Source: an optimization exercise on an open RTL-to-GDS flow (aim: small area, a short achievable clock period and few clock cycles). Production flows keep margins and buffers that such runs may drop. At most, simulation tests tie the RTL to the original design; equivalence was not proved. The series may have gaps, and a smaller design here may also do less where the tests do not look. Function not checked in runs 2 to 8 and 10: the RTL went through the layout flow alone.

==> flow/design.v <==
module ALU #(
    parameter DATA_W = 32
)
(
    input                       i_clk,    
    input                       i_rst_n,  
    input                       i_valid,  
    input [DATA_W - 1 : 0]      i_A,      
    input [DATA_W - 1 : 0]      i_B,      
    input [         2 : 0]      i_inst,   
    output [2*DATA_W - 1 : 0]   o_data,   
    output                      o_done    
);
    parameter S_IDLE           = 2'd0;
    parameter S_ONE_CYCLE_OP   = 2'd1;
    parameter S_MULTI_CYCLE_OP = 2'd2;
    reg  [         1: 0] state, state_nxt;  
    reg  [  DATA_W-1: 0] operand_a, operand_a_nxt;
    reg  [  DATA_W-1: 0] operand_b, operand_b_nxt;
    reg  [         2: 0] inst, inst_nxt;
    wire [  DATA_W-1: 0] add_buf, sub_buf;
    reg  [  2*DATA_W: 0] shift_reg, shift_reg_nxt;
    reg                  done, done_nxt;
    reg  [         4: 0] counter;
    assign add_buf = operand_a + operand_b;
    assign sub_buf = operand_a - operand_b;
    assign o_data = shift_reg[ 2*DATA_W-1: 0];
    assign o_done = done;
    always @(*) begin
        if (i_valid) begin
            operand_a_nxt = i_A;
            operand_b_nxt = i_B;
            inst_nxt      = i_inst;
        end
        else begin
            operand_a_nxt = operand_a;
            operand_b_nxt = operand_b;
            inst_nxt      = inst;
        end
    end
    always @(*) begin
        case(state)
            S_IDLE           :  begin
                if (i_valid) state_nxt = (i_inst >= 6 ) ? S_MULTI_CYCLE_OP : S_ONE_CYCLE_OP;
                else state_nxt = state;
            end
            S_ONE_CYCLE_OP   :  state_nxt = S_IDLE;
            S_MULTI_CYCLE_OP :  state_nxt = (counter == 31) ? S_IDLE : state;           
            default : state_nxt = state;
        endcase
    end
    always @(posedge i_clk) begin 
        counter <= (state == S_MULTI_CYCLE_OP) ? counter + 5'd1 : 5'd0;
    end
    always @(*) begin
        shift_reg_nxt = shift_reg;
        case (state)
            S_IDLE          : begin
                shift_reg_nxt = 65'b0;
                done_nxt = 1'b0;
            end
            S_ONE_CYCLE_OP  : begin
                case (inst)
                    3'd0    : begin
                        if ((operand_a[DATA_W-1] == 1) && (operand_b[DATA_W-1] == 1) && (add_buf[DATA_W-1] == 0))
                            shift_reg_nxt[31:0] = {1'b1, 31'b0};
                        else if ((operand_a[DATA_W-1] == 0) && (operand_b[DATA_W-1] == 0) && (add_buf[DATA_W-1] == 1))
                            shift_reg_nxt[31:0] = {1'b0, {31{1'b1}}};
                        else
                            shift_reg_nxt[31:0] = add_buf;
                    end
                    3'd1    : begin
                        if ((operand_a[DATA_W-1] == 1) && (operand_b[DATA_W-1] == 0) && (sub_buf[DATA_W-1] == 0))
                            shift_reg_nxt[31:0] = {1'b1, 31'b0};
                        else if ((operand_a[DATA_W-1] == 0) && (operand_b[DATA_W-1] == 1) && (sub_buf[DATA_W-1] == 1))
                            shift_reg_nxt[31:0] = {1'b0, {31{1'b1}}};
                        else
                            shift_reg_nxt[31:0] = sub_buf;
                    end
                    3'd2    : shift_reg_nxt[31:0] = operand_a & operand_b;
                    3'd3    : shift_reg_nxt[31:0] = operand_a | operand_b;
                    3'd4    : shift_reg_nxt[31:0] = ($signed(operand_a) < $signed(operand_b)) ? 32'd1 : 32'd0;
                    3'd5    : shift_reg_nxt[31:0] = $signed(operand_a) >>> $signed(operand_b);
                    default : shift_reg_nxt[31:0] = shift_reg[31:0];
                endcase
                shift_reg_nxt[64:32] = 33'b0;
                done_nxt = 1'b1;
            end
            S_MULTI_CYCLE_OP: begin
                case (inst)
                    3'd6    : begin
                        if (counter == 0)
                            shift_reg_nxt[31:0] = operand_a;
                        else
                            shift_reg_nxt[31:0] = shift_reg[31:0];
                        if(shift_reg_nxt[0] == 1)
                            shift_reg_nxt[64:32] = shift_reg[63:32] + operand_b;
                        else
                            shift_reg_nxt[64:32] = shift_reg[63:32];
                        shift_reg_nxt = shift_reg_nxt >> 1;
                        if (counter == 31) 
                            done_nxt = 1'b1;
                        else 
                            done_nxt = 1'b0;
                    end
                    3'd7    :begin
                        if (counter == 0) begin
                            if ((operand_b == 1) && (operand_a[31] == 1)) begin
                                shift_reg_nxt[31:1] = operand_a[30:0];
                                shift_reg_nxt[32] = 0;
                                shift_reg_nxt[0] = 1;
                            end
                            else begin
                                shift_reg_nxt[32:1] = operand_a;
                                shift_reg_nxt[0] = 0;
                            end
                            shift_reg_nxt[63:33] = shift_reg[63:33];
                        end
                        else begin
                            if (shift_reg[63:32] >= operand_b) begin
                                shift_reg_nxt[63:32] = shift_reg[63:32] - operand_b;
                                shift_reg_nxt[0] = 1;
                            end
                            else begin
                                shift_reg_nxt[63:32] = shift_reg[63:32];
                                shift_reg_nxt[0] = 0;
                            end
                            shift_reg_nxt[31:1] = shift_reg[31:1];
                        end
                        if (counter == 31) 
                            done_nxt = 1'b1;
                        else begin
                            shift_reg_nxt = shift_reg_nxt << 1;
                            done_nxt = 1'b0;
                        end
                    end
                    default :begin
                        shift_reg_nxt = shift_reg;
                        done_nxt = done;
                    end
                endcase
            end
            default : begin
                shift_reg_nxt = shift_reg;
                done_nxt = 1'b0;
            end
        endcase
    end
    always @(posedge i_clk or negedge i_rst_n) begin
        if(!i_rst_n) begin 
            done <= 0;
        end
        else begin
            done <= done_nxt;
        end
    end
    always @(posedge i_clk or negedge i_rst_n) begin
        if (!i_rst_n) begin
            state       <= S_IDLE;
            operand_a   <= 0;
            operand_b   <= 0;
            inst        <= 0;
            shift_reg   <= 0;
        end
        else begin
            state       <= state_nxt;
            operand_a   <= operand_a_nxt;
            operand_b   <= operand_b_nxt;
            inst        <= inst_nxt;
            shift_reg   <= shift_reg_nxt;
        end
    end
endmodule
==> flow/run.sh <==
#!/bin/bash
# synth_recipe.tcl (not shown) runs the flow's synth.tcl, then flattens the netlist and writes it again
# the make line also repeats each setting of config.mk as NAME=value (left out here)
make -C /OpenROAD-flow-scripts/flow DESIGN_CONFIG=/design/flow/config.mk WORK_HOME=/design/flow/orfs CLKGATE_MAP_FILE= SYNTH_SCRIPT=/design/flow/synth_recipe.tcl finish
==> flow/config.mk <==
export PLATFORM = sky130hd
export DESIGN_NAME = ALU
export DESIGN_NICKNAME = ALU
export VERILOG_FILES = /design/flow/design.v
export SDC_FILE = /design/flow/constraint.sdc
export NUM_CORES = 4
export LEC_CHECK = 0
export CAP_MARGIN = 20
export CORE_MARGIN = 2
export CORE_UTILIZATION = 40
export SLEW_MARGIN = 20
==> flow/constraint.sdc <==
create_clock -name core_clock -period 7.0 [get_ports {i_clk}]
set_input_delay 1.4000 -clock core_clock [delete_from_list [all_inputs] [get_ports {i_clk}]]
set_output_delay 1.4000 -clock core_clock [all_outputs]
set_load 0.01 [all_outputs]
==> flow_metrics.env, run 1 <==
export IMPL_run_status="finished clean"
export IMPL_grt_antenna_before_repair=1
export IMPL_tritoncts_clock_tree="yes"
export IMPL_drv_cap=0
export IMPL_synth_xor_xnor_area_share_pct=5.41
export IMPL_syn_instance_count=2426
export IMPL_final_cell_mix="sky130_fd_sc_hd__nand2_1 (305), sky130_fd_sc_hd__a21oi_1 (277), sky130_fd_sc_hd__o21ai_0 (206), sky130_fd_sc_hd__nor2_1 (186), sky130_fd_sc_hd__ha_1 (169)"
export IMPL_post_route_drc_count=0
export IMPL_number_of_buffers_on_the_longest_clock_path=2
export IMPL_fillCellCount=4636
export IMPL_timing_hold_worst_path_depth=1
export IMPL_synth_top_family_by_area="compound AO/OA/AOI/OAI gates"
export IMPL_num_rows=77
export IMPL_ys_dominant_reg_cell="sky130_fd_sc_hd__dfrtp_1"
export IMPL_post_synth_cell_area_avg_sq_um=7.34
export IMPL_crit_share_post_route_pct=72.9
export IMPL_wire_length_of_the_first_global_routing_pass_mm=124
export IMPL_critPathRequiredTime_ps=7380
export IMPL_synth_sequential_area_ratio_pct=19.4
export IMPL_quantity_of_hold_fixing_buffers_added_after_cts=0
export IMPL_detailedRoute_firstPassIterationCount=6
export IMPL_finalHoldWorstSlack_ps=464
export IMPL_cp_cell_sequence="buf_4, inv_2, ha_1, o21ai_0, o21a_1, o311a_1, o2bb2ai_2, a21oi_2, mux2i_1, nor2_4, a21oi_2, a21oi_1, a221o_1"
export IMPL_ctsHtreeMaxLevel=4
export IMPL_timing_final_max_slew_violations=0
export IMPL_grt_overflow_total=0
export IMPL_largest_register_ffs=64
export IMPL_cp_max_fo=46
export IMPL_fin_nets=2679
export IMPL_yosys_cell_count_top_type="sky130_fd_sc_hd__nand2_1"
export IMPL_slowest_delay_ps=910
export IMPL_vias_in_the_first_global_route=18493
export IMPL_fin_tns_setup_ps=0
export IMPL_tightestPinTransition_ps=1290
export IMPL_clk_pin_slew_worst_paths_ps=70
export IMPL_syn_to_final_growth_pct=12.4
export IMPL_post_synth_mux_area_share_pct=5.50
export IMPL_cp_buffers_inverters=2
export IMPL_leading_cell_types_by_total_area_after_synthesis="sky130_fd_sc_hd__dfrtp_1 (19%), sky130_fd_sc_hd__ha_1 (12%), sky130_fd_sc_hd__a21oi_1 (7.8%)"
export IMPL_worstRegToRegCells=13
export IMPL_maxClockFrequency_mhz=196
export IMPL_yosys_cell_types_count=93
export IMPL_die_h_um=215
export IMPL_clockRootBuffer="sky130_fd_sc_hd__clkbuf_16"
export IMPL_final_hold_violation_count=0
export IMPL_chipWidth_um=215
export IMPL_rsz_0062_raised_after_global_routing="false"
export IMPL_period_needed_ps=5110
export IMPL_hold_path_class="register to register"
export IMPL_synth_top_area_share_pct=18.8
export IMPL_grt_use_total_pct=35.8
export IMPL_register_bit_total_from_synthesis=139
export IMPL_layout_cells_most_common="sky130_fd_sc_hd__nand2_1"
export IMPL_place_congestion=1.02
export IMPL_synth_fa_ha_area_share_pct=12.4
export IMPL_cts_repair_resized=0
export IMPL_critPathTopFamily="compound AO/OA/AOI/OAI gates"
export IMPL_total_cts_buffers=17
export IMPL_synthDominantAreaCellType="sky130_fd_sc_hd__dfrtp_1"
export IMPL_port_buffers=134
export IMPL_clk_insertion_delay_late_ps=510
export IMPL_critical_path_top_cell_by_count="sky130_fd_sc_hd__a21oi_2"
export IMPL_fraction_of_registers_with_async_set_reset_pct=96.4
export IMPL_number_of_flops_mapped_to_enable_cells_by_yosys=0
export IMPL_dpl_hpwl_mm=63.8
export IMPL_synth_simple_area_share_pct=18.3
export IMPL_setup_worst_path_end_class="register"
export IMPL_crit_path_top_delay_cell="sky130_fd_sc_hd__a21oi_2"
export IMPL_critical_path_depth=13
export IMPL_start_util_pct=40.4
export IMPL_dr_first_iter_drc_count=2412
export IMPL_grt_max_degree=73
export IMPL_startpoint_class_of_the_critical_path="register"
Testbench counts for the RTL of run 1, summed over its fixed seeds: cycles 30,518.
-- run 1: path summary, 6_finish.rpt --
check / startpoint / to / slack [ps]
hold reg to reg: counter[0] / counter[0] / 460
setup / recovery: operand_b[2] / shift_reg[1] / 1890
hold / removal: counter[0] / counter[0] / 460
min in group asynchronous: i_rst_n / shift_reg[52] / 920
max in group asynchronous: i_rst_n / operand_b[0] / 4560
setup reg to reg: operand_b[2] / shift_reg[1] / 1890
-- run 1: cell type report --
cell class / instances / area (sq um) / share of cell area, %
Multi-Input combinational cell: 1986 / 13200 / 65.9
Sequential cell: 139 / 3460 / 17.3
Timing Repair Buffer: 164 / 1570 / 7.82
Tap cell: 592 / 741 / 3.70
Inverter: 127 / 477 / 2.38
Clock buffer: 22 / 464 / 2.32
Clock inverter: 9 / 114 / 0.569
Antenna cell: 1 / 2.50 / 0.0125
-- run 1: cells by family (layout without fill, tap and decap cells) --
logic type               Yosys count  after routing
AO/OA/AOI/OAI                    904            904
AND/OR/NAND/NOR                  731            731
buffers and inverters            301            322
adder cells (fa/ha/maj)          174            174
flip-flops                       139            139
XOR/XNOR                         110            110
multiplexers                      67             67
other                              0              1
-- run 1: metrics by stage --
stage	instance area, sq um	setup WS, ps
CTS	20000	2040
floorplan	17800	3220
global route	20000	1780
detailed placement	19400	2060
finish	20000	1890
global placement	19400	2200
-- run 1: layer usage --
layer,global-route usage [%],vias up,share of wire (%)
met3,6.81,183,8.4
met4,18.5,0,5.2
met5,0,-,0
met2,54.3,1064,44
li1,-,8816,-
met1,48.5,9604,43
-- run 1: worst register-to-register path: cells and delay by family, from the launching register on --
family                   cells  cell delay, ps
AO/OA/AOI/OAI                8            2740
buffers and inverters        2             830
AND/OR/NAND/NOR              1              80
multiplexers                 1             440
adder cells (fa/ha/maj)      1             570
flip-flops                   1             330
run_1/congestion.png
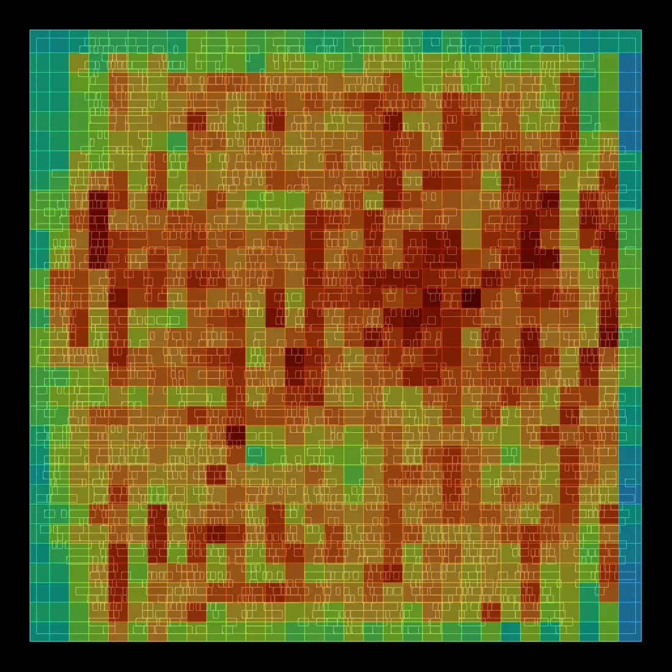
Final Util: 45.3%
routed wirelength normalized by instance count: 27.8 um

run_1/io_fan.png
(2 px per um)
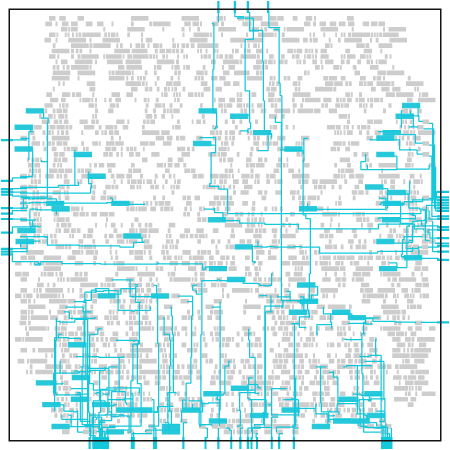
Cyan stands for `o_data`, bits 64, direction output, edge 31 bottom, 17 right, 12 left, 4 top, end cells 64, wire 5,420 um.

run_1/layout.png
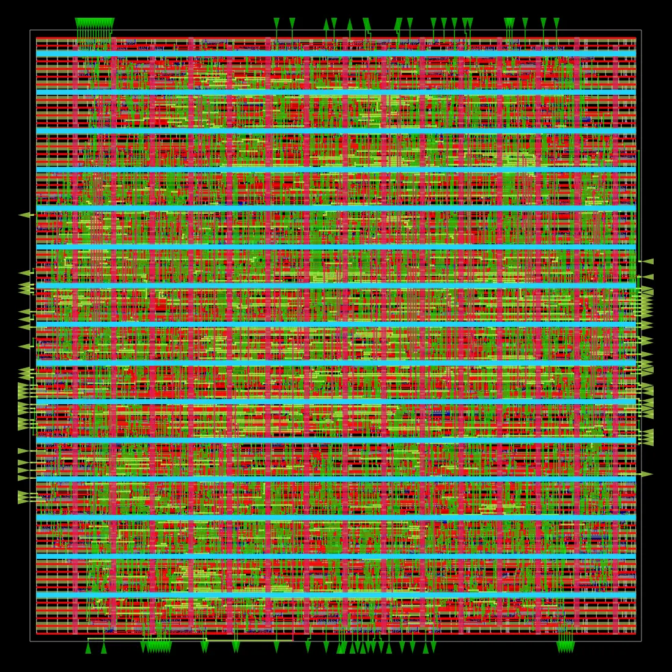
Total Die Area: 0.0462 sq mm
Final Instance Count excl. Fillers: 3,040
total length of routed wires: 84.5 mm

run_1/clk_routes.png
(3 px per um)
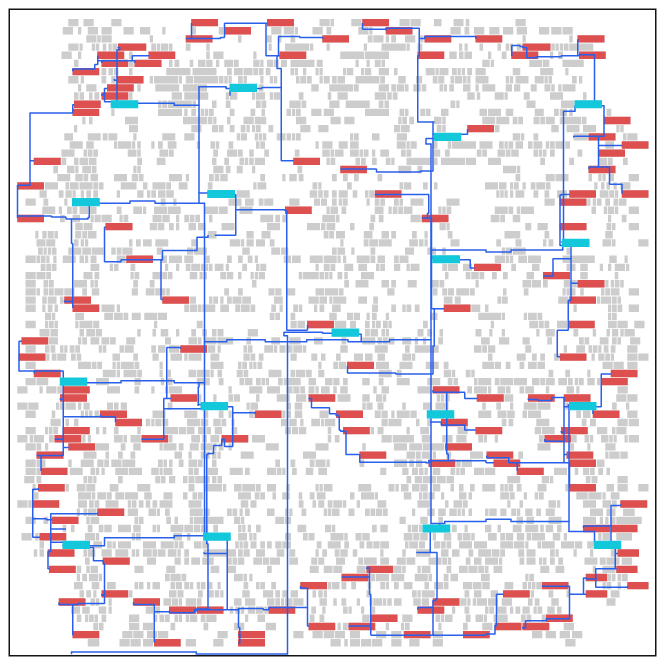
Blue stands for clock wires, length 2,990 um. Red stands for flip-flops, count 139. Cyan stands for clock drivers, count 17.
There are 18 routed clock nets. Position of the flops: all over the die.

## Run 2: what changed since run 1
==> flow/design.v (replaced) <==
module ALU #(
    parameter DATA_W = 32
)
(
    input                       i_clk,    
    input                       i_rst_n,  
    input                       i_valid,  
    input [DATA_W - 1 : 0]      i_A,      
    input [DATA_W - 1 : 0]      i_B,      
    input [         2 : 0]      i_inst,   
    output [2*DATA_W - 1 : 0]   o_data,   
    output                      o_done    
);
    reg         busy;       
    reg         done;
    reg         is_div;     
    reg  [4:0]  cnt;        
    reg  [63:0] acc;        
    reg  [31:0] opb;        
    assign o_data = acc;
    assign o_done = done;
    wire [31:0] H = acc[63:32];
    wire [31:0] L = acc[31:0];
    wire [35:0] p0 = {4'd0, opb & {32{L[0]}}};
    wire [35:0] p1 = {3'd0, opb & {32{L[1]}}, 1'b0};
    wire [35:0] p2 = {2'd0, opb & {32{L[2]}}, 2'b0};
    wire [35:0] p3 = {1'd0, opb & {32{L[3]}}, 3'b0};
    wire [35:0] p4 = {4'd0, H};
    wire [35:0] s1 = p0 ^ p1 ^ p2;
    wire [35:0] c1 = {((p0 & p1) | (p0 & p2) | (p1 & p2)), 1'b0};
    wire [35:0] s2 = p3 ^ p4 ^ s1;
    wire [35:0] c2 = {((p3 & p4) | (p3 & s1) | (p4 & s1)), 1'b0};
    wire [35:0] s3 = c1 ^ s2 ^ c2;
    wire [35:0] c3 = {((c1 & s2) | (c1 & c2) | (s2 & c2)), 1'b0};
    wire        sub  = (i_inst == 3'd1) | (i_inst == 3'd4);
    wire [31:0] bx   = i_B ^ {32{sub}};
    reg  [35:0] ax, ay;
    reg         ac;
    always @(*) begin
        if (busy) begin
            if (is_div) begin
                ax = {4'd0, H};
                ay = {4'hf, ~opb};
                ac = 1'b1;
            end else begin
                ax = s3;
                ay = c3;
                ac = 1'b0;
            end
        end else begin
            ax = {{4{i_A[31]}}, i_A};
            ay = {{4{bx[31]}}, bx};
            ac = sub;
        end
    end
    wire [35:0] sum = ax + ay + {35'd0, ac};
    wire        ovf  = sum[32] ^ sum[31];
    wire [31:0] sat  = ovf ? {sum[32], {31{~sum[32]}}} : sum[31:0];
    wire        lt   = sum[32];
    reg  [4:0]  clz;
    integer k;
    always @(*) begin
        clz = 5'd31;
        for (k = 0; k < 32; k = k + 1)
            if (i_B[k]) clz = 5'd31 - k[4:0];
    end
    wire        bzero = ~|i_B;
    wire        dv    = i_inst[1];    
    reg  [31:0] brev;
    always @(*) for (k = 0; k < 32; k = k + 1) brev[k] = i_B[31-k];
    wire [31:0] shin  = dv ? brev : i_A;
    wire [4:0]  shamt = dv ? clz : i_B[4:0];
    wire        fill  = ~dv & i_A[31];
    wire [63:0] shx   = {{32{fill}}, shin} >> shamt;
    wire [31:0] shr   = shx[31:0];
    reg  [31:0] bnorm;
    always @(*) for (k = 0; k < 32; k = k + 1) bnorm[k] = shr[31-k];
    wire        bbig  = |i_B[31:5];
    wire [31:0] sra   = bbig ? {32{i_A[31]}} : shr;
    reg  [31:0] lo_init;
    always @(*) begin
        case (i_inst)
            3'd0, 3'd1: lo_init = sat;
            3'd2:       lo_init = i_A & i_B;
            3'd3:       lo_init = i_A | i_B;
            3'd4:       lo_init = {31'd0, lt};
            3'd5:       lo_init = sra;
            3'd6:       lo_init = i_A;
            default:    lo_init = bzero ? 32'h7fffffff : 32'd0;
        endcase
    end
    wire [31:0] hi_init = (i_inst == 3'd7) ? i_A : 32'd0;
    wire        q     = ~sum[35];
    wire [31:0] rnext = q ? sum[31:0] : H;
    wire        last  = (cnt == 5'd0);
    wire        muldv = i_inst[2] & i_inst[1];
    always @(posedge i_clk or negedge i_rst_n) begin
        if (!i_rst_n) begin
            busy <= 1'b0;
            done <= 1'b0;
        end else if (busy) begin
            busy <= ~last;
            done <= last;
        end else begin
            busy <= i_valid & muldv & ~(i_inst[0] & bzero);
            done <= i_valid & ~(muldv & ~(i_inst[0] & bzero));
        end
    end
    always @(posedge i_clk) begin
        if (busy) begin
            cnt <= cnt - 5'd1;
            if (is_div) begin
                acc <= {rnext, L[30:0], q};
                opb <= {1'b0, opb[31:1]};
            end else begin
                acc <= {sum, L[31:4]};
            end
        end else begin
            is_div <= i_inst[0];
            cnt    <= i_inst[0] ? clz : 5'd7;
            acc    <= {hi_init, lo_init};
            opb    <= i_inst[0] ? bnorm : i_B;
        end
    end
endmodule
--- a/flow/config.mk
+++ b/flow/config.mk
@@ -7,2 +7,3 @@
 export LEC_CHECK = 0
+export ABC_AREA = 1
 export CAP_MARGIN = 20
run_2/clk_routes.png
(3 px per um)
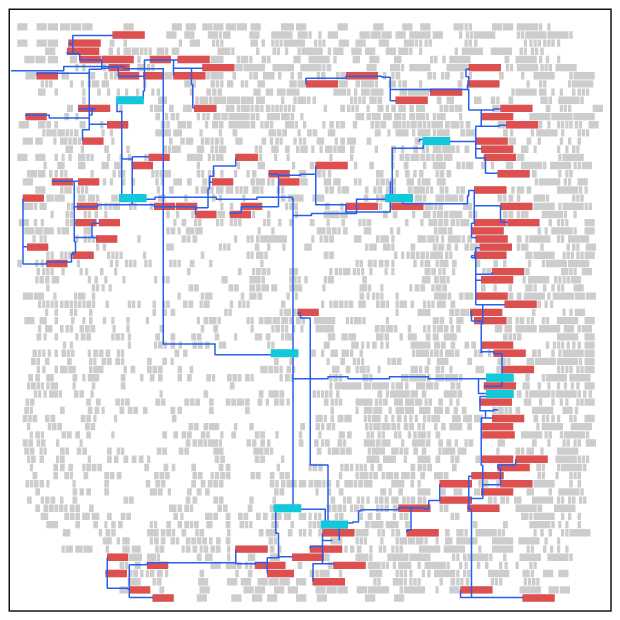
Cyan stands for clock drivers, count 9. Blue stands for clock wires, length 1,800 um. Red stands for flip-flops, count 104.
Position of the flops: all over the die. There are 10 routed clock nets.

run_2/io_fan.png
(2 px per um)
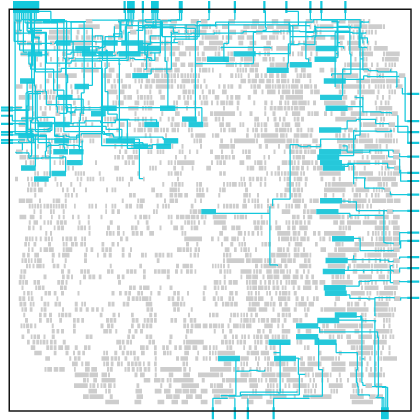
Cyan stands for `o_data`, bits 64, direction output, edge 33 top, 15 right, 8 left, 8 bottom, end cells 64, wire 5,040 um.

==> run 2 against run 1 <==
- worst hold slack lost 23 ps
- clock skew grew 4.2 ps
- still clean
- first-iteration DRC count shrank 9.1%
- fmax shrank 24%
- core utilization grew 1.9 points
- largest cell class unchanged
- critical endpoint is now acc[25]
- wire length shrank 12%
- via count shrank 9.9%
==> flow_metrics.env, run 2 <==
export IMPL_run_status="finished clean"
export IMPL_grt_antenna_before_repair=3
export IMPL_design_die_area_sq_mm=0.0400
export IMPL_grt_overflow_total=0
export IMPL_stdcell_area_sq_mm=0.0178
export IMPL_start_util_pct=40.7
export IMPL_regArea_sq_mm=0.00275
export IMPL_critPathRequiredTime_ps=7290
export IMPL_tritoncts_clock_tree="yes"
export IMPL_total_cts_buffers=9
export IMPL_hold_path_class="register to register"
export IMPL_layout_drive_gt1_share_pct=7.32
export IMPL_cts_sink_count=104
export IMPL_register_bit_total_from_synthesis=104
export IMPL_drt_vias_per_instance=5.80
export IMPL_post_route_drc_count=0
export IMPL_synth_sequential_area_ratio_pct=17.8
export IMPL_slowest_delay_ps=500
export IMPL_grt_use_total_pct=37.4
export IMPL_layout_cells_most_common="sky130_fd_sc_hd__nand2_1"
export IMPL_ctsHtreeMaxLevel=3
export IMPL_synthTopCellsByCount="sky130_fd_sc_hd__nand2_1 (679), sky130_fd_sc_hd__inv_1 (406), sky130_fd_sc_hd__nand3_1 (296), sky130_fd_sc_hd__o21ai_0 (180), sky130_fd_sc_hd__clkbuf_1 (102)"
export IMPL_arrival_ps=6970
export IMPL_yosys_cell_count_top_type="sky130_fd_sc_hd__nand2_1"
export IMPL_vias_in_the_first_global_route=16864
export IMPL_final_hold_violation_count=0
export IMPL_clk_insertion_delay_late_ps=390
export IMPL_fin_nets=2744
export IMPL_core_sq_mm=0.0378
export IMPL_port_buffers=134
export IMPL_drt_total_wl_mm=74.1
export IMPL_crit_path_top_delay_cell="sky130_fd_sc_hd__clkdlybuf4s50_1"
export IMPL_setup_worst_path_end_class="register"
export IMPL_setup_worst_path_class="input pin to register"
export IMPL_syn_to_final_growth_pct=15.9
export IMPL_globalRoute_busiestLayer="met2"
export IMPL_clock_skew_final_ps=16.5
export IMPL_timing_final_max_slew_violations=0
export IMPL_die_h_um=200
export IMPL_grt_max_degree=72
export IMPL_period_needed_ps=6680
export IMPL_fillCellCount=3983
export IMPL_synthDominantAreaCellType="sky130_fd_sc_hd__nand2_1"
export IMPL_ys_warnings_count=1
export IMPL_dr_first_iter_drc_count=2193
export IMPL_number_of_flops_mapped_to_enable_cells_by_yosys=65
export IMPL_quantity_of_hold_fixing_buffers_added_after_cts=0
export IMPL_routed_wire_length_per_instance_um=24.3
export IMPL_grt_use_met2_pct=55.6
export IMPL_cp_max_fo=8
export IMPL_post_synth_cell_area_avg_sq_um=6.30
export IMPL_rr_startpoint="opb[2]"
export IMPL_chipWidth_um=200
export IMPL_syn_num_nets=2652
export IMPL_crit_share_post_route_pct=95.4
export IMPL_final_cell_mix="sky130_fd_sc_hd__nand2_1 (678), sky130_fd_sc_hd__inv_1 (402), sky130_fd_sc_hd__nand3_1 (296), sky130_fd_sc_hd__o21ai_0 (179), sky130_fd_sc_hd__clkdlybuf4s50_1 (132)"
export IMPL_design_portCount=135
export IMPL_synth_top_area_share_pct=16.6
export IMPL_syn_instance_count=2443
export IMPL_antenna_violating_nets_post_route=0
export IMPL_yosys_cell_types_count=55
export IMPL_globalRouteMet1Util_pct=52.6
export IMPL_number_of_buffers_on_the_longest_clock_path=2
export IMPL_worstSetupStartpoint="i_inst[2]"
export IMPL_mappedNetlistArea_sq_mm=0.0154
export IMPL_clockRootBuffer="sky130_fd_sc_hd__clkbuf_16"
export IMPL_slew_limit_headroom_pct=27.3
export IMPL_drv_cap=0
export IMPL_fraction_of_registers_with_async_set_reset_pct=1.92
export IMPL_met3_grt_util_pct=7.24
export IMPL_startpoint_class_of_the_critical_path="input pin"
export IMPL_via_count=17714
export IMPL_placed_cell_area_sq_mm=0.0174
export IMPL_setup_viol=0
export IMPL_maxClockFrequency_mhz=150
export IMPL_tightestPinTransition_ps=1080
export IMPL_detailedRoute_firstPassIterationCount=6
export IMPL_place_congestion=1.05
export IMPL_multi_input_area_sq_mm=0.0105
export IMPL_finalHoldWorstSlack_ps=441
export IMPL_leading_cell_types_by_total_area_after_synthesis="sky130_fd_sc_hd__nand2_1 (17%), sky130_fd_sc_hd__edfxtp_1 (13%), sky130_fd_sc_hd__fa_1 (12%)"
export IMPL_dpl_hpwl_mm=59.1
export IMPL_largest_register_ffs=64
export IMPL_clk_pin_slew_worst_paths_ps=80
export IMPL_wire_length_of_the_first_global_routing_pass_mm=110
export IMPL_num_rows=71
export IMPL_worst_hold_startpoint="cnt[0]"
export IMPL_ys_dominant_reg_cell="sky130_fd_sc_hd__edfxtp_1"
export IMPL_critical_path_top_cell_by_count="sky130_fd_sc_hd__nand2_1"
[run 2: critical path: cells and delay by family]
kind,cells,cell delay (ps)
simple gates,18,1570
buf+inv,6,1180
compound gates,12,1510
fa+ha+maj,3,1280
[run 2: worst paths after layout]
path,end,slack (ps),depth (start not counted)
worst max-delay path,acc[25],320,39
min in group asynchronous,busy,1170,1
worst min register to register,cnt[0],440,1
worst max register to register,acc[25],370,42
worst min-delay path,cnt[0],440,1
max in group asynchronous,busy,5690,1
[run 2: what timing repair did]
| item | in CTS | in global routing |
|---|---|---|
| buffers inserted | 0 | 4 |
| resized for setup | 0 | 15 |
| hold endpoints to repair | 0 | 0 |
| endpoints found under the setup margin | 0 | 53 |
[run 2: routing by layer]
metal  part of all wire (%)  vias to the layer above  routed length [um]
li1                       -                     8109                   -
met3                    9.9                      150                7350
met4                    4.7                        4                3490
met1                     43                     8430               31700
met5                  0.035                        -                  26
met2                     43                     1021               31600
[run 2: layout make-up]
class | count | area share, %
Tap cell | 511 | 3.59
Clock buffer | 10 | 1.28
Antenna cell | 1 | 0.0140
Clock inverter | 6 | 0.281
Timing Repair Buffer | 227 | 11.6
Multi-Input combinational cell | 1778 | 59.0
Sequential cell | 104 | 15.4
Inverter | 415 | 8.75
[run 2: logic make-up after synthesis]
family	Yosys count	share of synthesized area [%]
buffers and inverters	561	14.3
flip-flops	104	17.8
adder cells (fa/ha/maj)	139	15.8
AND/OR/NAND/NOR	1115	30.6
XOR/XNOR	32	1.82
AO/OA/AOI/OAI	492	19.6
[run 2: metrics by stage]
stage / utilization, % / setup slack [ps] / std cells / TNS (ps)
floorplan: - / 483 / 2443 / 0
global placement: 46.2 / 81.2 / 3030 / 0
detailed placement: 46.2 / -75.4 / 3030 / -264
CTS: 46.9 / 139 / 3046 / 0
global route: 47.2 / -5.66 / 3051 / -22.8
finish: 47.2 / 321 / 3052 / 0
## Run 3: what changed since run 2
--- a/flow/config.mk
+++ b/flow/config.mk
@@ -7,3 +7,2 @@
 export LEC_CHECK = 0
-export ABC_AREA = 1
 export CAP_MARGIN = 20
run_3/congestion.png
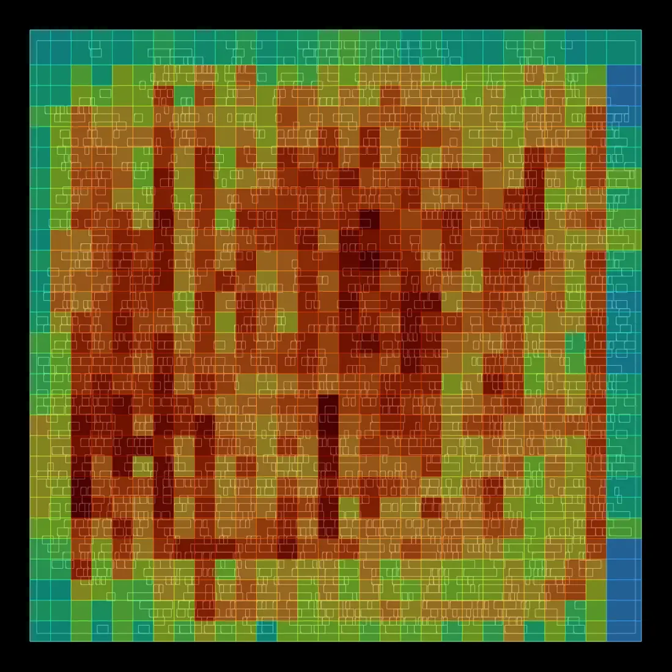
most used routing layer in global routing: met2
total track usage: 38.6%
routed wirelength normalized by instance count: 29.7 um
Final Util: 46.9%

run_3/logic_types.png
(2 px per um)
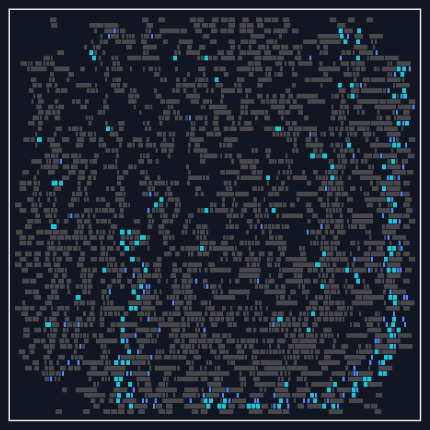
Cyan stands for AND and OR gates, cells 134, most used and2_1, where all over the die. Blue stands for inverters, cells 122, most used inv_1, where all over the die.

==> run 3 against run 2 <==
- worst hold slack better by 32 ps
- global-route usage up 1.2 points
- critical path depth down 13
- area after synthesis up 5.0%
==> flow_metrics.env, run 3 <==
export IMPL_via_count=17550
export IMPL_chipWidth_um=205
export IMPL_stdcell_area_sq_mm=0.0187
export IMPL_ys_warnings_count=1
export IMPL_slew_limit_headroom_pct=31.8
export IMPL_total_cts_buffers=9
export IMPL_clk_pin_slew_worst_paths_ps=90
export IMPL_run_status="finished clean"
export IMPL_vias_in_the_first_global_route=16980
export IMPL_dpl_hpwl_mm=63.7
export IMPL_port_buffers=134
export IMPL_arrival_ps=6890
export IMPL_number_of_flops_mapped_to_enable_cells_by_yosys=65
export IMPL_timing_final_max_slew_violations=0
export IMPL_fraction_of_registers_with_async_set_reset_pct=1.92
export IMPL_tightestPinTransition_ps=1020
export IMPL_startpoint_class_of_the_critical_path="register"
export IMPL_synthTopCellsByCount="sky130_fd_sc_hd__nand2_1 (239), sky130_fd_sc_hd__o21ai_0 (208), sky130_fd_sc_hd__a21oi_1 (169), sky130_fd_sc_hd__nor2_1 (150), sky130_fd_sc_hd__inv_1 (120)"
export IMPL_worstSetupStartpoint="acc[2]"
export IMPL_layout_drive_gt1_share_pct=10.2
export IMPL_critical_path_top_cell_by_count="sky130_fd_sc_hd__fa_1"
export IMPL_instances_no_fill=2730
export IMPL_grt_antenna_before_repair=2
export IMPL_crit_path_top_delay_cell="sky130_fd_sc_hd__fa_1"
export IMPL_cts_sink_count=104
export IMPL_finalHoldWorstSlack_ps=473
export IMPL_fin_tns_setup_ps=0
export IMPL_hold_path_class="register to register"
export IMPL_post_synth_cell_area_avg_sq_um=7.68
export IMPL_synthDominantAreaCellType="sky130_fd_sc_hd__edfxtp_1"
export IMPL_syn_instance_count=2103
export IMPL_crit_path_end="acc[15]"
export IMPL_synth_sequential_area_ratio_pct=17.0
export IMPL_maxClockFrequency_mhz=150
export IMPL_leading_cell_types_by_total_area_after_synthesis="sky130_fd_sc_hd__edfxtp_1 (12%), sky130_fd_sc_hd__fa_1 (12%), sky130_fd_sc_hd__mux2i_1 (6.9%)"
export IMPL_syn_to_final_growth_pct=15.7
export IMPL_core_sq_mm=0.0398
export IMPL_ctsHtreeMaxLevel=3
export IMPL_largest_register_ffs=64
export IMPL_rr_startpoint="acc[2]"
export IMPL_grt_max_degree=70
export IMPL_clk_insertion_delay_late_ps=380
export IMPL_number_of_buffers_on_the_longest_clock_path=2
export IMPL_antenna_violating_nets_post_route=0
export IMPL_slowest_delay_ps=530
export IMPL_yosys_cell_types_count=95
export IMPL_dr_first_iter_drc_count=2089
export IMPL_critPathRequiredTime_ps=7240
export IMPL_detailedRoute_firstPassIterationCount=6
export IMPL_setup_viol=0
export IMPL_final_cell_mix="sky130_fd_sc_hd__nand2_1 (239), sky130_fd_sc_hd__o21ai_0 (207), sky130_fd_sc_hd__a21oi_1 (168), sky130_fd_sc_hd__nor2_1 (148), sky130_fd_sc_hd__clkdlybuf4s50_1 (133)"
export IMPL_ys_dominant_reg_cell="sky130_fd_sc_hd__edfxtp_1"
export IMPL_num_rows=73
export IMPL_timing_reg2reg_setup_slack_ps=340
export IMPL_wire_length_of_the_first_global_routing_pass_mm=117
export IMPL_worstRegToRegCells=26
export IMPL_tritoncts_clock_tree="yes"
export IMPL_critical_path_reg2reg_endpoint="acc[15]"
export IMPL_place_ws_ps=38.4
run 3: changes by cell type after synthesis, sizes merged, moves of 51 or more:
cell / delta
nand2: -454
and2: +101
a22oi: -51
a21oi: +91
mux2i: +113
inv: -290
nor2: +51
nand3: -276
run 3: how the worst min path moves through the flow:
stage / end / slack, ps / cells past startpoint
floorplan: cnt[0] / 430 / 1
global placement: cnt[0] / 460 / 1
detailed placement: cnt[0] / 460 / 1
CTS: cnt[0] / 480 / 1
global route: cnt[0] / 510 / 1
finish: cnt[0] / 470 / 1
run 3: routing by layer:
metal	share of wire [%]	vias up	wire length (um)	track usage (%)
met2	43	1071	34600	58.0
met5	0.022	-	18	0
li1	-	7710	-	-
met4	6.4	2	5220	21.8
met1	40	8561	32300	51.3
met3	11	206	8950	8.10
run 3: final cells by class:
cell class / instances / area [sq um]
clock buffer: 9 / 225
timing repair buffer: 251 / 2250
sequential: 104 / 2750
multi-input combinational: 1711 / 12300
fill: 4039 / 21100
inverter: 122 / 458
antenna: 1 / 2.50
tap: 525 / 657
clock inverter: 7 / 56.3
run 3: worst max-delay path: cells and delay by family (launching register included):
family	cells	cell delay, ps
fa+ha+maj	5	2230
simple gates	5	800
buf+inv	4	690
compound gates	11	2090
flops	1	400
mux	1	290
run 3: cells by family (layout without fill, tap and decap cells):
| group | after synthesis | count (layout) | synth area share, % |
|---|---|---|---|
| compound gates | 693 | 693 | 27.5 |
| simple gates | 653 | 653 | 19.1 |
| buf+inv | 288 | 389 | 7.14 |
| mux | 165 | 165 | 10.9 |
| fa+ha+maj | 139 | 139 | 15.1 |
| flops | 104 | 104 | 17.0 |
| xor+xnor | 61 | 61 | 3.31 |
| other cells | 0 | 1 | 0 |
run 3: timing repair:
item,4_1_cts,5_1_grt
resized for setup,0,4
endpoints found under the setup margin,0,16
buffers inserted,0,0
endpoints found under the hold margin,0,0
hold buffers,0,0
==> run 4: a larger rewrite; changed files in full <==
==> flow/design.v <==
module ALU #(
    parameter DATA_W = 32
)
(
    input                       i_clk,    
    input                       i_rst_n,  
    input                       i_valid,  
    input [DATA_W - 1 : 0]      i_A,      
    input [DATA_W - 1 : 0]      i_B,      
    input [         2 : 0]      i_inst,   
    output [2*DATA_W - 1 : 0]   o_data,   
    output                      o_done    
);
    localparam S_IDLE = 3'd0, S_EXEC = 3'd1, S_MUL = 3'd2, S_MULF = 3'd3,
               S_DIV  = 3'd4, S_DIVC = 3'd5;
    reg  [2:0]  st;
    reg         done;
    reg  [2:0]  inst;
    reg  [4:0]  cnt;
    reg  [31:0] hi, lo;     
    reg  [31:0] opb;        
    reg  [31:0] hc;         
    reg         cy;         
    reg         rs;         
    reg         satf, sats; 
    assign o_data = {hi, satf ? {sats, {31{~sats}}} : lo};
    assign o_done = done;
    wire [35:0] p0 = {4'd0, opb & {32{lo[0]}}};
    wire [35:0] p1 = {3'd0, opb & {32{lo[1]}}, 1'b0};
    wire [35:0] p2 = {2'd0, opb & {32{lo[2]}}, 2'b0};
    wire [35:0] p3 = {1'd0, opb & {32{lo[3]}}, 3'b0};
    wire [35:0] p4 = {4'd0, hi};
    wire [35:0] p5 = {4'd0, hc};
    wire [35:0] s1a = p0 ^ p1 ^ p2;
    wire [35:0] c1a = {((p0 & p1) | (p0 & p2) | (p1 & p2)), 1'b0};
    wire [35:0] s1b = p3 ^ p4 ^ p5;
    wire [35:0] c1b = {((p3 & p4) | (p3 & p5) | (p4 & p5)), 1'b0};
    wire [35:0] s2  = s1a ^ c1a ^ s1b;
    wire [35:0] c2  = {((s1a & c1a) | (s1a & s1b) | (c1a & s1b)), 1'b0};
    wire [35:0] s3  = s2 ^ c2 ^ c1b;
    wire [35:0] c3  = {((s2 & c2) | (s2 & c1b) | (c2 & c1b)), 1'b0};
    wire [4:0]  nib = {1'b0, s3[3:0]} + {1'b0, c3[3:0]} + {4'd0, cy};
    wire        t_mul = (st == S_MULF);
    wire        t_div = st[2];
    wire        inv   = t_div & ~rs;            
    wire [35:0] ax    = t_div ? {{4{rs}}, hi} : t_mul ? {4'd0, hi} : {{4{lo[31]}}, lo};
    wire [35:0] yb    = t_mul ? {4'd0, hc} : {{4{opb[31] & ~t_div}}, opb};
    wire [35:0] ay    = yb ^ {36{inv}};
    wire        ac    = t_div ? inv : t_mul ? cy : inst[0] | inst[2];
    wire [35:0] sum;
    pfx_add #(36) u_add (.a(ax), .b(ay), .c(ac), .s(sum));
    integer k;
    wire        dv    = inst[1];
    reg  [31:0] brev;
    always @(*) for (k = 0; k < 32; k = k + 1) brev[k] = opb[31-k];
    wire [31:0] shin  = dv ? brev : lo;
    wire [4:0]  shamt = dv ? cnt : opb[4:0];
    wire        fill  = ~dv & lo[31];
    wire [63:0] shx   = {{32{fill}}, shin} >> shamt;
    reg  [31:0] bnorm;
    always @(*) for (k = 0; k < 32; k = k + 1) bnorm[k] = shx[31-k];
    wire        bbig  = |opb[31:5];
    wire [31:0] sra   = bbig ? {32{lo[31]}} : shx[31:0];
    reg  [4:0]  clz;
    always @(*) begin
        clz = 5'd31;
        for (k = 0; k < 32; k = k + 1)
            if (i_B[k]) clz = 5'd31 - k[4:0];
    end
    wire        bzero = ~|i_B;
    wire        i_sub = (i_inst == 3'd1) | (i_inst == 3'd4);
    reg  [31:0] lo_iss;
    always @(*) begin
        case (i_inst)
            3'd2:    lo_iss = i_A & i_B;
            3'd3:    lo_iss = i_A | i_B;
            3'd7:    lo_iss = bzero ? 32'h7fffffff : 32'd0;
            default: lo_iss = i_A;
        endcase
    end
    reg  [2:0]  st_iss;
    always @(*) begin
        case (i_inst)
            3'd2, 3'd3: st_iss = S_IDLE;
            3'd6:       st_iss = S_MUL;
            3'd7:       st_iss = bzero ? S_IDLE : S_EXEC;
            default:    st_iss = S_EXEC;
        endcase
    end
    wire        dn_iss = (i_inst == 3'd2) | (i_inst == 3'd3) | ((i_inst == 3'd7) & bzero);
    wire        ovf   = sum[32] ^ sum[31];
    reg  [31:0] lo_ex;
    always @(*) begin
        case (inst)
            3'd4:    lo_ex = {31'd0, sum[32]};
            3'd5:    lo_ex = sra;
            default: lo_ex = sum[31:0];
        endcase
    end
    wire        last  = (cnt == 5'd0);
    wire        rneg  = sum[32];
    always @(posedge i_clk or negedge i_rst_n) begin
        if (!i_rst_n) begin
            st   <= S_IDLE;
            done <= 1'b0;
        end else begin
            case (st)
                S_EXEC: begin
                    st   <= inst[2] & inst[1] ? S_DIV : S_IDLE;
                    done <= ~(inst[2] & inst[1]);
                end
                S_MUL: begin
                    st   <= last ? S_MULF : S_MUL;
                    done <= 1'b0;
                end
                S_DIV: begin
                    st   <= last ? (rneg ? S_DIVC : S_IDLE) : S_DIV;
                    done <= last & ~rneg;
                end
                S_MULF, S_DIVC: begin
                    st   <= S_IDLE;
                    done <= 1'b1;
                end
                default: begin
                    st   <= i_valid ? st_iss : S_IDLE;
                    done <= i_valid & dn_iss;
                end
            endcase
        end
    end
    always @(posedge i_clk) begin
        case (st)
            S_EXEC: begin
                opb  <= bnorm;
                lo   <= (inst[2] & inst[1]) ? 32'd0 : lo_ex;
                satf <= ~inst[2] & ~inst[1] & ovf;
                sats <= sum[32];
                rs   <= 1'b0;
            end
            S_MUL: begin
                hi  <= s3[35:4];
                hc  <= c3[35:4];
                lo  <= {nib[3:0], lo[31:4]};
                cy  <= nib[4];
                cnt <= cnt - 5'd1;
            end
            S_MULF: begin
                hi  <= sum[31:0];
            end
            S_DIV: begin
                hi  <= sum[31:0];
                rs  <= sum[32];
                lo  <= {lo[30:0], ~sum[32]};
                if (!last) opb <= {1'b0, opb[31:1]};
                cnt <= cnt - 5'd1;
            end
            S_DIVC: begin
                hi  <= sum[31:0];
            end
            default: begin
                inst <= i_inst;
                opb  <= i_B ^ {32{i_sub}};
                cnt  <= (i_inst[0]) ? clz : 5'd7;
                hi   <= (i_inst == 3'd7) ? i_A : 32'd0;
                lo   <= lo_iss;
                hc   <= 32'd0;
                cy   <= 1'b0;
                satf <= 1'b0;
            end
        endcase
    end
endmodule
module pfx_add #(parameter N = 36) (
    input  [N-1:0] a,
    input  [N-1:0] b,
    input          c,
    output [N-1:0] s
);
    localparam L = $clog2(N + 1);
    wire [N:0] g [0:L];
    wire [N:0] p [0:L];
    assign g[0] = {a & b, c};
    assign p[0] = {a ^ b, 1'b0};
    genvar i, j;
    generate
        for (i = 0; i < L; i = i + 1) begin : lv
            for (j = 0; j <= N; j = j + 1) begin : bt
                if ((j >> i) & 1) begin : m
                    assign g[i+1][j] = g[i][j] | (p[i][j] & g[i][((j >> i) << i) - 1]);
                    assign p[i+1][j] = p[i][j] & p[i][((j >> i) << i) - 1];
                end else begin : t
                    assign g[i+1][j] = g[i][j];
                    assign p[i+1][j] = p[i][j];
                end
            end
        end
    endgenerate
    assign s = p[0][N:1] ^ g[L][N-1:0];
endmodule
==> flow/config.mk <==
export PLATFORM = sky130hd
export DESIGN_NAME = ALU
export DESIGN_NICKNAME = ALU
export VERILOG_FILES = /design/flow/design.v
export SDC_FILE = /design/flow/constraint.sdc
export NUM_CORES = 4
export LEC_CHECK = 0
export CAP_MARGIN = 20
export CORE_MARGIN = 2
export CORE_UTILIZATION = 40
export SETUP_SLACK_MARGIN = 2.5
export SLEW_MARGIN = 20
run_4/congestion.png
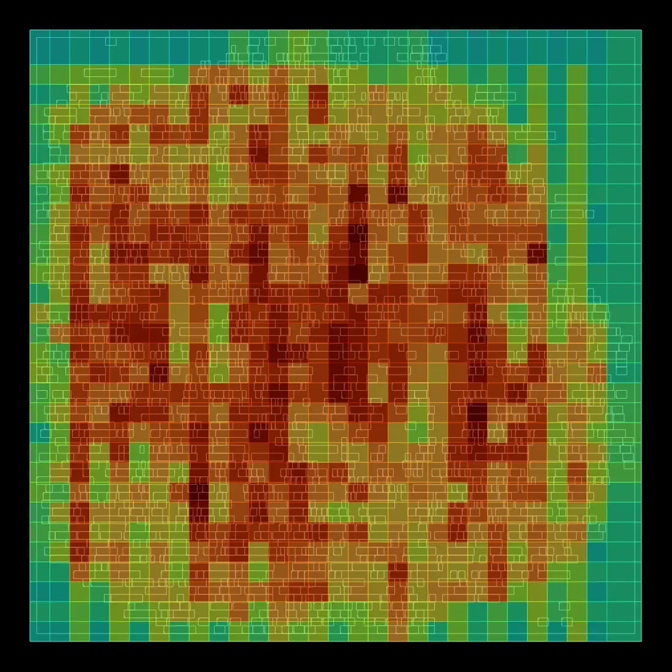
total track usage: 33.9%
met2 track utilization from global routing: 53.1%

run_4/io_placement.png
(2 px per um) Pins as bars across the die edge, other pins in gray.
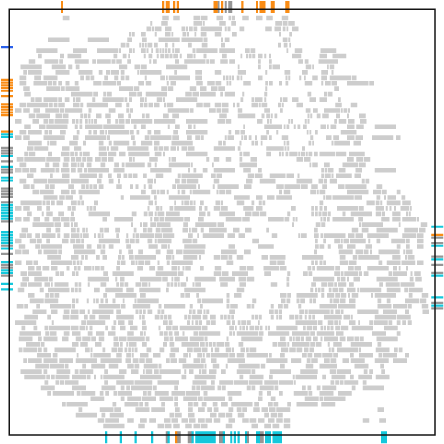
Blue stands for `i_clk`, pins 1, direction input, edge left. Cyan stands for `o_data`, pins 64, direction output, edge 35 bottom, 23 left, 6 right. Orange stands for `i_B`, pins 32, direction input, edge 18 top, 12 left, 1 bottom, 1 right.
All pins by edge: 53 left, 46 bottom, 22 top, 14 right.

==> run 4 against run 3 <==
- non-clock buffer count decreased by 27
- cell area grew 9.5%
- sequential cell count rose by 40
- cell count fell by 8.5%
- core utilization grew 0.77 points
- setup slack improved by 2100 ps
- critical path depth down 7
- synthesized cell count decreased by 14%
- fmax is 46% higher
- die area increased by 7.1%
==> flow_metrics.env, run 4 <==
export IMPL_run_status="finished clean"
export IMPL_synth_simple_area_share_pct=15.0
export IMPL_worstRegToRegCells=19
export IMPL_synthTopCellsByCount="sky130_fd_sc_hd__and2_1 (170), sky130_fd_sc_hd__edfxtp_1 (140), sky130_fd_sc_hd__fa_1 (129), sky130_fd_sc_hd__nand2_1 (128), sky130_fd_sc_hd__a21oi_1 (123)"
export IMPL_syn_num_nets=2042
export IMPL_wire_length_of_the_first_global_routing_pass_mm=110
export IMPL_ys_dominant_reg_cell="sky130_fd_sc_hd__edfxtp_1"
export IMPL_instances_no_fill=2498
export IMPL_chipWidth_um=212
export IMPL_post_synth_cell_area_avg_sq_um=9.63
export IMPL_timing_hold_worst_path_depth=3
export IMPL_worst_hold_startpoint="opb[3]"
export IMPL_clk_insertion_delay_late_ps=470
export IMPL_leading_cell_types_by_total_area_after_synthesis="sky130_fd_sc_hd__edfxtp_1 (24%), sky130_fd_sc_hd__fa_1 (15%), sky130_fd_sc_hd__mux2i_1 (6.4%)"
export IMPL_antenna_diode_count=0
export IMPL_final_cell_mix="sky130_fd_sc_hd__and2_1 (170), sky130_fd_sc_hd__edfxtp_1 (140), sky130_fd_sc_hd__clkdlybuf4s50_1 (132), sky130_fd_sc_hd__fa_1 (127), sky130_fd_sc_hd__nand2_1 (125)"
export IMPL_grt_max_degree=65
export IMPL_arrival_ps=4780
export IMPL_drt_vias_per_instance=6.45
export IMPL_yosys_cell_count_top_type="sky130_fd_sc_hd__and2_1"
export IMPL_period_needed_ps=4570
export IMPL_routed_wire_length_per_instance_um=30.4
export IMPL_die_h_um=212
export IMPL_worst_hold_path_endpoint="opb[2]"
export IMPL_critPathRequiredTime_ps=7210
export IMPL_synth_xor_xnor_area_share_pct=4.65
export IMPL_drv_cap=0
export IMPL_port_buffers=134
export IMPL_synth_top_area_share_pct=24.3
export IMPL_dpl_hpwl_mm=55.1
export IMPL_critical_path_reg2reg_endpoint="lo[0]"
export IMPL_layout_cells_most_common="sky130_fd_sc_hd__and2_1"
export IMPL_number_of_flops_mapped_to_enable_cells_by_yosys=140
export IMPL_yosys_cell_types_count=77
export IMPL_clockRootBuffer="sky130_fd_sc_hd__clkbuf_16"
export IMPL_dr_first_iter_drc_count=1911
export IMPL_drt_total_wl_mm=76.0
export IMPL_timing_final_max_slew_violations=0
export IMPL_grt_overflow_total=0
export IMPL_fillCellCount=4003
export IMPL_antenna_violating_nets_post_route=0
export IMPL_cp_max_fo=8
export IMPL_number_of_buffers_on_the_longest_clock_path=2
export IMPL_crit_share_post_route_pct=65.3
export IMPL_syn_instance_count=1799
export IMPL_register_bit_total_from_synthesis=144
export IMPL_fin_tns_setup_ps=0
export IMPL_post_place_cells=2416
export IMPL_stdcell_area_sq_mm=0.0204
export IMPL_rsz_0062_raised_after_global_routing="true"
export IMPL_design_die_area_sq_mm=0.0450
export IMPL_tritoncts_clock_tree="yes"
export IMPL_via_count=16103
export IMPL_place_congestion=1.00
export IMPL_start_util_pct=40.4
export IMPL_synth_compound_gate_area_share_pct=18.8
export IMPL_vias_in_the_first_global_route=15741
export IMPL_cts_sink_count=144
export IMPL_crit_path_top_delay_cell="sky130_fd_sc_hd__or3_4"
export IMPL_post_synth_mux_area_share_pct=13.8
export IMPL_design_portCount=135
export IMPL_timing_reg2reg_setup_slack_ps=2430
export IMPL_synth_sequential_area_ratio_pct=24.9
export IMPL_ys_warnings_count=2
export IMPL_setup_worst_path_end_class="register"
[run 4: cell count changes in the layout (fill, tap and decap cells not counted), moves of 34 or more]
cell,before,now
sky130_fd_sc_hd__inv_1,120,42
sky130_fd_sc_hd__edfxtp_1,65,140
sky130_fd_sc_hd__dfxtp_1,37,0
sky130_fd_sc_hd__o21a_1,15,72
sky130_fd_sc_hd__o21ai_0,207,65
sky130_fd_sc_hd__a21oi_1,168,121
sky130_fd_sc_hd__nor2_1,148,84
sky130_fd_sc_hd__fa_1,93,127
sky130_fd_sc_hd__nand2_1,239,125
sky130_fd_sc_hd__and2_1,100,170
[run 4: final cells by class]
type	instances	area, sq um	share of cell area [%]
Multi-Input combinational cell	1470	12600	61.5
Clock buffer	18	429	2.10
Inverter	43	161	0.789
Sequential cell	144	4310	21.1
Clock inverter	14	118	0.575
Timing Repair Buffer	224	2120	10.4
Tap cell	585	732	3.58
[run 4: how the worst max path moves through the flow]
stage,from,to,cells after the start
6_report,st[1],lo[0],19
5_1_grt,st[2],lo[0],20
4_1_cts,st[1],lo[0],19
3_5_place_dp,st[1],lo[0],18
3_3_place_gp,st[1],lo[0],18
2_1_floorplan,st[0],lo[0],18
[run 4: critical path: cells and delay by family, from the launching register on]
family	cells	cell delay, ps
AND/OR/NAND/NOR	3	850
AO/OA/AOI/OAI	9	1270
adder cells (fa/ha/maj)	2	700
XOR/XNOR	1	270
buffers and inverters	3	440
flip-flops	1	430
multiplexers	1	320
[run 4: cell families (layout without fill, tap and decap cells)]
| family | Yosys count | after routing |
|---|---|---|
| AO/OA/AOI/OAI | 491 | 491 |
| XOR/XNOR | 92 | 92 |
| adder cells (fa/ha/maj) | 173 | 173 |
| buffers and inverters | 188 | 299 |
| flip-flops | 144 | 144 |
| multiplexers | 200 | 200 |
| AND/OR/NAND/NOR | 511 | 514 |
[run 4: routing by layer]
metal	global-route usage [%]	vias up	part of all wire, %
met1	44.3	8078	40
li1	-	6766	-
met4	16.9	4	5.7
met3	7.47	243	9.5
met5	0	-	0.033
met2	53.1	1012	45
[run 4: repair_timing]
action                                  in CTS  in global routing
pin swaps                                   12                 29
endpoints found under the setup margin      33                  8
cloned                                       2                  1
setup buffers                               17                 30
gates resized for setup                     25                 27
## Run 5: what changed since run 4
--- a/flow/config.mk
+++ b/flow/config.mk
@@ -10,3 +10,3 @@
 export CORE_UTILIZATION = 40
-export SETUP_SLACK_MARGIN = 2.5
+export SETUP_SLACK_MARGIN = 3.5
 export SLEW_MARGIN = 20
run_5/clk_routes.png
(3 px per um)
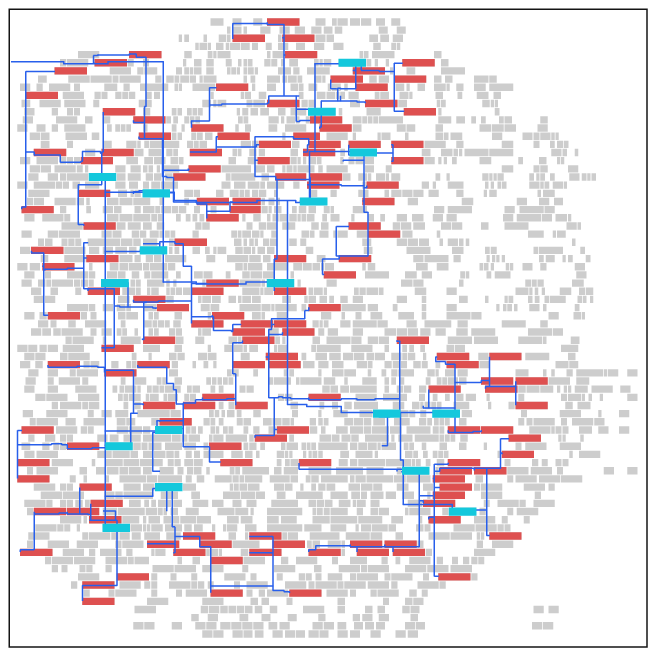
Red stands for flip-flops, count 144. Blue stands for clock wires, length 2,650 um. Cyan stands for clock drivers, count 17.
There are 18 routed clock nets.

run_5/layout.png
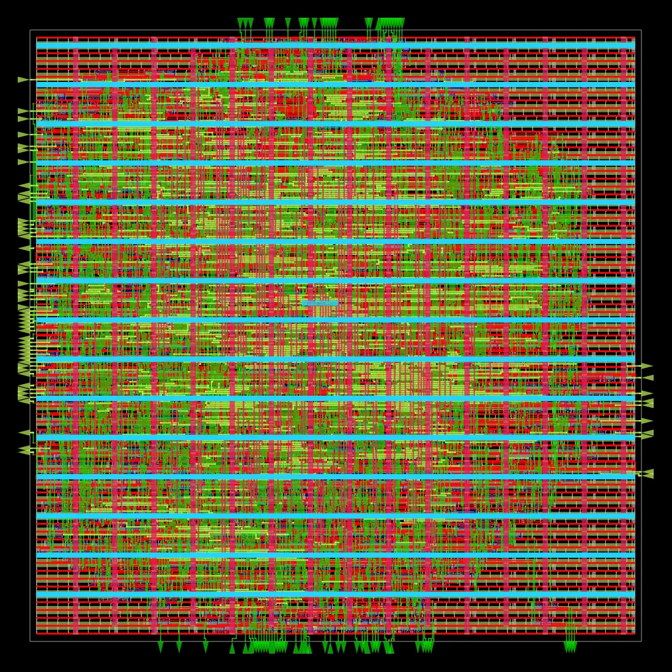
die outline width: 212 um
die boundary height: 212 um
Boundary Pins: 135
Non-Filler Cell Area, Final: 0.0216 sq mm

==> run 5 against run 4 <==
- still clean
- worst hold slack lost 220 ps
- wire length rose by 3.4%
- cell area rose by 5.9%
- cell count up 1.7%
- clock skew about the same
==> flow_metrics.env, run 5 <==
export IMPL_cp_max_fo=5
export IMPL_detailedRoute_firstPassIterationCount=6
export IMPL_multi_input_area_sq_mm=0.0133
export IMPL_port_buffers=134
export IMPL_via_count=16661
export IMPL_tightestPinTransition_ps=1030
export IMPL_final_cell_mix="sky130_fd_sc_hd__and2_1 (169), sky130_fd_sc_hd__edfxtp_1 (140), sky130_fd_sc_hd__fa_1 (124), sky130_fd_sc_hd__nand2_1 (123), sky130_fd_sc_hd__a21oi_1 (116)"
export IMPL_num_rows=76
export IMPL_wire_length_of_the_first_global_routing_pass_mm=113
export IMPL_routed_wire_length_per_instance_um=30.9
export IMPL_syn_to_final_growth_pct=25.0
export IMPL_yosys_cell_count_top_type="sky130_fd_sc_hd__and2_1"
export IMPL_antenna_violating_nets_post_route=0
export IMPL_slowest_delay_ps=520
export IMPL_tritoncts_clock_tree="yes"
export IMPL_register_bit_total_from_synthesis=144
export IMPL_instances_no_fill=2540
export IMPL_vias_in_the_first_global_route=16283
export IMPL_drv_cap=0
export IMPL_timing_final_max_slew_violations=0
export IMPL_clk_insertion_delay_late_ps=460
export IMPL_synthDominantAreaCellType="sky130_fd_sc_hd__edfxtp_1"
export IMPL_post_place_cells=2413
export IMPL_post_route_drc_count=0
export IMPL_setup_viol=0
export IMPL_fin_nets=2185
export IMPL_ctsHtreeMaxLevel=4
export IMPL_ys_warnings_count=2
export IMPL_fin_tns_setup_ps=0
export IMPL_regArea_sq_mm=0.00431
export IMPL_ys_dominant_reg_cell="sky130_fd_sc_hd__edfxtp_1"
export IMPL_finalHoldWorstSlack_ps=565
export IMPL_total_cts_buffers=17
export IMPL_arrival_ps=4780
export IMPL_yosys_cell_types_count=77
export IMPL_leading_cell_types_by_total_area_after_synthesis="sky130_fd_sc_hd__edfxtp_1 (24%), sky130_fd_sc_hd__fa_1 (15%), sky130_fd_sc_hd__mux2i_1 (6.4%)"
export IMPL_clockRootBuffer="sky130_fd_sc_hd__clkbuf_16"
export IMPL_place_congestion=1.07
export IMPL_cp_buffers_inverters=2
export IMPL_run_status="finished clean"
export IMPL_layout_cells_most_common="sky130_fd_sc_hd__and2_1"
export IMPL_slew_limit_headroom_pct=30.9
export IMPL_number_of_flops_mapped_to_enable_cells_by_yosys=140
export IMPL_critPathRequiredTime_ps=7180
export IMPL_grt_overflow_total=0
export IMPL_crit_share_post_route_pct=65.7
export IMPL_grt_max_degree=62
export IMPL_clk_pin_slew_worst_paths_ps=70
export IMPL_antenna_diode_count=0
export IMPL_grt_antenna_before_repair=1
export IMPL_syn_num_nets=2042
export IMPL_drt_total_wl_mm=78.6
export IMPL_dr_first_iter_drc_count=2247
export IMPL_period_needed_ps=4600
export IMPL_cts_sink_count=144
export IMPL_fraction_of_registers_with_async_set_reset_pct=2.78
export IMPL_critPathTopFamily="simple AND/OR/NAND/NOR gates"
export IMPL_post_synth_cell_area_avg_sq_um=9.63
export IMPL_synth_sequential_area_ratio_pct=24.9
export IMPL_cp_cell_sequence="nor2b_4, buf_12, nand2_8, mux2i_4, xnor2_2, ha_4, nand4_1, or3_4, nor3b_4, o21ai_4, a21oi_4, a211o_1, a21oi_2, o21ba_4, fa_2, xnor2_4, buf_4, xnor2_1, nor4_1"
export IMPL_clock_skew_final_ps=12.7
export IMPL_synthTopCellsByCount="sky130_fd_sc_hd__and2_1 (170), sky130_fd_sc_hd__edfxtp_1 (140), sky130_fd_sc_hd__fa_1 (129), sky130_fd_sc_hd__nand2_1 (128), sky130_fd_sc_hd__a21oi_1 (123)"
export IMPL_crit_path_top_delay_cell="sky130_fd_sc_hd__dfrtp_4"
export IMPL_maxClockFrequency_mhz=218
export IMPL_drt_vias_per_instance=6.56
export IMPL_dpl_hpwl_mm=55.6
export IMPL_setup_worst_path_end_class="register"
export IMPL_syn_instance_count=1799
export IMPL_hold_path_class="register to register"
export IMPL_design_die_area_sq_mm=0.0450
export IMPL_grt_use_total_pct=35.0
export IMPL_layout_drive_gt1_share_pct=20.6
export IMPL_number_of_buffers_on_the_longest_clock_path=2
## run 5: cell counts after synthesis
No cell type changed its count.
## run 5: final timing paths
kind / start / end / slack, ps / cells past startpoint
max: st[2] / satf / 2400 / 19
min: opb[3] / opb[2] / 570 / 2
max reg2reg: st[2] / satf / 2400 / 19
min reg2reg: opb[3] / opb[2] / 570 / 2
max in group asynchronous: i_rst_n / st[2] / 5560 / 1
min in group asynchronous: i_rst_n / done / 1180 / 1
## run 5: metal layers
layer / GRT usage, % / up-vias / part of all wire [%]
li1: - / 6853 / -
met1: 46.1 / 8233 / 38
met2: 52.5 / 1295 / 44
met3: 8.89 / 278 / 12
met4: 19.5 / 2 / 6.6
met5: 0 / - / 0.013
## run 5: cell type report
| type | instances | area share, % |
|---|---|---|
| Clock buffer | 27 | 2.37 |
| Clock inverter | 5 | 0.347 |
| Inverter | 43 | 0.746 |
| Multi-Input combinational cell | 1471 | 61.3 |
| Sequential cell | 144 | 19.9 |
| Tap cell | 585 | 3.38 |
| Timing Repair Buffer | 265 | 11.9 |
## run 5: stage by stage
step	worst slack, ps	area (sq um)	utilization (%)
3_5_place_dp	1690	19300	44.9
2_1_floorplan	2840	17600	-
4_1_cts	2520	21000	49.0
5_1_grt	2320	21600	50.5
3_3_place_gp	1710	19300	44.9
6_report	2400	21600	50.5
## run 5: what timing repair did
action | 4_1_cts | 5_1_grt
hold buffers | 0 | 0
gates cloned | 7 | 1
gates resized for setup | 160 | 87
pin swaps | 52 | 46
buffers inserted | 63 | 24
endpoints found under the setup margin | 113 | 67
## run 5: cell families after synthesis
kind of cell    Yosys count  share of synthesized area [%]
compound gates          491                           18.8
mux                     200                           13.8
simple gates            511                           15.0
flops                   144                           24.9
fa+ha+maj               173                           18.1
xor+xnor                 92                           4.65
buf+inv                 188                           4.89
## Run 6: files that changed since run 5, shown whole
==> flow/design.v <==
module ALU #(
    parameter DATA_W = 32
)
(
    input                       i_clk,    
    input                       i_rst_n,  
    input                       i_valid,  
    input [DATA_W - 1 : 0]      i_A,      
    input [DATA_W - 1 : 0]      i_B,      
    input [         2 : 0]      i_inst,   
    output [2*DATA_W - 1 : 0]   o_data,   
    output                      o_done    
);
    reg         s_ex, s_mul, s_mulf, s_div, s_divc;
    reg         done;
    reg         x_hi;       
    reg         x_rs;       
    reg         x_lo;       
    reg         y_hc;       
    reg         y_sx;       
    reg         inv;        
    reg         e_sum, e_slt, e_sra, e_div;  
    reg         e_sub;      
    reg  [4:0]  cnt;
    reg  [31:0] hi, lo;     
    reg  [31:0] opb;        
    reg  [31:0] hc;         
    reg         cy;         
    reg         rs;         
    reg         satf, sats; 
    wire        idle = ~(s_ex | s_mul | s_mulf | s_div | s_divc);
    assign o_data = {hi, satf ? {sats, {31{~sats}}} : lo};
    assign o_done = done;
    wire [35:0] p0 = {4'd0, opb & {32{lo[0]}}};
    wire [35:0] p1 = {3'd0, opb & {32{lo[1]}}, 1'b0};
    wire [35:0] p2 = {2'd0, opb & {32{lo[2]}}, 2'b0};
    wire [35:0] p3 = {1'd0, opb & {32{lo[3]}}, 3'b0};
    wire [35:0] p4 = {4'd0, hi};
    wire [35:0] p5 = {4'd0, hc};
    wire [35:0] s1a = p0 ^ p1 ^ p2;
    wire [35:0] c1a = {((p0 & p1) | (p0 & p2) | (p1 & p2)), 1'b0};
    wire [35:0] s1b = p3 ^ p4 ^ p5;
    wire [35:0] c1b = {((p3 & p4) | (p3 & p5) | (p4 & p5)), 1'b0};
    wire [35:0] s2  = s1a ^ c1a ^ s1b;
    wire [35:0] c2  = {((s1a & c1a) | (s1a & s1b) | (c1a & s1b)), 1'b0};
    wire [35:0] s3  = s2 ^ c2 ^ c1b;
    wire [35:0] c3  = {((s2 & c2) | (s2 & c1b) | (c2 & c1b)), 1'b0};
    wire [4:0]  nib = {1'b0, s3[3:0]} + {1'b0, c3[3:0]} + {4'd0, cy};
    wire [31:0] xa    = x_hi ? hi : lo;
    wire        xs    = (x_rs & rs) | (x_lo & lo[31]);
    wire [31:0] ya    = (y_hc ? hc : opb) ^ {32{inv}};
    wire        ys    = (y_sx & opb[31]) ^ inv;
    wire        ac    = inv | e_sub | (y_hc & cy);
    wire [35:0] sum;
    pfx_add #(36) u_add (.a({{4{xs}}, xa}), .b({{4{ys}}, ya}), .c(ac), .s(sum));
    integer k;
    reg  [31:0] brev;
    always @(*) for (k = 0; k < 32; k = k + 1) brev[k] = opb[31-k];
    wire [31:0] shin  = e_div ? brev : lo;
    wire [4:0]  shamt = e_div ? cnt : opb[4:0];
    wire        fill  = ~e_div & lo[31];
    wire [63:0] shx   = {{32{fill}}, shin} >> shamt;
    reg  [31:0] bnorm;
    always @(*) for (k = 0; k < 32; k = k + 1) bnorm[k] = shx[31-k];
    wire        bbig  = |opb[31:5];
    wire [31:0] sra   = bbig ? {32{lo[31]}} : shx[31:0];
    reg  [4:0]  clz;
    always @(*) begin
        clz = 5'd31;
        for (k = 0; k < 32; k = k + 1)
            if (i_B[k]) clz = 5'd31 - k[4:0];
    end
    wire        bzero = ~|i_B;
    wire        op_as  = (i_inst == 3'd0) | (i_inst == 3'd1);
    wire        op_sub = (i_inst == 3'd1) | (i_inst == 3'd4);
    wire        op_lo  = (i_inst == 3'd2) | (i_inst == 3'd3);
    wire        op_mul = (i_inst == 3'd6);
    wire        op_div = (i_inst == 3'd7);
    reg  [31:0] lo_iss;
    always @(*) begin
        case (i_inst)
            3'd2:    lo_iss = i_A & i_B;
            3'd3:    lo_iss = i_A | i_B;
            3'd7:    lo_iss = bzero ? 32'h7fffffff : i_A;
            default: lo_iss = i_A;
        endcase
    end
    wire        last  = (cnt == 5'd0);
    wire        rneg  = sum[32];
    wire        ovf   = sum[32] ^ sum[31];
    wire        go      = idle & i_valid;
    wire        n_ex    = go & ~op_lo & ~op_mul & ~(op_div & bzero);
    wire        n_mul   = (go & op_mul) | (s_mul & ~last);
    wire        n_mulf  = s_mul & last;
    wire        n_div   = (s_ex & e_div) | (s_div & ~last);
    wire        n_divc  = s_div & last & rneg;
    wire        n_done  = (go & (op_lo | (op_div & bzero))) | (s_ex & ~e_div) |
                          s_mulf | s_divc | (s_div & last & ~rneg);
    always @(posedge i_clk or negedge i_rst_n) begin
        if (!i_rst_n) begin
            s_ex   <= 1'b0;
            s_mul  <= 1'b0;
            s_mulf <= 1'b0;
            s_div  <= 1'b0;
            s_divc <= 1'b0;
            done   <= 1'b0;
        end else begin
            s_ex   <= n_ex;
            s_mul  <= n_mul;
            s_mulf <= n_mulf;
            s_div  <= n_div;
            s_divc <= n_divc;
            done   <= n_done;
        end
    end
    always @(posedge i_clk) begin
        x_hi  <= n_mulf | n_div | n_divc;
        x_rs  <= n_div | n_divc;
        x_lo  <= ~(n_mulf | n_div | n_divc);
        y_hc  <= n_mulf;
        y_sx  <= ~(n_mulf | n_div | n_divc);
        inv   <= (s_ex & e_div) | (s_div & ~last & ~rneg);
        cy    <= idle ? 1'b0 : nib[4];
        rs    <= s_ex ? 1'b0 : rneg;
        if (idle) begin
            e_sum <= op_as;
            e_slt <= (i_inst == 3'd4);
            e_sra <= (i_inst == 3'd5);
            e_div <= op_div;
            e_sub <= op_sub;
        end else begin
            e_sub <= 1'b0;
        end
        hc   <= idle ? 32'd0 : c3[35:4];
        cnt  <= idle ? (i_inst[0] ? clz : 5'd7) : s_ex ? cnt : cnt - 5'd1;
        satf <= s_ex & e_sum & ovf;
        sats <= rneg;
        if (idle)        hi <= (op_div & bzero) ? i_A : 32'd0;
        else if (s_ex)   hi <= e_div ? lo : 32'd0;
        else if (s_mul)  hi <= s3[35:4];
        else             hi <= sum[31:0];
        if (idle)        lo <= lo_iss;
        else if (s_ex)   lo <= ({32{e_sum}} & sum[31:0]) | {31'd0, e_slt & rneg} |
                               ({32{e_sra}} & sra);
        else if (s_mul)  lo <= {nib[3:0], lo[31:4]};
        else if (s_div)  lo <= {lo[30:0], ~rneg};
        if (idle)        opb <= i_B ^ {32{op_sub}};
        else if (s_ex)   opb <= bnorm;
        else if (s_div & ~last) opb <= {1'b0, opb[31:1]};
    end
endmodule
module pfx_add #(parameter N = 36) (
    input  [N-1:0] a,
    input  [N-1:0] b,
    input          c,
    output [N-1:0] s
);
    localparam L = $clog2(N + 1);
    wire [N:0] g [0:L];
    wire [N:0] p [0:L];
    assign g[0] = {a & b, c};
    assign p[0] = {a ^ b, 1'b0};
    genvar i, j;
    generate
        for (i = 0; i < L; i = i + 1) begin : lv
            for (j = 0; j <= N; j = j + 1) begin : bt
                if ((j >> i) & 1) begin : m
                    assign g[i+1][j] = g[i][j] | (p[i][j] & g[i][((j >> i) << i) - 1]);
                    assign p[i+1][j] = p[i][j] & p[i][((j >> i) << i) - 1];
                end else begin : t
                    assign g[i+1][j] = g[i][j];
                    assign p[i+1][j] = p[i][j];
                end
            end
        end
    endgenerate
    assign s = p[0][N:1] ^ g[L][N-1:0];
endmodule
==> flow/config.mk <==
export PLATFORM = sky130hd
export DESIGN_NAME = ALU
export DESIGN_NICKNAME = ALU
export VERILOG_FILES = /design/flow/design.v
export SDC_FILE = /design/flow/constraint.sdc
export NUM_CORES = 4
export LEC_CHECK = 0
export CAP_MARGIN = 20
export CORE_MARGIN = 2
export CORE_UTILIZATION = 40
export SETUP_SLACK_MARGIN = 2.5
export SLEW_MARGIN = 20
run_6/clk_routes.png
(3 px per um)
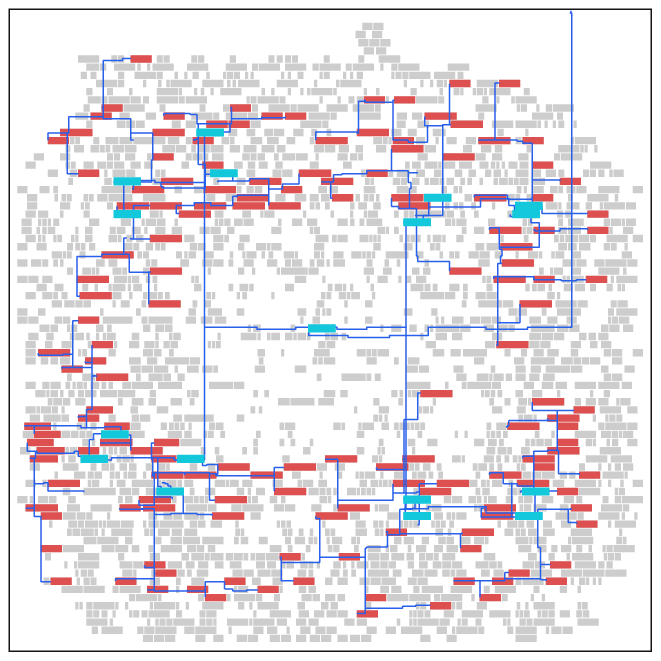
Red stands for flip-flops, count 153. Cyan stands for clock drivers, count 17. Blue stands for clock wires, length 2,650 um.
Position of the flops: all over the die.

run_6/congestion.png
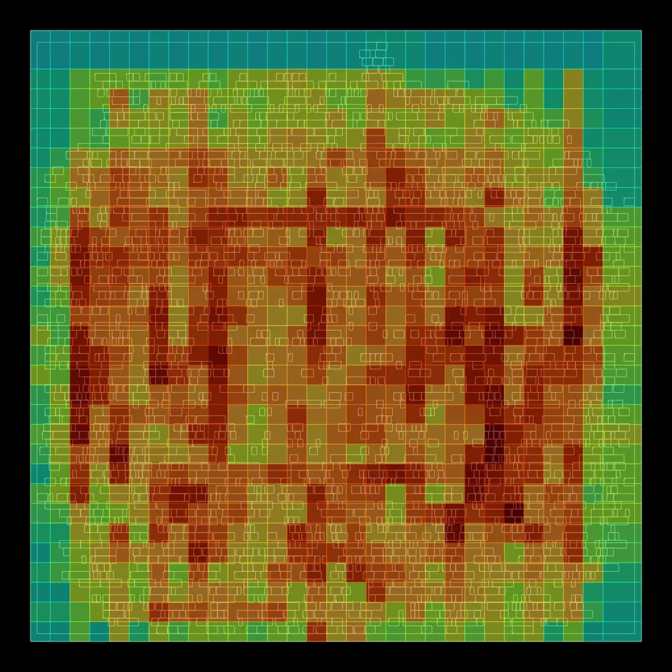
met1 track demand over resource: 48.9%
Final Util: 47.4%

==> run 6 against run 5 <==
- sequential share of layout area is 1.2 points lower
- worst hold slack better by 49 ps
- critical path depth is 1 lower
- first-iteration DRC count is 0.98% lower
- core utilization is 3.0 points lower
==> flow_metrics.env, run 6 <==
export IMPL_worstRegToRegCells=18
export IMPL_hold_path_class="register to register"
export IMPL_tritoncts_clock_tree="yes"
export IMPL_final_hold_violation_count=0
export IMPL_critical_path_reg2reg_endpoint="lo[0]"
export IMPL_ys_warnings_count=2
export IMPL_rr_startpoint="y_hc"
export IMPL_clk_pin_slew_worst_paths_ps=70
export IMPL_design_die_area_sq_mm=0.0456
export IMPL_stdcell_area_sq_mm=0.0205
export IMPL_fin_tns_setup_ps=0
export IMPL_clk_insertion_delay_late_ps=470
export IMPL_slew_limit_headroom_pct=18.0
export IMPL_num_rows=76
export IMPL_mappedNetlistArea_sq_mm=0.0176
export IMPL_critPathTopFamily="compound AO/OA/AOI/OAI gates"
export IMPL_syn_to_final_growth_pct=16.6
export IMPL_crit_share_post_route_pct=63.2
export IMPL_cp_cell_sequence="buf_12, mux2i_2, xnor2_2, ha_1, a211oi_2, o21a_2, o211ai_1, nand4_1, nand2_2, a31oi_4, nor2_2, a211oi_2, fa_2, xor2_4, xnor2_4, o21ai_0, a21oi_1, o211ai_1"
export IMPL_setup_worst_path_class="register to register"
export IMPL_synth_top_area_share_pct=14.7
export IMPL_fin_nets=2292
export IMPL_grt_overflow_total=0
export IMPL_synthTopCellsByCount="sky130_fd_sc_hd__inv_1 (172), sky130_fd_sc_hd__mux2i_1 (152), sky130_fd_sc_hd__o21ai_0 (138), sky130_fd_sc_hd__and2_1 (132), sky130_fd_sc_hd__fa_1 (129)"
export IMPL_placed_cell_area_sq_mm=0.0193
export IMPL_grt_max_degree=68
export IMPL_synthDominantAreaCellType="sky130_fd_sc_hd__fa_1"
export IMPL_critical_path_depth=18
export IMPL_cp_buffers_inverters=1
export IMPL_register_bit_total_from_synthesis=153
export IMPL_rsz_0062_raised_after_global_routing="true"
export IMPL_clock_skew_final_ps=15.2
export IMPL_timing_final_max_slew_violations=0
export IMPL_die_h_um=214
export IMPL_number_of_buffers_on_the_longest_clock_path=2
export IMPL_routed_wire_length_per_instance_um=30.3
export IMPL_vias_in_the_first_global_route=16283
export IMPL_timing_reg2reg_setup_slack_ps=2570
export IMPL_fraction_of_registers_with_async_set_reset_pct=3.92
export IMPL_syn_num_nets=2218
export IMPL_setup_viol=0
export IMPL_cp_max_fo=10
export IMPL_detailedRoute_firstPassIterationCount=8
export IMPL_startpoint_class_of_the_critical_path="register"
export IMPL_design_portCount=135
export IMPL_run_status="finished clean"
export IMPL_syn_instance_count=1974
export IMPL_drv_cap=0
export IMPL_setup_worst_path_end_class="register"
export IMPL_cts_sink_count=153
export IMPL_start_util_pct=40.7
export IMPL_dr_first_iter_drc_count=2225
export IMPL_yosys_cell_types_count=75
export IMPL_worstSetupStartpoint="y_hc"
export IMPL_layout_drive_gt1_share_pct=11.6
export IMPL_yosys_cell_count_top_type="sky130_fd_sc_hd__inv_1"
export IMPL_ys_dominant_reg_cell="sky130_fd_sc_hd__dfxtp_1"
export IMPL_drt_vias_per_instance=6.31
export IMPL_total_cts_buffers=17
export IMPL_grt_antenna_before_repair=1
export IMPL_finalHoldWorstSlack_ps=614
export IMPL_post_route_drc_count=0
export IMPL_layout_cells_most_common="sky130_fd_sc_hd__inv_1"
export IMPL_grt_use_total_pct=35.0
==> run 6: metrics by stage <==
step | setup WS [ps] | std cells | util [%]
after floorplan | 2550 | 1974 | -
final | 2570 | 2647 | 47.4
after CTS | 2500 | 2632 | 46.9
after global placement | 1510 | 2576 | 44.8
after detailed placement | 1430 | 2576 | 44.8
after global routing | 2460 | 2646 | 47.4
==> run 6: worst min path at each step <==
stage / from / endpoint / slack [ps] / cells after the start
detailed placement: s_div / done / 570 / 2
CTS: s_div / done / 600 / 2
global route: s_div / done / 630 / 2
finish: s_div / done / 610 / 2
floorplan: s_mulf / done / 480 / 2
global placement: s_div / done / 580 / 2
==> run 6: kinds of logic after synthesis <==
| group | synth area share [%] |
|---|---|
| DFF | 21.8 |
| AOI/OAI and AO/OA | 18.3 |
| buffers and inverters | 7.39 |
| adders and majority gates | 17.9 |
| and+or+nand+nor | 14.4 |
| xor gates and xnor gates | 4.84 |
| muxes | 15.4 |
==> run 6: what timing repair did <==
action | CTS | global route
pin swaps | 10 | 9
setup endpoints to repair | 55 | 18
resized for setup | 23 | 14
hold buffers | 0 | 0
gates cloned | 0 | 1
setup buffers | 24 | 12
==> run 6: layout make-up <==
type	instances	area [sq um]
multi-input cells	1494	12600
clock buffers	19	454
fillers	4221	22700
flip-flops and latches	153	3840
diodes	1	2.50
clock inverters	13	124
repair buffers	209	2050
well taps	585	732
inverters	173	649
==> run 6: per-layer routing <==
metal  part of all wire [%]  GRT usage, %  routed length [um]  vias up
li1                       -             -                   -     7079
met1                     42          48.9               33800     8301
met2                     43          52.8               34400     1159
met3                     10          7.26                8040      175
met4                    4.8          14.4                3810        0
met5                      0             0                   0        -
==> run 6: worst min-delay path, delay by kind of cell (launching register included) <==
family,cells,cell delay (ps)
AO/OA/AOI/OAI,1,80
flip-flops,1,390
AND/OR/NAND/NOR,1,90
## Run 7: what changed since run 6
--- a/flow/design.v
+++ b/flow/design.v
@@ -66,9 +66,16 @@
     wire [31:0] sra   = bbig ? {32{lo[31]}} : shx[31:0];
-    reg  [4:0]  clz;
+    reg  [4:0]  clzb, clza;
     always @(*) begin
-        clz = 5'd31;
-        for (k = 0; k < 32; k = k + 1)
-            if (i_B[k]) clz = 5'd31 - k[4:0];
+        clzb = 5'd31;
+        clza = 5'd31;
+        for (k = 0; k < 32; k = k + 1) begin
+            if (i_B[k]) clzb = 5'd31 - k[4:0];
+            if (i_A[k]) clza = 5'd31 - k[4:0];
+        end
     end
     wire        bzero = ~|i_B;
+    wire [5:0]  dlz   = {1'b0, clzb} - {1'b0, clza};
+    wire        aless = dlz[5];             
+    wire        dp0   = (dlz == 6'd0);      
+    wire        dnow  = bzero | aless;      
     wire        op_as  = (i_inst == 3'd0) | (i_inst == 3'd1);
@@ -83,3 +90,3 @@
             3'd3:    lo_iss = i_A | i_B;
-            3'd7:    lo_iss = bzero ? 32'h7fffffff : i_A;
+            3'd7:    lo_iss = bzero ? 32'h7fffffff : (aless | dp0) ? 32'd0 : i_A;
             default: lo_iss = i_A;
@@ -91,8 +98,8 @@
     wire        go      = idle & i_valid;
-    wire        n_ex    = go & ~op_lo & ~op_mul & ~(op_div & bzero);
+    wire        n_ex    = go & ~op_lo & ~op_mul & ~(op_div & (dnow | dp0));
     wire        n_mul   = (go & op_mul) | (s_mul & ~last);
     wire        n_mulf  = s_mul & last;
-    wire        n_div   = (s_ex & e_div) | (s_div & ~last);
+    wire        n_div   = (go & op_div & ~dnow & dp0) | (s_ex & e_div) | (s_div & ~last);
     wire        n_divc  = s_div & last & rneg;
-    wire        n_done  = (go & (op_lo | (op_div & bzero))) | (s_ex & ~e_div) |
+    wire        n_done  = (go & (op_lo | (op_div & dnow))) | (s_ex & ~e_div) |
                           s_mulf | s_divc | (s_div & last & ~rneg);
@@ -121,5 +128,5 @@
         y_sx  <= ~(n_mulf | n_div | n_divc);
-        inv   <= (s_ex & e_div) | (s_div & ~last & ~rneg);
+        inv   <= (go & op_div) | (s_ex & e_div) | (s_div & ~last & ~rneg);
         cy    <= idle ? 1'b0 : nib[4];
-        rs    <= s_ex ? 1'b0 : rneg;
+        rs    <= (idle | s_ex) ? 1'b0 : rneg;
         if (idle) begin
@@ -134,6 +141,6 @@
         hc   <= idle ? 32'd0 : c3[35:4];
-        cnt  <= idle ? (i_inst[0] ? clz : 5'd7) : s_ex ? cnt : cnt - 5'd1;
+        cnt  <= idle ? (i_inst[0] ? dlz[4:0] : 5'd7) : s_ex ? cnt : cnt - 5'd1;
         satf <= s_ex & e_sum & ovf;
         sats <= rneg;
-        if (idle)        hi <= (op_div & bzero) ? i_A : 32'd0;
+        if (idle)        hi <= (op_div & (dnow | dp0)) ? i_A : 32'd0;
         else if (s_ex)   hi <= e_div ? lo : 32'd0;
run_7/clk_routes.png
(3 px per um)
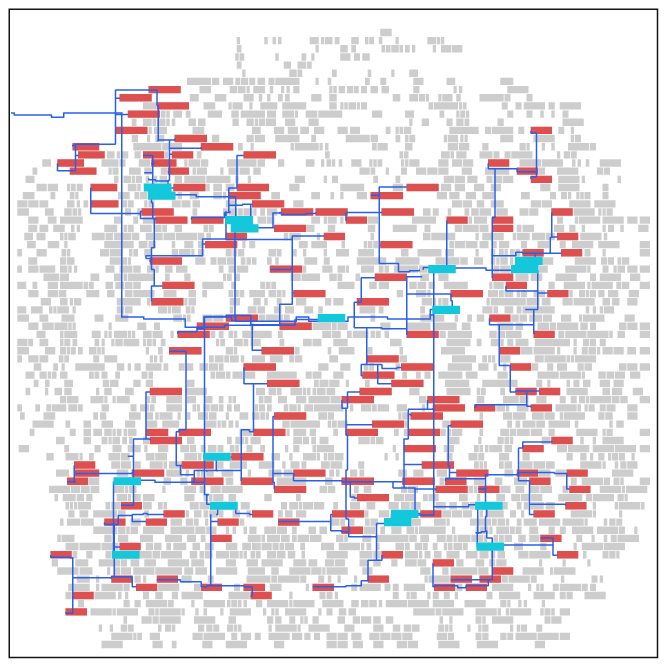
Blue stands for clock wires, length 2,570 um. Red stands for flip-flops, count 153. Cyan stands for clock drivers, count 17.
There are 18 routed clock nets.

run_7/io_fan.png
(2 px per um)
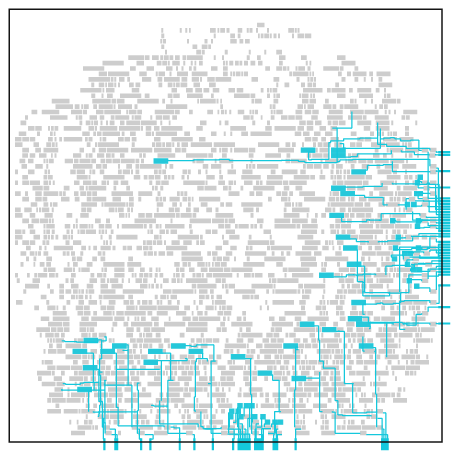
Cyan stands for `o_data`, bits 64, direction output, edge 35 right, 29 bottom, end cells 64, wire 2,720 um.

==> run 7 against run 6 <==
- non-clock buffer count grew 42
- cell count increased by 4.0%
- wire length grew 5.7%
- global-route usage is 0.93 points higher
- clock-buffer cell count shrank 1
- clock skew grew 6.5 ps
- setup slack worse by 590 ps
- synthesized cell count increased by 2.6%
==> flow_metrics.env, run 7 <==
export IMPL_run_status="finished clean"
export IMPL_ys_dominant_reg_cell="sky130_fd_sc_hd__dfxtp_1"
export IMPL_number_of_flops_mapped_to_enable_cells_by_yosys=73
export IMPL_dr_first_iter_drc_count=3081
export IMPL_regArea_sq_mm=0.00383
export IMPL_synth_compound_gate_area_share_pct=19.4
export IMPL_layout_drive_gt1_share_pct=18.7
export IMPL_cts_sink_count=153
export IMPL_crit_share_post_route_pct=71.7
export IMPL_synth_fa_ha_area_share_pct=18.0
export IMPL_synth_xor_xnor_area_share_pct=4.70
export IMPL_dpl_hpwl_mm=61.1
export IMPL_clk_pin_slew_worst_paths_ps=70
export IMPL_maxClockFrequency_mhz=199
export IMPL_antenna_diode_count=0
export IMPL_num_rows=77
export IMPL_yosys_cell_count_top_type="sky130_fd_sc_hd__inv_1"
export IMPL_cp_max_fo=7
export IMPL_fraction_of_registers_with_async_set_reset_pct=3.92
export IMPL_chipWidth_um=216
export IMPL_drt_vias_per_instance=6.51
export IMPL_drt_total_wl_mm=84.7
export IMPL_slew_limit_headroom_pct=21.5
export IMPL_synthTopCellsByCount="sky130_fd_sc_hd__inv_1 (179), sky130_fd_sc_hd__and2_1 (171), sky130_fd_sc_hd__nand2_1 (148), sky130_fd_sc_hd__fa_1 (130), sky130_fd_sc_hd__nor2_1 (128)"
export IMPL_rsz_0062_raised_after_global_routing="true"
export IMPL_synthDominantAreaCellType="sky130_fd_sc_hd__fa_1"
export IMPL_final_hold_violation_count=0
export IMPL_wl_met3_mm=10.5
export IMPL_leading_cell_types_by_total_area_after_synthesis="sky130_fd_sc_hd__fa_1 (15%), sky130_fd_sc_hd__edfxtp_1 (12%), sky130_fd_sc_hd__dfxtp_1 (8.3%)"
export IMPL_setup_viol=0
export IMPL_finalHoldWorstSlack_ps=613
export IMPL_syn_instance_count=2025
export IMPL_grt_max_degree=55
export IMPL_post_route_drc_count=0
export IMPL_quantity_of_hold_fixing_buffers_added_after_cts=0
export IMPL_synth_top_family_by_area="compound AO/OA/AOI/OAI gates"
export IMPL_wire_length_of_the_first_global_routing_pass_mm=122
export IMPL_hold_path_class="register to register"
export IMPL_uppermost_signal_routing_layer_after_detailed_routing="met5"
export IMPL_ys_warnings_count=2
export IMPL_tightestPinTransition_ps=1170
export IMPL_clock_skew_final_ps=21.7
export IMPL_globalRouteMet1Util_pct=48.7
export IMPL_vias_in_the_first_global_route=17259
export IMPL_final_cell_mix="sky130_fd_sc_hd__inv_1 (178), sky130_fd_sc_hd__and2_1 (171), sky130_fd_sc_hd__nand2_1 (137), sky130_fd_sc_hd__fa_1 (127), sky130_fd_sc_hd__nor2_1 (118)"
export IMPL_yosys_cell_types_count=82
export IMPL_antenna_violating_nets_post_route=0
export IMPL_syn_num_nets=2275
export IMPL_port_buffers=134
export IMPL_post_synth_mux_area_share_pct=13.0
export IMPL_multi_input_area_sq_mm=0.0135
export IMPL_clockRootBuffer="sky130_fd_sc_hd__clkbuf_16"
export IMPL_syn_to_final_growth_pct=22.1
export IMPL_period_needed_ps=5020
export IMPL_post_synth_cell_area_avg_sq_um=8.84
export IMPL_grt_overflow_total=0
export IMPL_mappedNetlistArea_sq_mm=0.0179
export IMPL_globalRoute_busiestLayer="met2"
export IMPL_synth_simple_area_share_pct=16.1
export IMPL_clk_insertion_delay_late_ps=470
export IMPL_critPathRequiredTime_ps=7200
==> run 7: layout make-up <==
class	instances	area share, %
Timing Repair Buffer	251	11.4
Clock buffer	18	1.96
Multi-Input combinational cell	1544	61.9
Sequential cell	153	17.5
Clock inverter	14	0.681
Inverter	182	3.14
Tap cell	592	3.39
==> run 7: final timing paths <==
| path | from | cells after the start | end | slack (ps) |
|---|---|---|---|---|
| hold / removal | s_div | 1 | s_divc | 610 |
| setup reg to reg | s_ex | 11 | hi[24] | 2390 |
| setup / recovery | i_A[28] | 16 | lo[24] | 1980 |
| max in group asynchronous | i_rst_n | 1 | s_mul | 5500 |
| hold reg to reg | s_div | 1 | s_divc | 610 |
| min in group asynchronous | i_rst_n | 1 | s_mulf | 1220 |
==> run 7: critical path, stage by stage <==
cell                              delay (ps)
sky130_fd_sc_hd__clkdlybuf4s50_1         890
sky130_fd_sc_hd__a221oi_1                220
sky130_fd_sc_hd__a21oi_2                 160
sky130_fd_sc_hd__ha_2                    180
sky130_fd_sc_hd__inv_1                    60
sky130_fd_sc_hd__fa_2                    370
sky130_fd_sc_hd__a21o_1                  200
sky130_fd_sc_hd__a21oi_2                 170
sky130_fd_sc_hd__xnor2_2                 120
sky130_fd_sc_hd__nor4bb_4                380
sky130_fd_sc_hd__a21oi_4                 120
sky130_fd_sc_hd__buf_4                   180
sky130_fd_sc_hd__buf_16                  140
sky130_fd_sc_hd__nor2b_4                 140
sky130_fd_sc_hd__a2111oi_2               370
sky130_fd_sc_hd__o21ai_1                 110
==> run 7: stage by stage <==
| step | worst slack (ps) | cell area (sq um) | cells | utilization, % |
|---|---|---|---|---|
| floorplan | 2280 | 18000 | 2025 | - |
| global placement | 1000 | 19900 | 2659 | 45.0 |
| detailed placement | 984 | 20000 | 2661 | 45.1 |
| CTS | 2100 | 21500 | 2736 | 48.6 |
| global route | 1860 | 21900 | 2754 | 49.4 |
| finish | 1980 | 21900 | 2754 | 49.4 |
==> run 7: timing repair <==
action,4_1_cts,5_1_grt
cloned,8,0
pin swaps,69,57
endpoints found under the setup margin,77,104
setup buffers,35,18
gates resized for setup,278,87
## Run 8: what changed since run 7
--- a/flow/design.v
+++ b/flow/design.v
@@ -30,4 +30,5 @@
     reg         satf, sats; 
+    reg         sltf;       
     wire        idle = ~(s_ex | s_mul | s_mulf | s_div | s_divc);
-    assign o_data = {hi, satf ? {sats, {31{~sats}}} : lo};
+    assign o_data = {hi, satf ? {sats, {31{~sats}}} : {lo[31:1], lo[0] | sltf}};
     assign o_done = done;
@@ -53,4 +54,4 @@
     wire        ac    = inv | e_sub | (y_hc & cy);
-    wire [35:0] sum;
-    pfx_add #(36) u_add (.a({{4{xs}}, xa}), .b({{4{ys}}, ya}), .c(ac), .s(sum));
+    wire [32:0] sum;
+    pfx_add #(33) u_add (.a({xs, xa}), .b({ys, ya}), .c(ac), .s(sum));
     integer k;
@@ -90,3 +91,3 @@
             3'd3:    lo_iss = i_A | i_B;
-            3'd7:    lo_iss = bzero ? 32'h7fffffff : (aless | dp0) ? 32'd0 : i_A;
+            3'd7:    lo_iss = bzero ? 32'h7fffffff : 32'd0;
             default: lo_iss = i_A;
@@ -144,4 +145,5 @@
         sats <= rneg;
-        if (idle)        hi <= (op_div & (dnow | dp0)) ? i_A : 32'd0;
-        else if (s_ex)   hi <= e_div ? lo : 32'd0;
+        sltf <= s_ex & e_slt & rneg;
+        if (idle)        hi <= op_div ? i_A : 32'd0;
+        else if (s_ex)   hi <= e_div ? hi : 32'd0;
         else if (s_mul)  hi <= s3[35:4];
@@ -149,4 +151,3 @@
         if (idle)        lo <= lo_iss;
-        else if (s_ex)   lo <= ({32{e_sum}} & sum[31:0]) | {31'd0, e_slt & rneg} |
-                               ({32{e_sra}} & sra);
+        else if (s_ex)   lo <= ({32{e_sum}} & sum[31:0]) | ({32{e_sra}} & sra);
         else if (s_mul)  lo <= {nib[3:0], lo[31:4]};
@@ -173,5 +174,5 @@
             for (j = 0; j <= N; j = j + 1) begin : bt
-                if ((j >> i) & 1) begin : m
-                    assign g[i+1][j] = g[i][j] | (p[i][j] & g[i][((j >> i) << i) - 1]);
-                    assign p[i+1][j] = p[i][j] & p[i][((j >> i) << i) - 1];
+                if (j >= (1 << i)) begin : m
+                    assign g[i+1][j] = g[i][j] | (p[i][j] & g[i][j - (1 << i)]);
+                    assign p[i+1][j] = p[i][j] & p[i][j - (1 << i)];
                 end else begin : t
run_8/io_fan.png
(2 px per um)
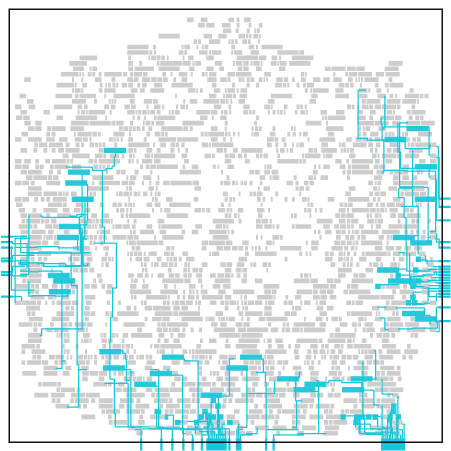
Cyan stands for `o_data`, bits 64, direction output, edge 36 bottom, 20 right, 8 left, end cells 64, wire 3,020 um.

run_8/logic_types.png
(2 px per um)
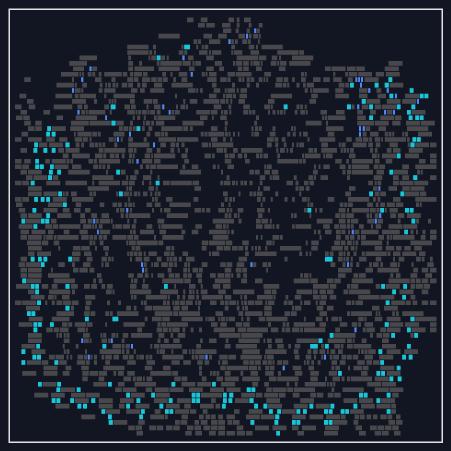
Cyan stands for AND and OR gates, cells 186, most used and2_1, where all over the die. Blue stands for inverters, cells 49, most used inv_1, where all over the die.

==> run 8 against run 7 <==
- first-iteration DRC count decreased by 27%
- still clean
- critical path depth increased by 3
- setup slack better by 620 ps
- area after synthesis increased by 0.13%
- global-route usage is 1.5 points lower
- largest cell class unchanged
- cell area fell by 5.5%
- sequential cell count grew 1
- core utilization down 2.7 points
- highest routed layer unchanged
- non-clock buffer count decreased by 59
==> flow_metrics.env, run 8 <==
export IMPL_run_status="finished clean"
export IMPL_period_needed_ps=4400
export IMPL_tritoncts_clock_tree="yes"
export IMPL_port_buffers=134
export IMPL_design_portCount=135
export IMPL_die_h_um=216
export IMPL_dr_first_iter_drc_count=2255
export IMPL_critPathTopFamily="compound AO/OA/AOI/OAI gates"
export IMPL_tightestPinTransition_ps=1100
export IMPL_drt_vias_per_instance=6.50
export IMPL_synth_top_area_share_pct=17.6
export IMPL_maxClockFrequency_mhz=227
export IMPL_setup_worst_path_class="input pin to register"
export IMPL_post_synth_cell_area_avg_sq_um=9.11
export IMPL_antenna_violating_nets_post_route=0
export IMPL_routed_wire_length_per_instance_um=30.6
export IMPL_setup_fix_bufs_post_cts=12
export IMPL_post_synth_mux_area_share_pct=14.0
export IMPL_synth_top_family_by_area="compound AO/OA/AOI/OAI gates"
export IMPL_post_route_drc_count=0
export IMPL_start_util_pct=40.5
export IMPL_grt_overflow_total=0
export IMPL_synthDominantAreaCellType="sky130_fd_sc_hd__edfxtp_1"
export IMPL_chipWidth_um=216
export IMPL_instances_no_fill=2632
export IMPL_fraction_of_registers_with_async_set_reset_pct=3.90
export IMPL_synth_fa_ha_area_share_pct=17.6
export IMPL_grt_antenna_before_repair=2
export IMPL_stdcell_area_sq_mm=0.0207
export IMPL_fin_nets=2274
export IMPL_clk_insertion_delay_late_ps=490
export IMPL_wire_length_of_the_first_global_routing_pass_mm=117
export IMPL_syn_num_nets=2214
export IMPL_placed_cell_area_sq_mm=0.0197
export IMPL_ys_warnings_count=2
export IMPL_cts_repair_resized=48
export IMPL_worstSetupStartpoint="i_A[4]"
export IMPL_total_cts_buffers=17
export IMPL_fin_ws_ps=2600
export IMPL_layout_drive_gt1_share_pct=12.6
export IMPL_timing_final_max_slew_violations=0
export IMPL_clock_skew_final_ps=15.1
export IMPL_ys_dominant_reg_cell="sky130_fd_sc_hd__edfxtp_1"
export IMPL_synthTopCellsByCount="sky130_fd_sc_hd__and2_1 (168), sky130_fd_sc_hd__nor2_1 (147), sky130_fd_sc_hd__a21oi_1 (143), sky130_fd_sc_hd__nand2_1 (139)"
export IMPL_fin_tns_setup_ps=0
export IMPL_cp_max_fo=5
export IMPL_post_place_cells=2579
export IMPL_ctsHtreeMaxLevel=4
export IMPL_cts_sink_count=154
export IMPL_finish_utilization_pct=46.7
export IMPL_startpoint_class_of_the_critical_path="input pin"
export IMPL_syn_instance_count=1967
export IMPL_dpl_hpwl_mm=59.0
export IMPL_slowest_delay_ps=330
export IMPL_clk_pin_slew_worst_paths_ps=60
export IMPL_place_congestion=1.01
export IMPL_yosys_cell_types_count=79
export IMPL_critPathRequiredTime_ps=7380
export IMPL_via_count=17098
export IMPL_synth_sequential_area_ratio_pct=23.2
export IMPL_slew_limit_headroom_pct=27.0
export IMPL_rsz_0062_raised_after_global_routing="true"
export IMPL_layout_cells_most_common="sky130_fd_sc_hd__and2_1"
export IMPL_fillCellCount=4230
export IMPL_final_cell_mix="sky130_fd_sc_hd__and2_1 (168), sky130_fd_sc_hd__nor2_1 (140), sky130_fd_sc_hd__a21oi_1 (139), sky130_fd_sc_hd__nand2_1 (136), sky130_fd_sc_hd__fa_1 (125)"
export IMPL_hold_path_class="register to register"
export IMPL_yosys_cell_count_top_type="sky130_fd_sc_hd__and2_1"
export IMPL_rr_startpoint="x_hi"
export IMPL_worst_hold_startpoint="s_div"
export IMPL_number_of_buffers_on_the_longest_clock_path=2
export IMPL_design_die_area_sq_mm=0.0465
export IMPL_quantity_of_hold_fixing_buffers_added_after_cts=0
export IMPL_register_bit_total_from_synthesis=154
export IMPL_crit_path_top_delay_cell="sky130_fd_sc_hd__a211oi_4"
export IMPL_arrival_ps=4780
export IMPL_final_hold_violation_count=0
export IMPL_syn_to_final_growth_pct=15.3
export IMPL_mappedNetlistArea_sq_mm=0.0179
export IMPL_synth_xor_xnor_area_share_pct=4.89
export IMPL_synth_compound_gate_area_share_pct=20.3
export IMPL_setup_worst_path_end_class="register"
export IMPL_grt_max_degree=67
export IMPL_leading_cell_types_by_total_area_after_synthesis="sky130_fd_sc_hd__edfxtp_1 (18%), sky130_fd_sc_hd__fa_1 (14%), sky130_fd_sc_hd__mux2i_1 (7.0%)"
export IMPL_finalHoldWorstSlack_ps=613
export IMPL_detailedRoute_firstPassIterationCount=7
export IMPL_cp_buffers_inverters=1
export IMPL_drv_cap=0
export IMPL_grt_use_total_pct=34.5
export IMPL_number_of_flops_mapped_to_enable_cells_by_yosys=105
export IMPL_drt_total_wl_mm=80.5
export IMPL_place_ws_ps=1060
export IMPL_core_sq_mm=0.0442
export IMPL_synth_simple_area_share_pct=15.5
export IMPL_crit_share_post_route_pct=62.8
export IMPL_num_rows=77
export IMPL_setup_viol=0
export IMPL_vias_in_the_first_global_route=16978
export IMPL_clockRootBuffer="sky130_fd_sc_hd__clkbuf_16"
export IMPL_antenna_diode_count=0
export IMPL_cp_cell_sequence="buf_4, nor2_4, o21ai_2, a211oi_4, o31ai_2, a211oi_2, nor3_2, o31ai_2, a21boi_1, o31ai_2, ha_1, a21o_1, a21o_1, a21o_1, a21oi_2, nor2_1, a41oi_2, o21ai_2, nand2b_1"
-- run 8: cell types whose count changed in the layout (fill, tap and decap cells not counted), sizes merged, moves of 20 or more --
cell	delta
dfxtp	-31
o21ai	+21
buf	-74
edfxtp	+32
o211ai	+20
clkdlybuf4s50	+26
a21oi	+40
mux2	+32
inv	-134
-- run 8: cells by family (layout without fill, tap and decap cells) --
family | Yosys count | after routing
AOI/OAI and AO/OA | 558 | 558
xor gates and xnor gates | 100 | 100
and+or+nand+nor | 559 | 559
buffers and inverters | 200 | 273
adders and majority gates | 177 | 177
DFF | 154 | 154
muxes | 219 | 219
-- run 8: final timing paths --
path / to / cells after the start / slack (ps)
hold reg to reg: s_divc / 2 / 610
setup reg to reg: hi[31] / 12 / 2620
min in group asynchronous: s_mulf / 1 / 1150
hold / removal: s_divc / 2 / 610
max in group asynchronous: s_mul / 1 / 5610
setup / recovery: x_hi / 19 / 2600
-- run 8: final cells by class --
class / instances / area [sq um] / area share, %
clock buffer: 23 / 553 / 2.68
clock inverter: 9 / 71.3 / 0.345
inverter: 49 / 184 / 0.890
multi-input combinational: 1613 / 13200 / 63.8
sequential: 154 / 4180 / 20.2
tap: 592 / 741 / 3.58
timing repair buffer: 192 / 1750 / 8.48
-- run 8: worst reg2reg max path: stages, from the launching register on --
cell,delay [ps]
sky130_fd_sc_hd__dfxtp_4,550
sky130_fd_sc_hd__buf_4,340
sky130_fd_sc_hd__mux2_2,380
sky130_fd_sc_hd__ha_1,490
sky130_fd_sc_hd__o21ai_0,240
sky130_fd_sc_hd__a2111oi_1,620
sky130_fd_sc_hd__o21ai_0,170
sky130_fd_sc_hd__a21oi_1,170
sky130_fd_sc_hd__o21ai_1,160
sky130_fd_sc_hd__a21oi_2,230
sky130_fd_sc_hd__nor4_1,80
sky130_fd_sc_hd__a311oi_2,510
sky130_fd_sc_hd__o21ai_0,170
-- run 8: metal layers --
layer,GRT usage [%],part of all wire [%]
met1,44.5,40
met2,53.8,45
met3,8.44,9.8
met4,17.2,5.6
met5,0,0.015
## Run 9: what changed since run 8
--- a/flow/design.v
+++ b/flow/design.v
@@ -165,3 +165,3 @@
 );
-    localparam L = $clog2(N + 1);
+    localparam L = (N < 16) ? 4 : (N < 32) ? 5 : (N < 64) ? 6 : 7;
     wire [N:0] g [0:L];
run_9/layout.png
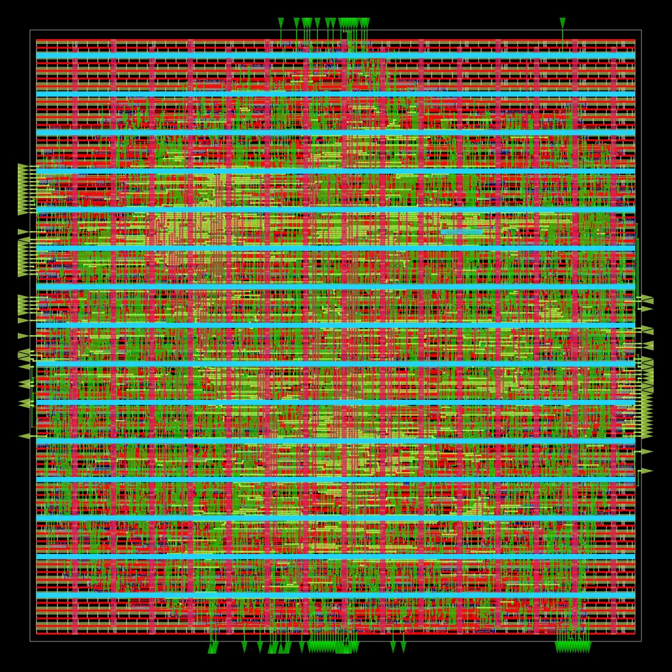
Final Util: 46.7%
die outline width: 216 um
total length of routed wires: 80.5 mm
row count: 77

run_9/congestion.png
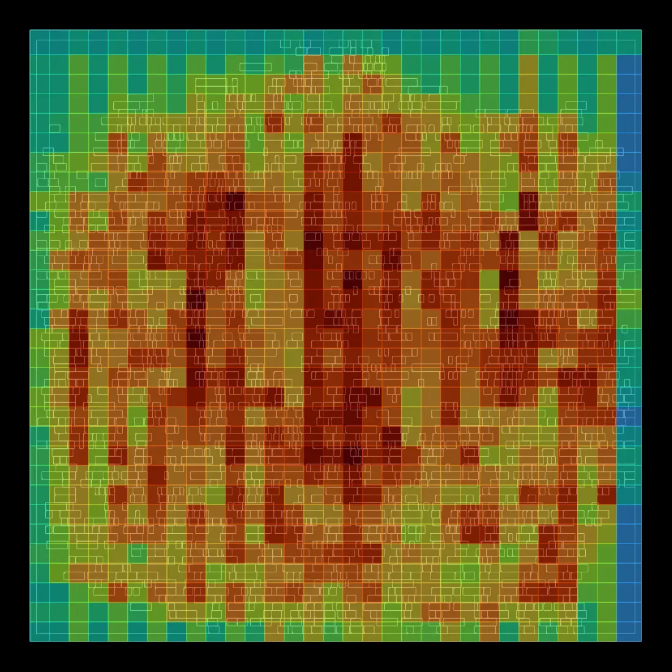
met1 track demand over resource: 44.5%
routed wirelength normalized by instance count: 30.6 um
met3 GRT Util: 8.44%
total track usage: 34.5%

==> run 9 against run 8 <==
- still clean
- clock-buffer cell count is the same
- cell count is the same
- register-to-register slack is essentially flat
- critical path depth is the same
- wire length is the same
- sequential cell count is the same
- fmax is the same
- core utilization is the same
==> flow_metrics.env, run 9 <==
export IMPL_antenna_violating_nets_post_route=0
export IMPL_design_portCount=135
export IMPL_syn_instance_count=1967
export IMPL_cts_sink_count=154
export IMPL_clk_insertion_delay_late_ps=490
export IMPL_fin_ws_ps=2600
export IMPL_antenna_diode_count=0
export IMPL_tightestPinTransition_ps=1100
export IMPL_post_place_cells=2579
export IMPL_syn_num_nets=2214
export IMPL_clockRootBuffer="sky130_fd_sc_hd__clkbuf_16"
export IMPL_layout_cells_most_common="sky130_fd_sc_hd__and2_1"
export IMPL_total_cts_buffers=17
export IMPL_ctsHtreeMaxLevel=4
export IMPL_leading_cell_types_by_total_area_after_synthesis="sky130_fd_sc_hd__edfxtp_1 (18%), sky130_fd_sc_hd__fa_1 (14%), sky130_fd_sc_hd__mux2i_1 (7.0%)"
export IMPL_instances_no_fill=2632
export IMPL_start_util_pct=40.5
export IMPL_critPathTopFamily="compound AO/OA/AOI/OAI gates"
export IMPL_port_buffers=134
export IMPL_mappedNetlistArea_sq_mm=0.0179
export IMPL_post_route_drc_count=0
export IMPL_period_needed_ps=4400
export IMPL_stdcell_area_sq_mm=0.0207
export IMPL_detailedRoute_firstPassIterationCount=7
export IMPL_number_of_buffers_on_the_longest_clock_path=2
export IMPL_final_hold_violation_count=0
export IMPL_timing_final_max_slew_violations=0
export IMPL_setup_worst_path_end_class="register"
export IMPL_cp_max_fo=5
export IMPL_fin_nets=2274
export IMPL_register_bit_total_from_synthesis=154
export IMPL_maxClockFrequency_mhz=227
export IMPL_dpl_hpwl_mm=59.0
export IMPL_core_sq_mm=0.0442
export IMPL_post_synth_cell_area_avg_sq_um=9.11
export IMPL_cp_cell_sequence="buf_4, nor2_4, o21ai_2, a211oi_4, o31ai_2, a211oi_2, nor3_2, o31ai_2, a21boi_1, o31ai_2, ha_1, a21o_1, a21o_1, a21o_1, a21oi_2, nor2_1, a41oi_2, o21ai_2, nand2b_1"
export IMPL_arrival_ps=4780
export IMPL_final_cell_mix="sky130_fd_sc_hd__and2_1 (168), sky130_fd_sc_hd__nor2_1 (140), sky130_fd_sc_hd__a21oi_1 (139), sky130_fd_sc_hd__nand2_1 (136), sky130_fd_sc_hd__fa_1 (125)"
export IMPL_synth_sequential_area_ratio_pct=23.2
export IMPL_yosys_cell_count_top_type="sky130_fd_sc_hd__and2_1"
export IMPL_grt_antenna_before_repair=2
export IMPL_critPathRequiredTime_ps=7380
export IMPL_grt_use_met2_pct=53.8
export IMPL_startpoint_class_of_the_critical_path="input pin"
export IMPL_placed_cell_area_sq_mm=0.0197
export IMPL_synthTopCellsByCount="sky130_fd_sc_hd__and2_1 (168), sky130_fd_sc_hd__nor2_1 (147), sky130_fd_sc_hd__a21oi_1 (143), sky130_fd_sc_hd__nand2_1 (139)"
export IMPL_synth_top_area_share_pct=17.6
export IMPL_cp_buffers_inverters=1
export IMPL_ys_dominant_reg_cell="sky130_fd_sc_hd__edfxtp_1"
export IMPL_number_of_flops_mapped_to_enable_cells_by_yosys=105
export IMPL_run_status="finished clean"
export IMPL_grt_overflow_total=0
export IMPL_fraction_of_registers_with_async_set_reset_pct=3.90
export IMPL_fin_tns_setup_ps=0
export IMPL_clock_skew_final_ps=15.1
export IMPL_yosys_cell_types_count=79
export IMPL_synthDominantAreaCellType="sky130_fd_sc_hd__edfxtp_1"
export IMPL_quantity_of_hold_fixing_buffers_added_after_cts=0
export IMPL_grt_max_degree=67
export IMPL_via_count=17098
export IMPL_dr_first_iter_drc_count=2255
export IMPL_crit_path_top_delay_cell="sky130_fd_sc_hd__a211oi_4"
export IMPL_slowest_delay_ps=330
export IMPL_setup_worst_path_class="input pin to register"
export IMPL_layout_drive_gt1_share_pct=12.6
Testbench counts for the RTL of run 9, summed over its fixed seeds: cycles 9,974.
-- run 9: cell counts in the layout (fill, tap and decap cells not counted) --
Identical to the previous run, type by type.
-- run 9: layout make-up --
cell class / instances / area [sq um]
Multi-Input combinational cell: 1613 / 13200
Inverter: 49 / 184
Tap cell: 592 / 741
Clock buffer: 23 / 553
Clock inverter: 9 / 71.3
Timing Repair Buffer: 192 / 1750
Fill cell: 4230 / 23600
Sequential cell: 154 / 4180
-- run 9: what timing repair did --
| item | in CTS | in global routing |
|---|---|---|
| gates resized for setup | 48 | 65 |
| hold endpoints to repair | 0 | 0 |
| setup endpoints to repair | 28 | 28 |
| pin swaps | 11 | 22 |
| buffers inserted | 12 | 9 |
| gates cloned | 0 | 0 |
-- run 9: path summary, 6_finish.rpt --
kind / from / endpoint / slack [ps] / cells after the start
worst max-delay path: i_A[4] / x_hi / 2600 / 19
worst min-delay path: s_div / s_divc / 610 / 2
worst max register to register: x_hi / hi[31] / 2620 / 12
worst min register to register: s_div / s_divc / 610 / 2
max in group asynchronous: i_rst_n / s_mul / 5610 / 1
min in group asynchronous: i_rst_n / s_mulf / 1150 / 1
-- run 9: cells by family after synthesis --
logic type                 share of synthesized area (%)
and+or+nand+nor                                     15.5
AOI/OAI and AO/OA                                   20.3
muxes                                               14.0
buffers and inverters                               4.53
adders and majority gates                           17.6
DFF                                                 23.2
xor gates and xnor gates                            4.89
-- run 9: per-stage QoR --
stage          utilization [%]  hold slack, ps
6_report                  46.7             613
5_1_grt                   46.7             639
4_1_cts                   46.4             611
3_5_place_dp              44.6             600
3_3_place_gp              44.6             570
2_1_floorplan                -             451
-- run 9: metal layers --
metal / vias to the layer above / share of wire (%)
li1: 7231 / -
met4: 2 / 5.6
met5: - / 0.015
met1: 8486 / 40
met2: 1116 / 45
met3: 263 / 9.8
-- run 9: worst min-delay path: stages, from the launching register on --
cell	delay (ps)
sky130_fd_sc_hd__dfrtp_1	410
sky130_fd_sc_hd__nand2_1	110
sky130_fd_sc_hd__nor2_1	50
## Run 10: what changed since run 9
--- a/flow/design.v
+++ b/flow/design.v
@@ -165,3 +165,3 @@
 );
-    localparam L = (N < 16) ? 4 : (N < 32) ? 5 : (N < 64) ? 6 : 7;
+    localparam L = $clog2(N + 1);
     wire [N:0] g [0:L];
==> flow/flow/run.sh (new file) <==
#!/bin/bash
# The standard layout (standard.sh: ORFS synthesis to final layout),
# with one ORFS setting changed: the port buffers are buf_2 cells instead of
# the resizer's default pick (a delay cell); every input and output port
# still gets a buffer.
set -euo pipefail
export BUFFER_PORTS_ARGS="-buffer_cell sky130_fd_sc_hd__buf_2"
bash standard.sh > standard.log 2>&1
==> flow/standard.sh (new file) <==
#!/bin/bash
# synth_recipe.tcl (not shown) runs the flow's synth.tcl, then flattens the netlist and writes it again
# the make line also repeats each setting of config.mk as NAME=value (left out here)
make -C /OpenROAD-flow-scripts/flow DESIGN_CONFIG=/design/flow/config.mk WORK_HOME=/design/flow/orfs CLKGATE_MAP_FILE= SYNTH_SCRIPT=/design/flow/synth_recipe.tcl "${@:-finish}"
removed: flow/run.sh
run_10/io_fan.png
(2 px per um)
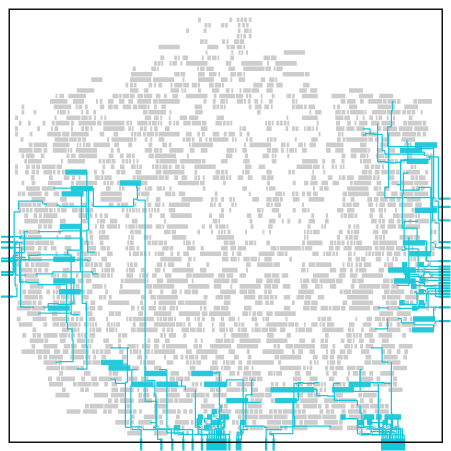
Cyan stands for `o_data`, bits 64, direction output, edge 36 bottom, 20 right, 8 left, end cells 64, wire 2,870 um.

run_10/layout.png
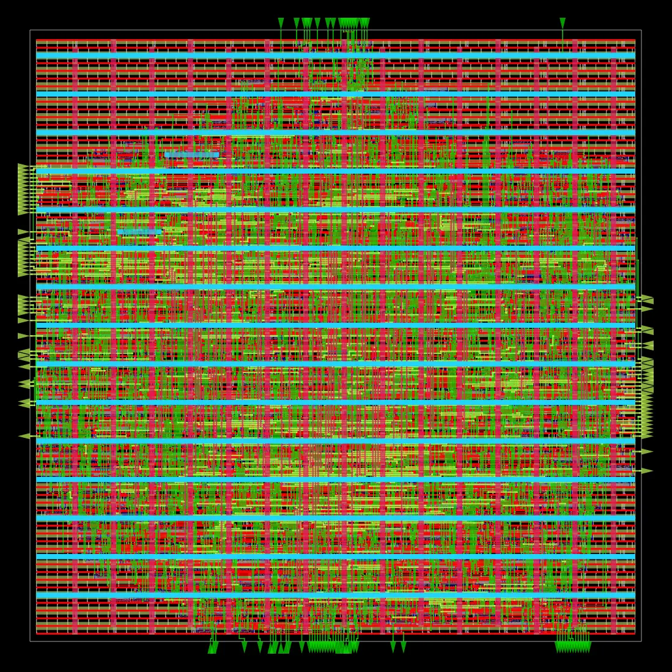
die boundary height: 216 um
total length of routed wires: 78.1 mm
Final Util: 44.7%
Final Instance Count excl. Fillers: 2,615

==> run 10 against run 9 <==
- setup slack improved by 11 ps
- sequential cell count stayed put
- area after synthesis unchanged
- cell count down 0.65%
- cell area shrank 4.3%
- largest cell class unchanged
- worst hold slack worse by 12 ps
- fmax grew 0.25%
- clock skew fell by 1.6 ps
- first-iteration DRC count decreased by 4.4%
==> flow_metrics.env, run 10 <==
export IMPL_run_status="finished clean"
export IMPL_num_rows=77
export IMPL_placed_cell_area_sq_mm=0.0191
export IMPL_number_of_flops_mapped_to_enable_cells_by_yosys=105
export IMPL_syn_instance_count=1967
export IMPL_period_needed_ps=4390
export IMPL_detailedRoute_firstPassIterationCount=6
export IMPL_clk_pin_slew_worst_paths_ps=60
export IMPL_finalHoldWorstSlack_ps=602
export IMPL_leading_cell_types_by_total_area_after_synthesis="sky130_fd_sc_hd__edfxtp_1 (18%), sky130_fd_sc_hd__fa_1 (14%), sky130_fd_sc_hd__mux2i_1 (7.0%)"
export IMPL_synth_top_area_share_pct=17.6
export IMPL_quantity_of_hold_fixing_buffers_added_after_cts=0
export IMPL_core_sq_mm=0.0442
export IMPL_fillCellCount=4366
export IMPL_dpl_hpwl_mm=57.4
export IMPL_timing_hold_worst_path_depth=1
export IMPL_setup_viol=0
export IMPL_register_bit_total_from_synthesis=154
export IMPL_final_hold_violation_count=0
export IMPL_rsz_0062_raised_after_global_routing="true"
export IMPL_yosys_cell_count_top_type="sky130_fd_sc_hd__and2_1"
export IMPL_clk_insertion_delay_late_ps=480
export IMPL_start_util_pct=40.5
export IMPL_fin_ws_ps=2610
export IMPL_post_synth_cell_area_avg_sq_um=9.11
export IMPL_tritoncts_clock_tree="yes"
export IMPL_fin_nets=2256
export IMPL_crit_path_top_delay_cell="sky130_fd_sc_hd__a211oi_2"
export IMPL_clock_skew_final_ps=13.5
export IMPL_startpoint_class_of_the_critical_path="input pin"
export IMPL_post_route_drc_count=0
export IMPL_critical_path_depth=20
export IMPL_dr_first_iter_drc_count=2156
export IMPL_wire_length_of_the_first_global_routing_pass_mm=113
export IMPL_cp_cell_sequence="buf_2, nor2_1, o21ai_1, a211oi_2, o31ai_2, a211oi_2, nor3_2, o31ai_1, a21boi_1, o31ai_2, buf_4, ha_1, a21o_1, a21o_1, a21o_1, a21oi_2, nor2_1, a41oi_2, o21ai_2, nand2b_1"
export IMPL_slowest_delay_ps=340
export IMPL_drt_vias_per_instance=6.45
export IMPL_grt_use_total_pct=33.2
export IMPL_cp_max_fo=5
export IMPL_total_cts_buffers=17
export IMPL_cp_buffers_inverters=2
export IMPL_via_count=16878
export IMPL_number_of_buffers_on_the_longest_clock_path=2
export IMPL_timing_final_max_slew_violations=0
export IMPL_maxClockFrequency_mhz=228
export IMPL_worst_hold_startpoint="s_div"
export IMPL_grt_antenna_before_repair=2
export IMPL_fin_tns_setup_ps=0
export IMPL_synthTopCellsByCount="sky130_fd_sc_hd__and2_1 (168), sky130_fd_sc_hd__nor2_1 (147), sky130_fd_sc_hd__a21oi_1 (143), sky130_fd_sc_hd__nand2_1 (139)"
export IMPL_grt_max_degree=62
export IMPL_stdcell_area_sq_mm=0.0198
export IMPL_rr_startpoint="x_hi"
export IMPL_crit_share_post_route_pct=62.6
export IMPL_fraction_of_registers_with_async_set_reset_pct=3.90
export IMPL_mappedNetlistArea_sq_mm=0.0179
export IMPL_layout_drive_gt1_share_pct=17.3
export IMPL_yosys_cell_types_count=79
export IMPL_syn_to_final_growth_pct=10.3
export IMPL_antenna_violating_nets_post_route=0
export IMPL_slew_limit_headroom_pct=25.6
export IMPL_critPathTopFamily="compound AO/OA/AOI/OAI gates"
export IMPL_hold_path_class="register to register"
export IMPL_layout_cells_most_common="sky130_fd_sc_hd__and2_1"
export IMPL_ys_warnings_count=2
export IMPL_setup_worst_path_class="input pin to register"
export IMPL_clockRootBuffer="sky130_fd_sc_hd__clkbuf_16"
export IMPL_port_buffers=134
export IMPL_critPathRequiredTime_ps=7370
export IMPL_routed_wire_length_per_instance_um=29.9
export IMPL_setup_worst_path_end_class="register"
export IMPL_ctsHtreeMaxLevel=4
export IMPL_cts_sink_count=154
export IMPL_synth_sequential_area_ratio_pct=23.2
export IMPL_place_congestion=0.994
export IMPL_ys_dominant_reg_cell="sky130_fd_sc_hd__edfxtp_1"
export IMPL_design_die_area_sq_mm=0.0465
export IMPL_vias_in_the_first_global_route=16394
export IMPL_synthDominantAreaCellType="sky130_fd_sc_hd__edfxtp_1"
export IMPL_arrival_ps=4750
export IMPL_design_portCount=135
export IMPL_grt_overflow_total=0
export IMPL_worstRegToRegCells=12
export IMPL_final_cell_mix="sky130_fd_sc_hd__and2_1 (168), sky130_fd_sc_hd__nor2_1 (143), sky130_fd_sc_hd__a21oi_1 (137), sky130_fd_sc_hd__nand2_1 (136), sky130_fd_sc_hd__buf_2 (134)"
export IMPL_place_ws_ps=1590
export IMPL_syn_num_nets=2214
export IMPL_critical_path_top_cell_by_count="sky130_fd_sc_hd__a21o_1"
export IMPL_tightestPinTransition_ps=1110
export IMPL_chipWidth_um=216
export IMPL_drv_cap=0
export IMPL_worstSetupStartpoint="i_A[5]"
export IMPL_post_place_cells=2577
-- run 10: changes by cell type in the layout (fill, tap and decap cells not counted), moves of 4 or more --
| cell | previous run | this run |
|---|---|---|
| sky130_fd_sc_hd__clkdlybuf4s50_1 | 106 | 0 |
| sky130_fd_sc_hd__buf_4 | 55 | 37 |
| sky130_fd_sc_hd__clkbuf_16 | 21 | 17 |
| sky130_fd_sc_hd__dlymetal6s2s_1 | 9 | 0 |
| sky130_fd_sc_hd__clkbuf_2 | 13 | 0 |
| sky130_fd_sc_hd__buf_2 | 0 | 134 |
-- run 10: timing repair --
item / 4_1_cts / 5_1_grt
gates resized for setup: 4 / 21
pin swaps: 1 / 9
endpoints found under the setup margin: 16 / 16
setup buffers: 3 / 2
-- run 10: cell type report --
type | instances | area [sq um] | area share [%]
multi-input cells | 1613 | 13100 | 66.3
flip-flops and latches | 154 | 4170 | 21.1
repair buffers | 174 | 991 | 5.01
well taps | 592 | 741 | 3.75
clock buffers | 18 | 429 | 2.17
inverters | 49 | 184 | 0.930
clock inverters | 14 | 150 | 0.759
diodes | 1 | 2.50 | 0.0127
-- run 10: kinds of logic after synthesis --
family	synth area share, %
mux	14.0
xor+xnor	4.89
simple gates	15.5
compound gates	20.3
fa+ha+maj	17.6
flops	23.2
buf+inv	4.53
-- run 10: metal layers --
| layer | part of all wire [%] | GRT usage [%] | vias up |
|---|---|---|---|
| met2 | 45 | 51.0 | 1032 |
| met5 | 0.040 | 0 | - |
| met1 | 40 | 43.9 | 8409 |
| li1 | - | - | 7222 |
| met4 | 5.9 | 18.2 | 4 |
| met3 | 9.5 | 6.46 | 211 |
-- run 10: worst paths after layout --
kind / slack [ps] / end
max: 2610 / x_hi
min: 600 / done
max reg2reg: 2690 / hi[25]
min reg2reg: 600 / done
max in group asynchronous: 6070 / s_mul
min in group asynchronous: 750 / s_mul

==> static timing again, ports no longer ideal <==
No port has a modelled driver above. Below, the same layouts with a new extraction and two added sets of constraints.
Step 1 assumes that a clkbuf_16 drives the clock port and a buf_2 every other input.
Step 2 adds t to the input delays and takes it off the output delays; t is the mean of the earliest and latest rising clock arrival at the registers after step 1. Input paths then give back, and output paths get back, about the clock's delay inside the block.
Slacks: ideal / step 1 / step 2; pairs: ideal / step 1.
run	t, ns	slack for setup (ns)	worst hold slack (ns)	worst slew at a driven data input, ns
run 1	0.556	1.895 / 1.895 / 1.895	0.464 / 0.464 / 0.464	0.05
run 2	0.438	0.321 / 0.353 / -0.085	0.441 / 0.441 / 0.441	0.04
run 3	0.431	0.342 / 0.342 / 0.014	0.473 / 0.473 / 0.473	0.06
run 4	0.522	2.427 / 2.427 / 2.295	0.789 / 0.789 / 0.789	0.05
run 5	0.510	2.404 / 2.404 / 2.404	0.565 / 0.565 / 0.565	0.05
run 6	0.518	2.574 / 2.574 / 2.097	0.614 / 0.614 / 0.614	0.06
run 7	0.516	1.984 / 2.014 / 1.498	0.613 / 0.613 / 0.613	0.06
run 8	0.540	2.604 / 2.620 / 2.093	0.613 / 0.613 / 0.613	0.05
run 9	0.540	2.604 / 2.620 / 2.093	0.613 / 0.613 / 0.613	0.05
run 10	0.540	2.615 / 2.656 / 2.116	0.602 / 0.602 / 0.602	0.08
Met with ideal ports but missed after step 2: setup timing in run 2.
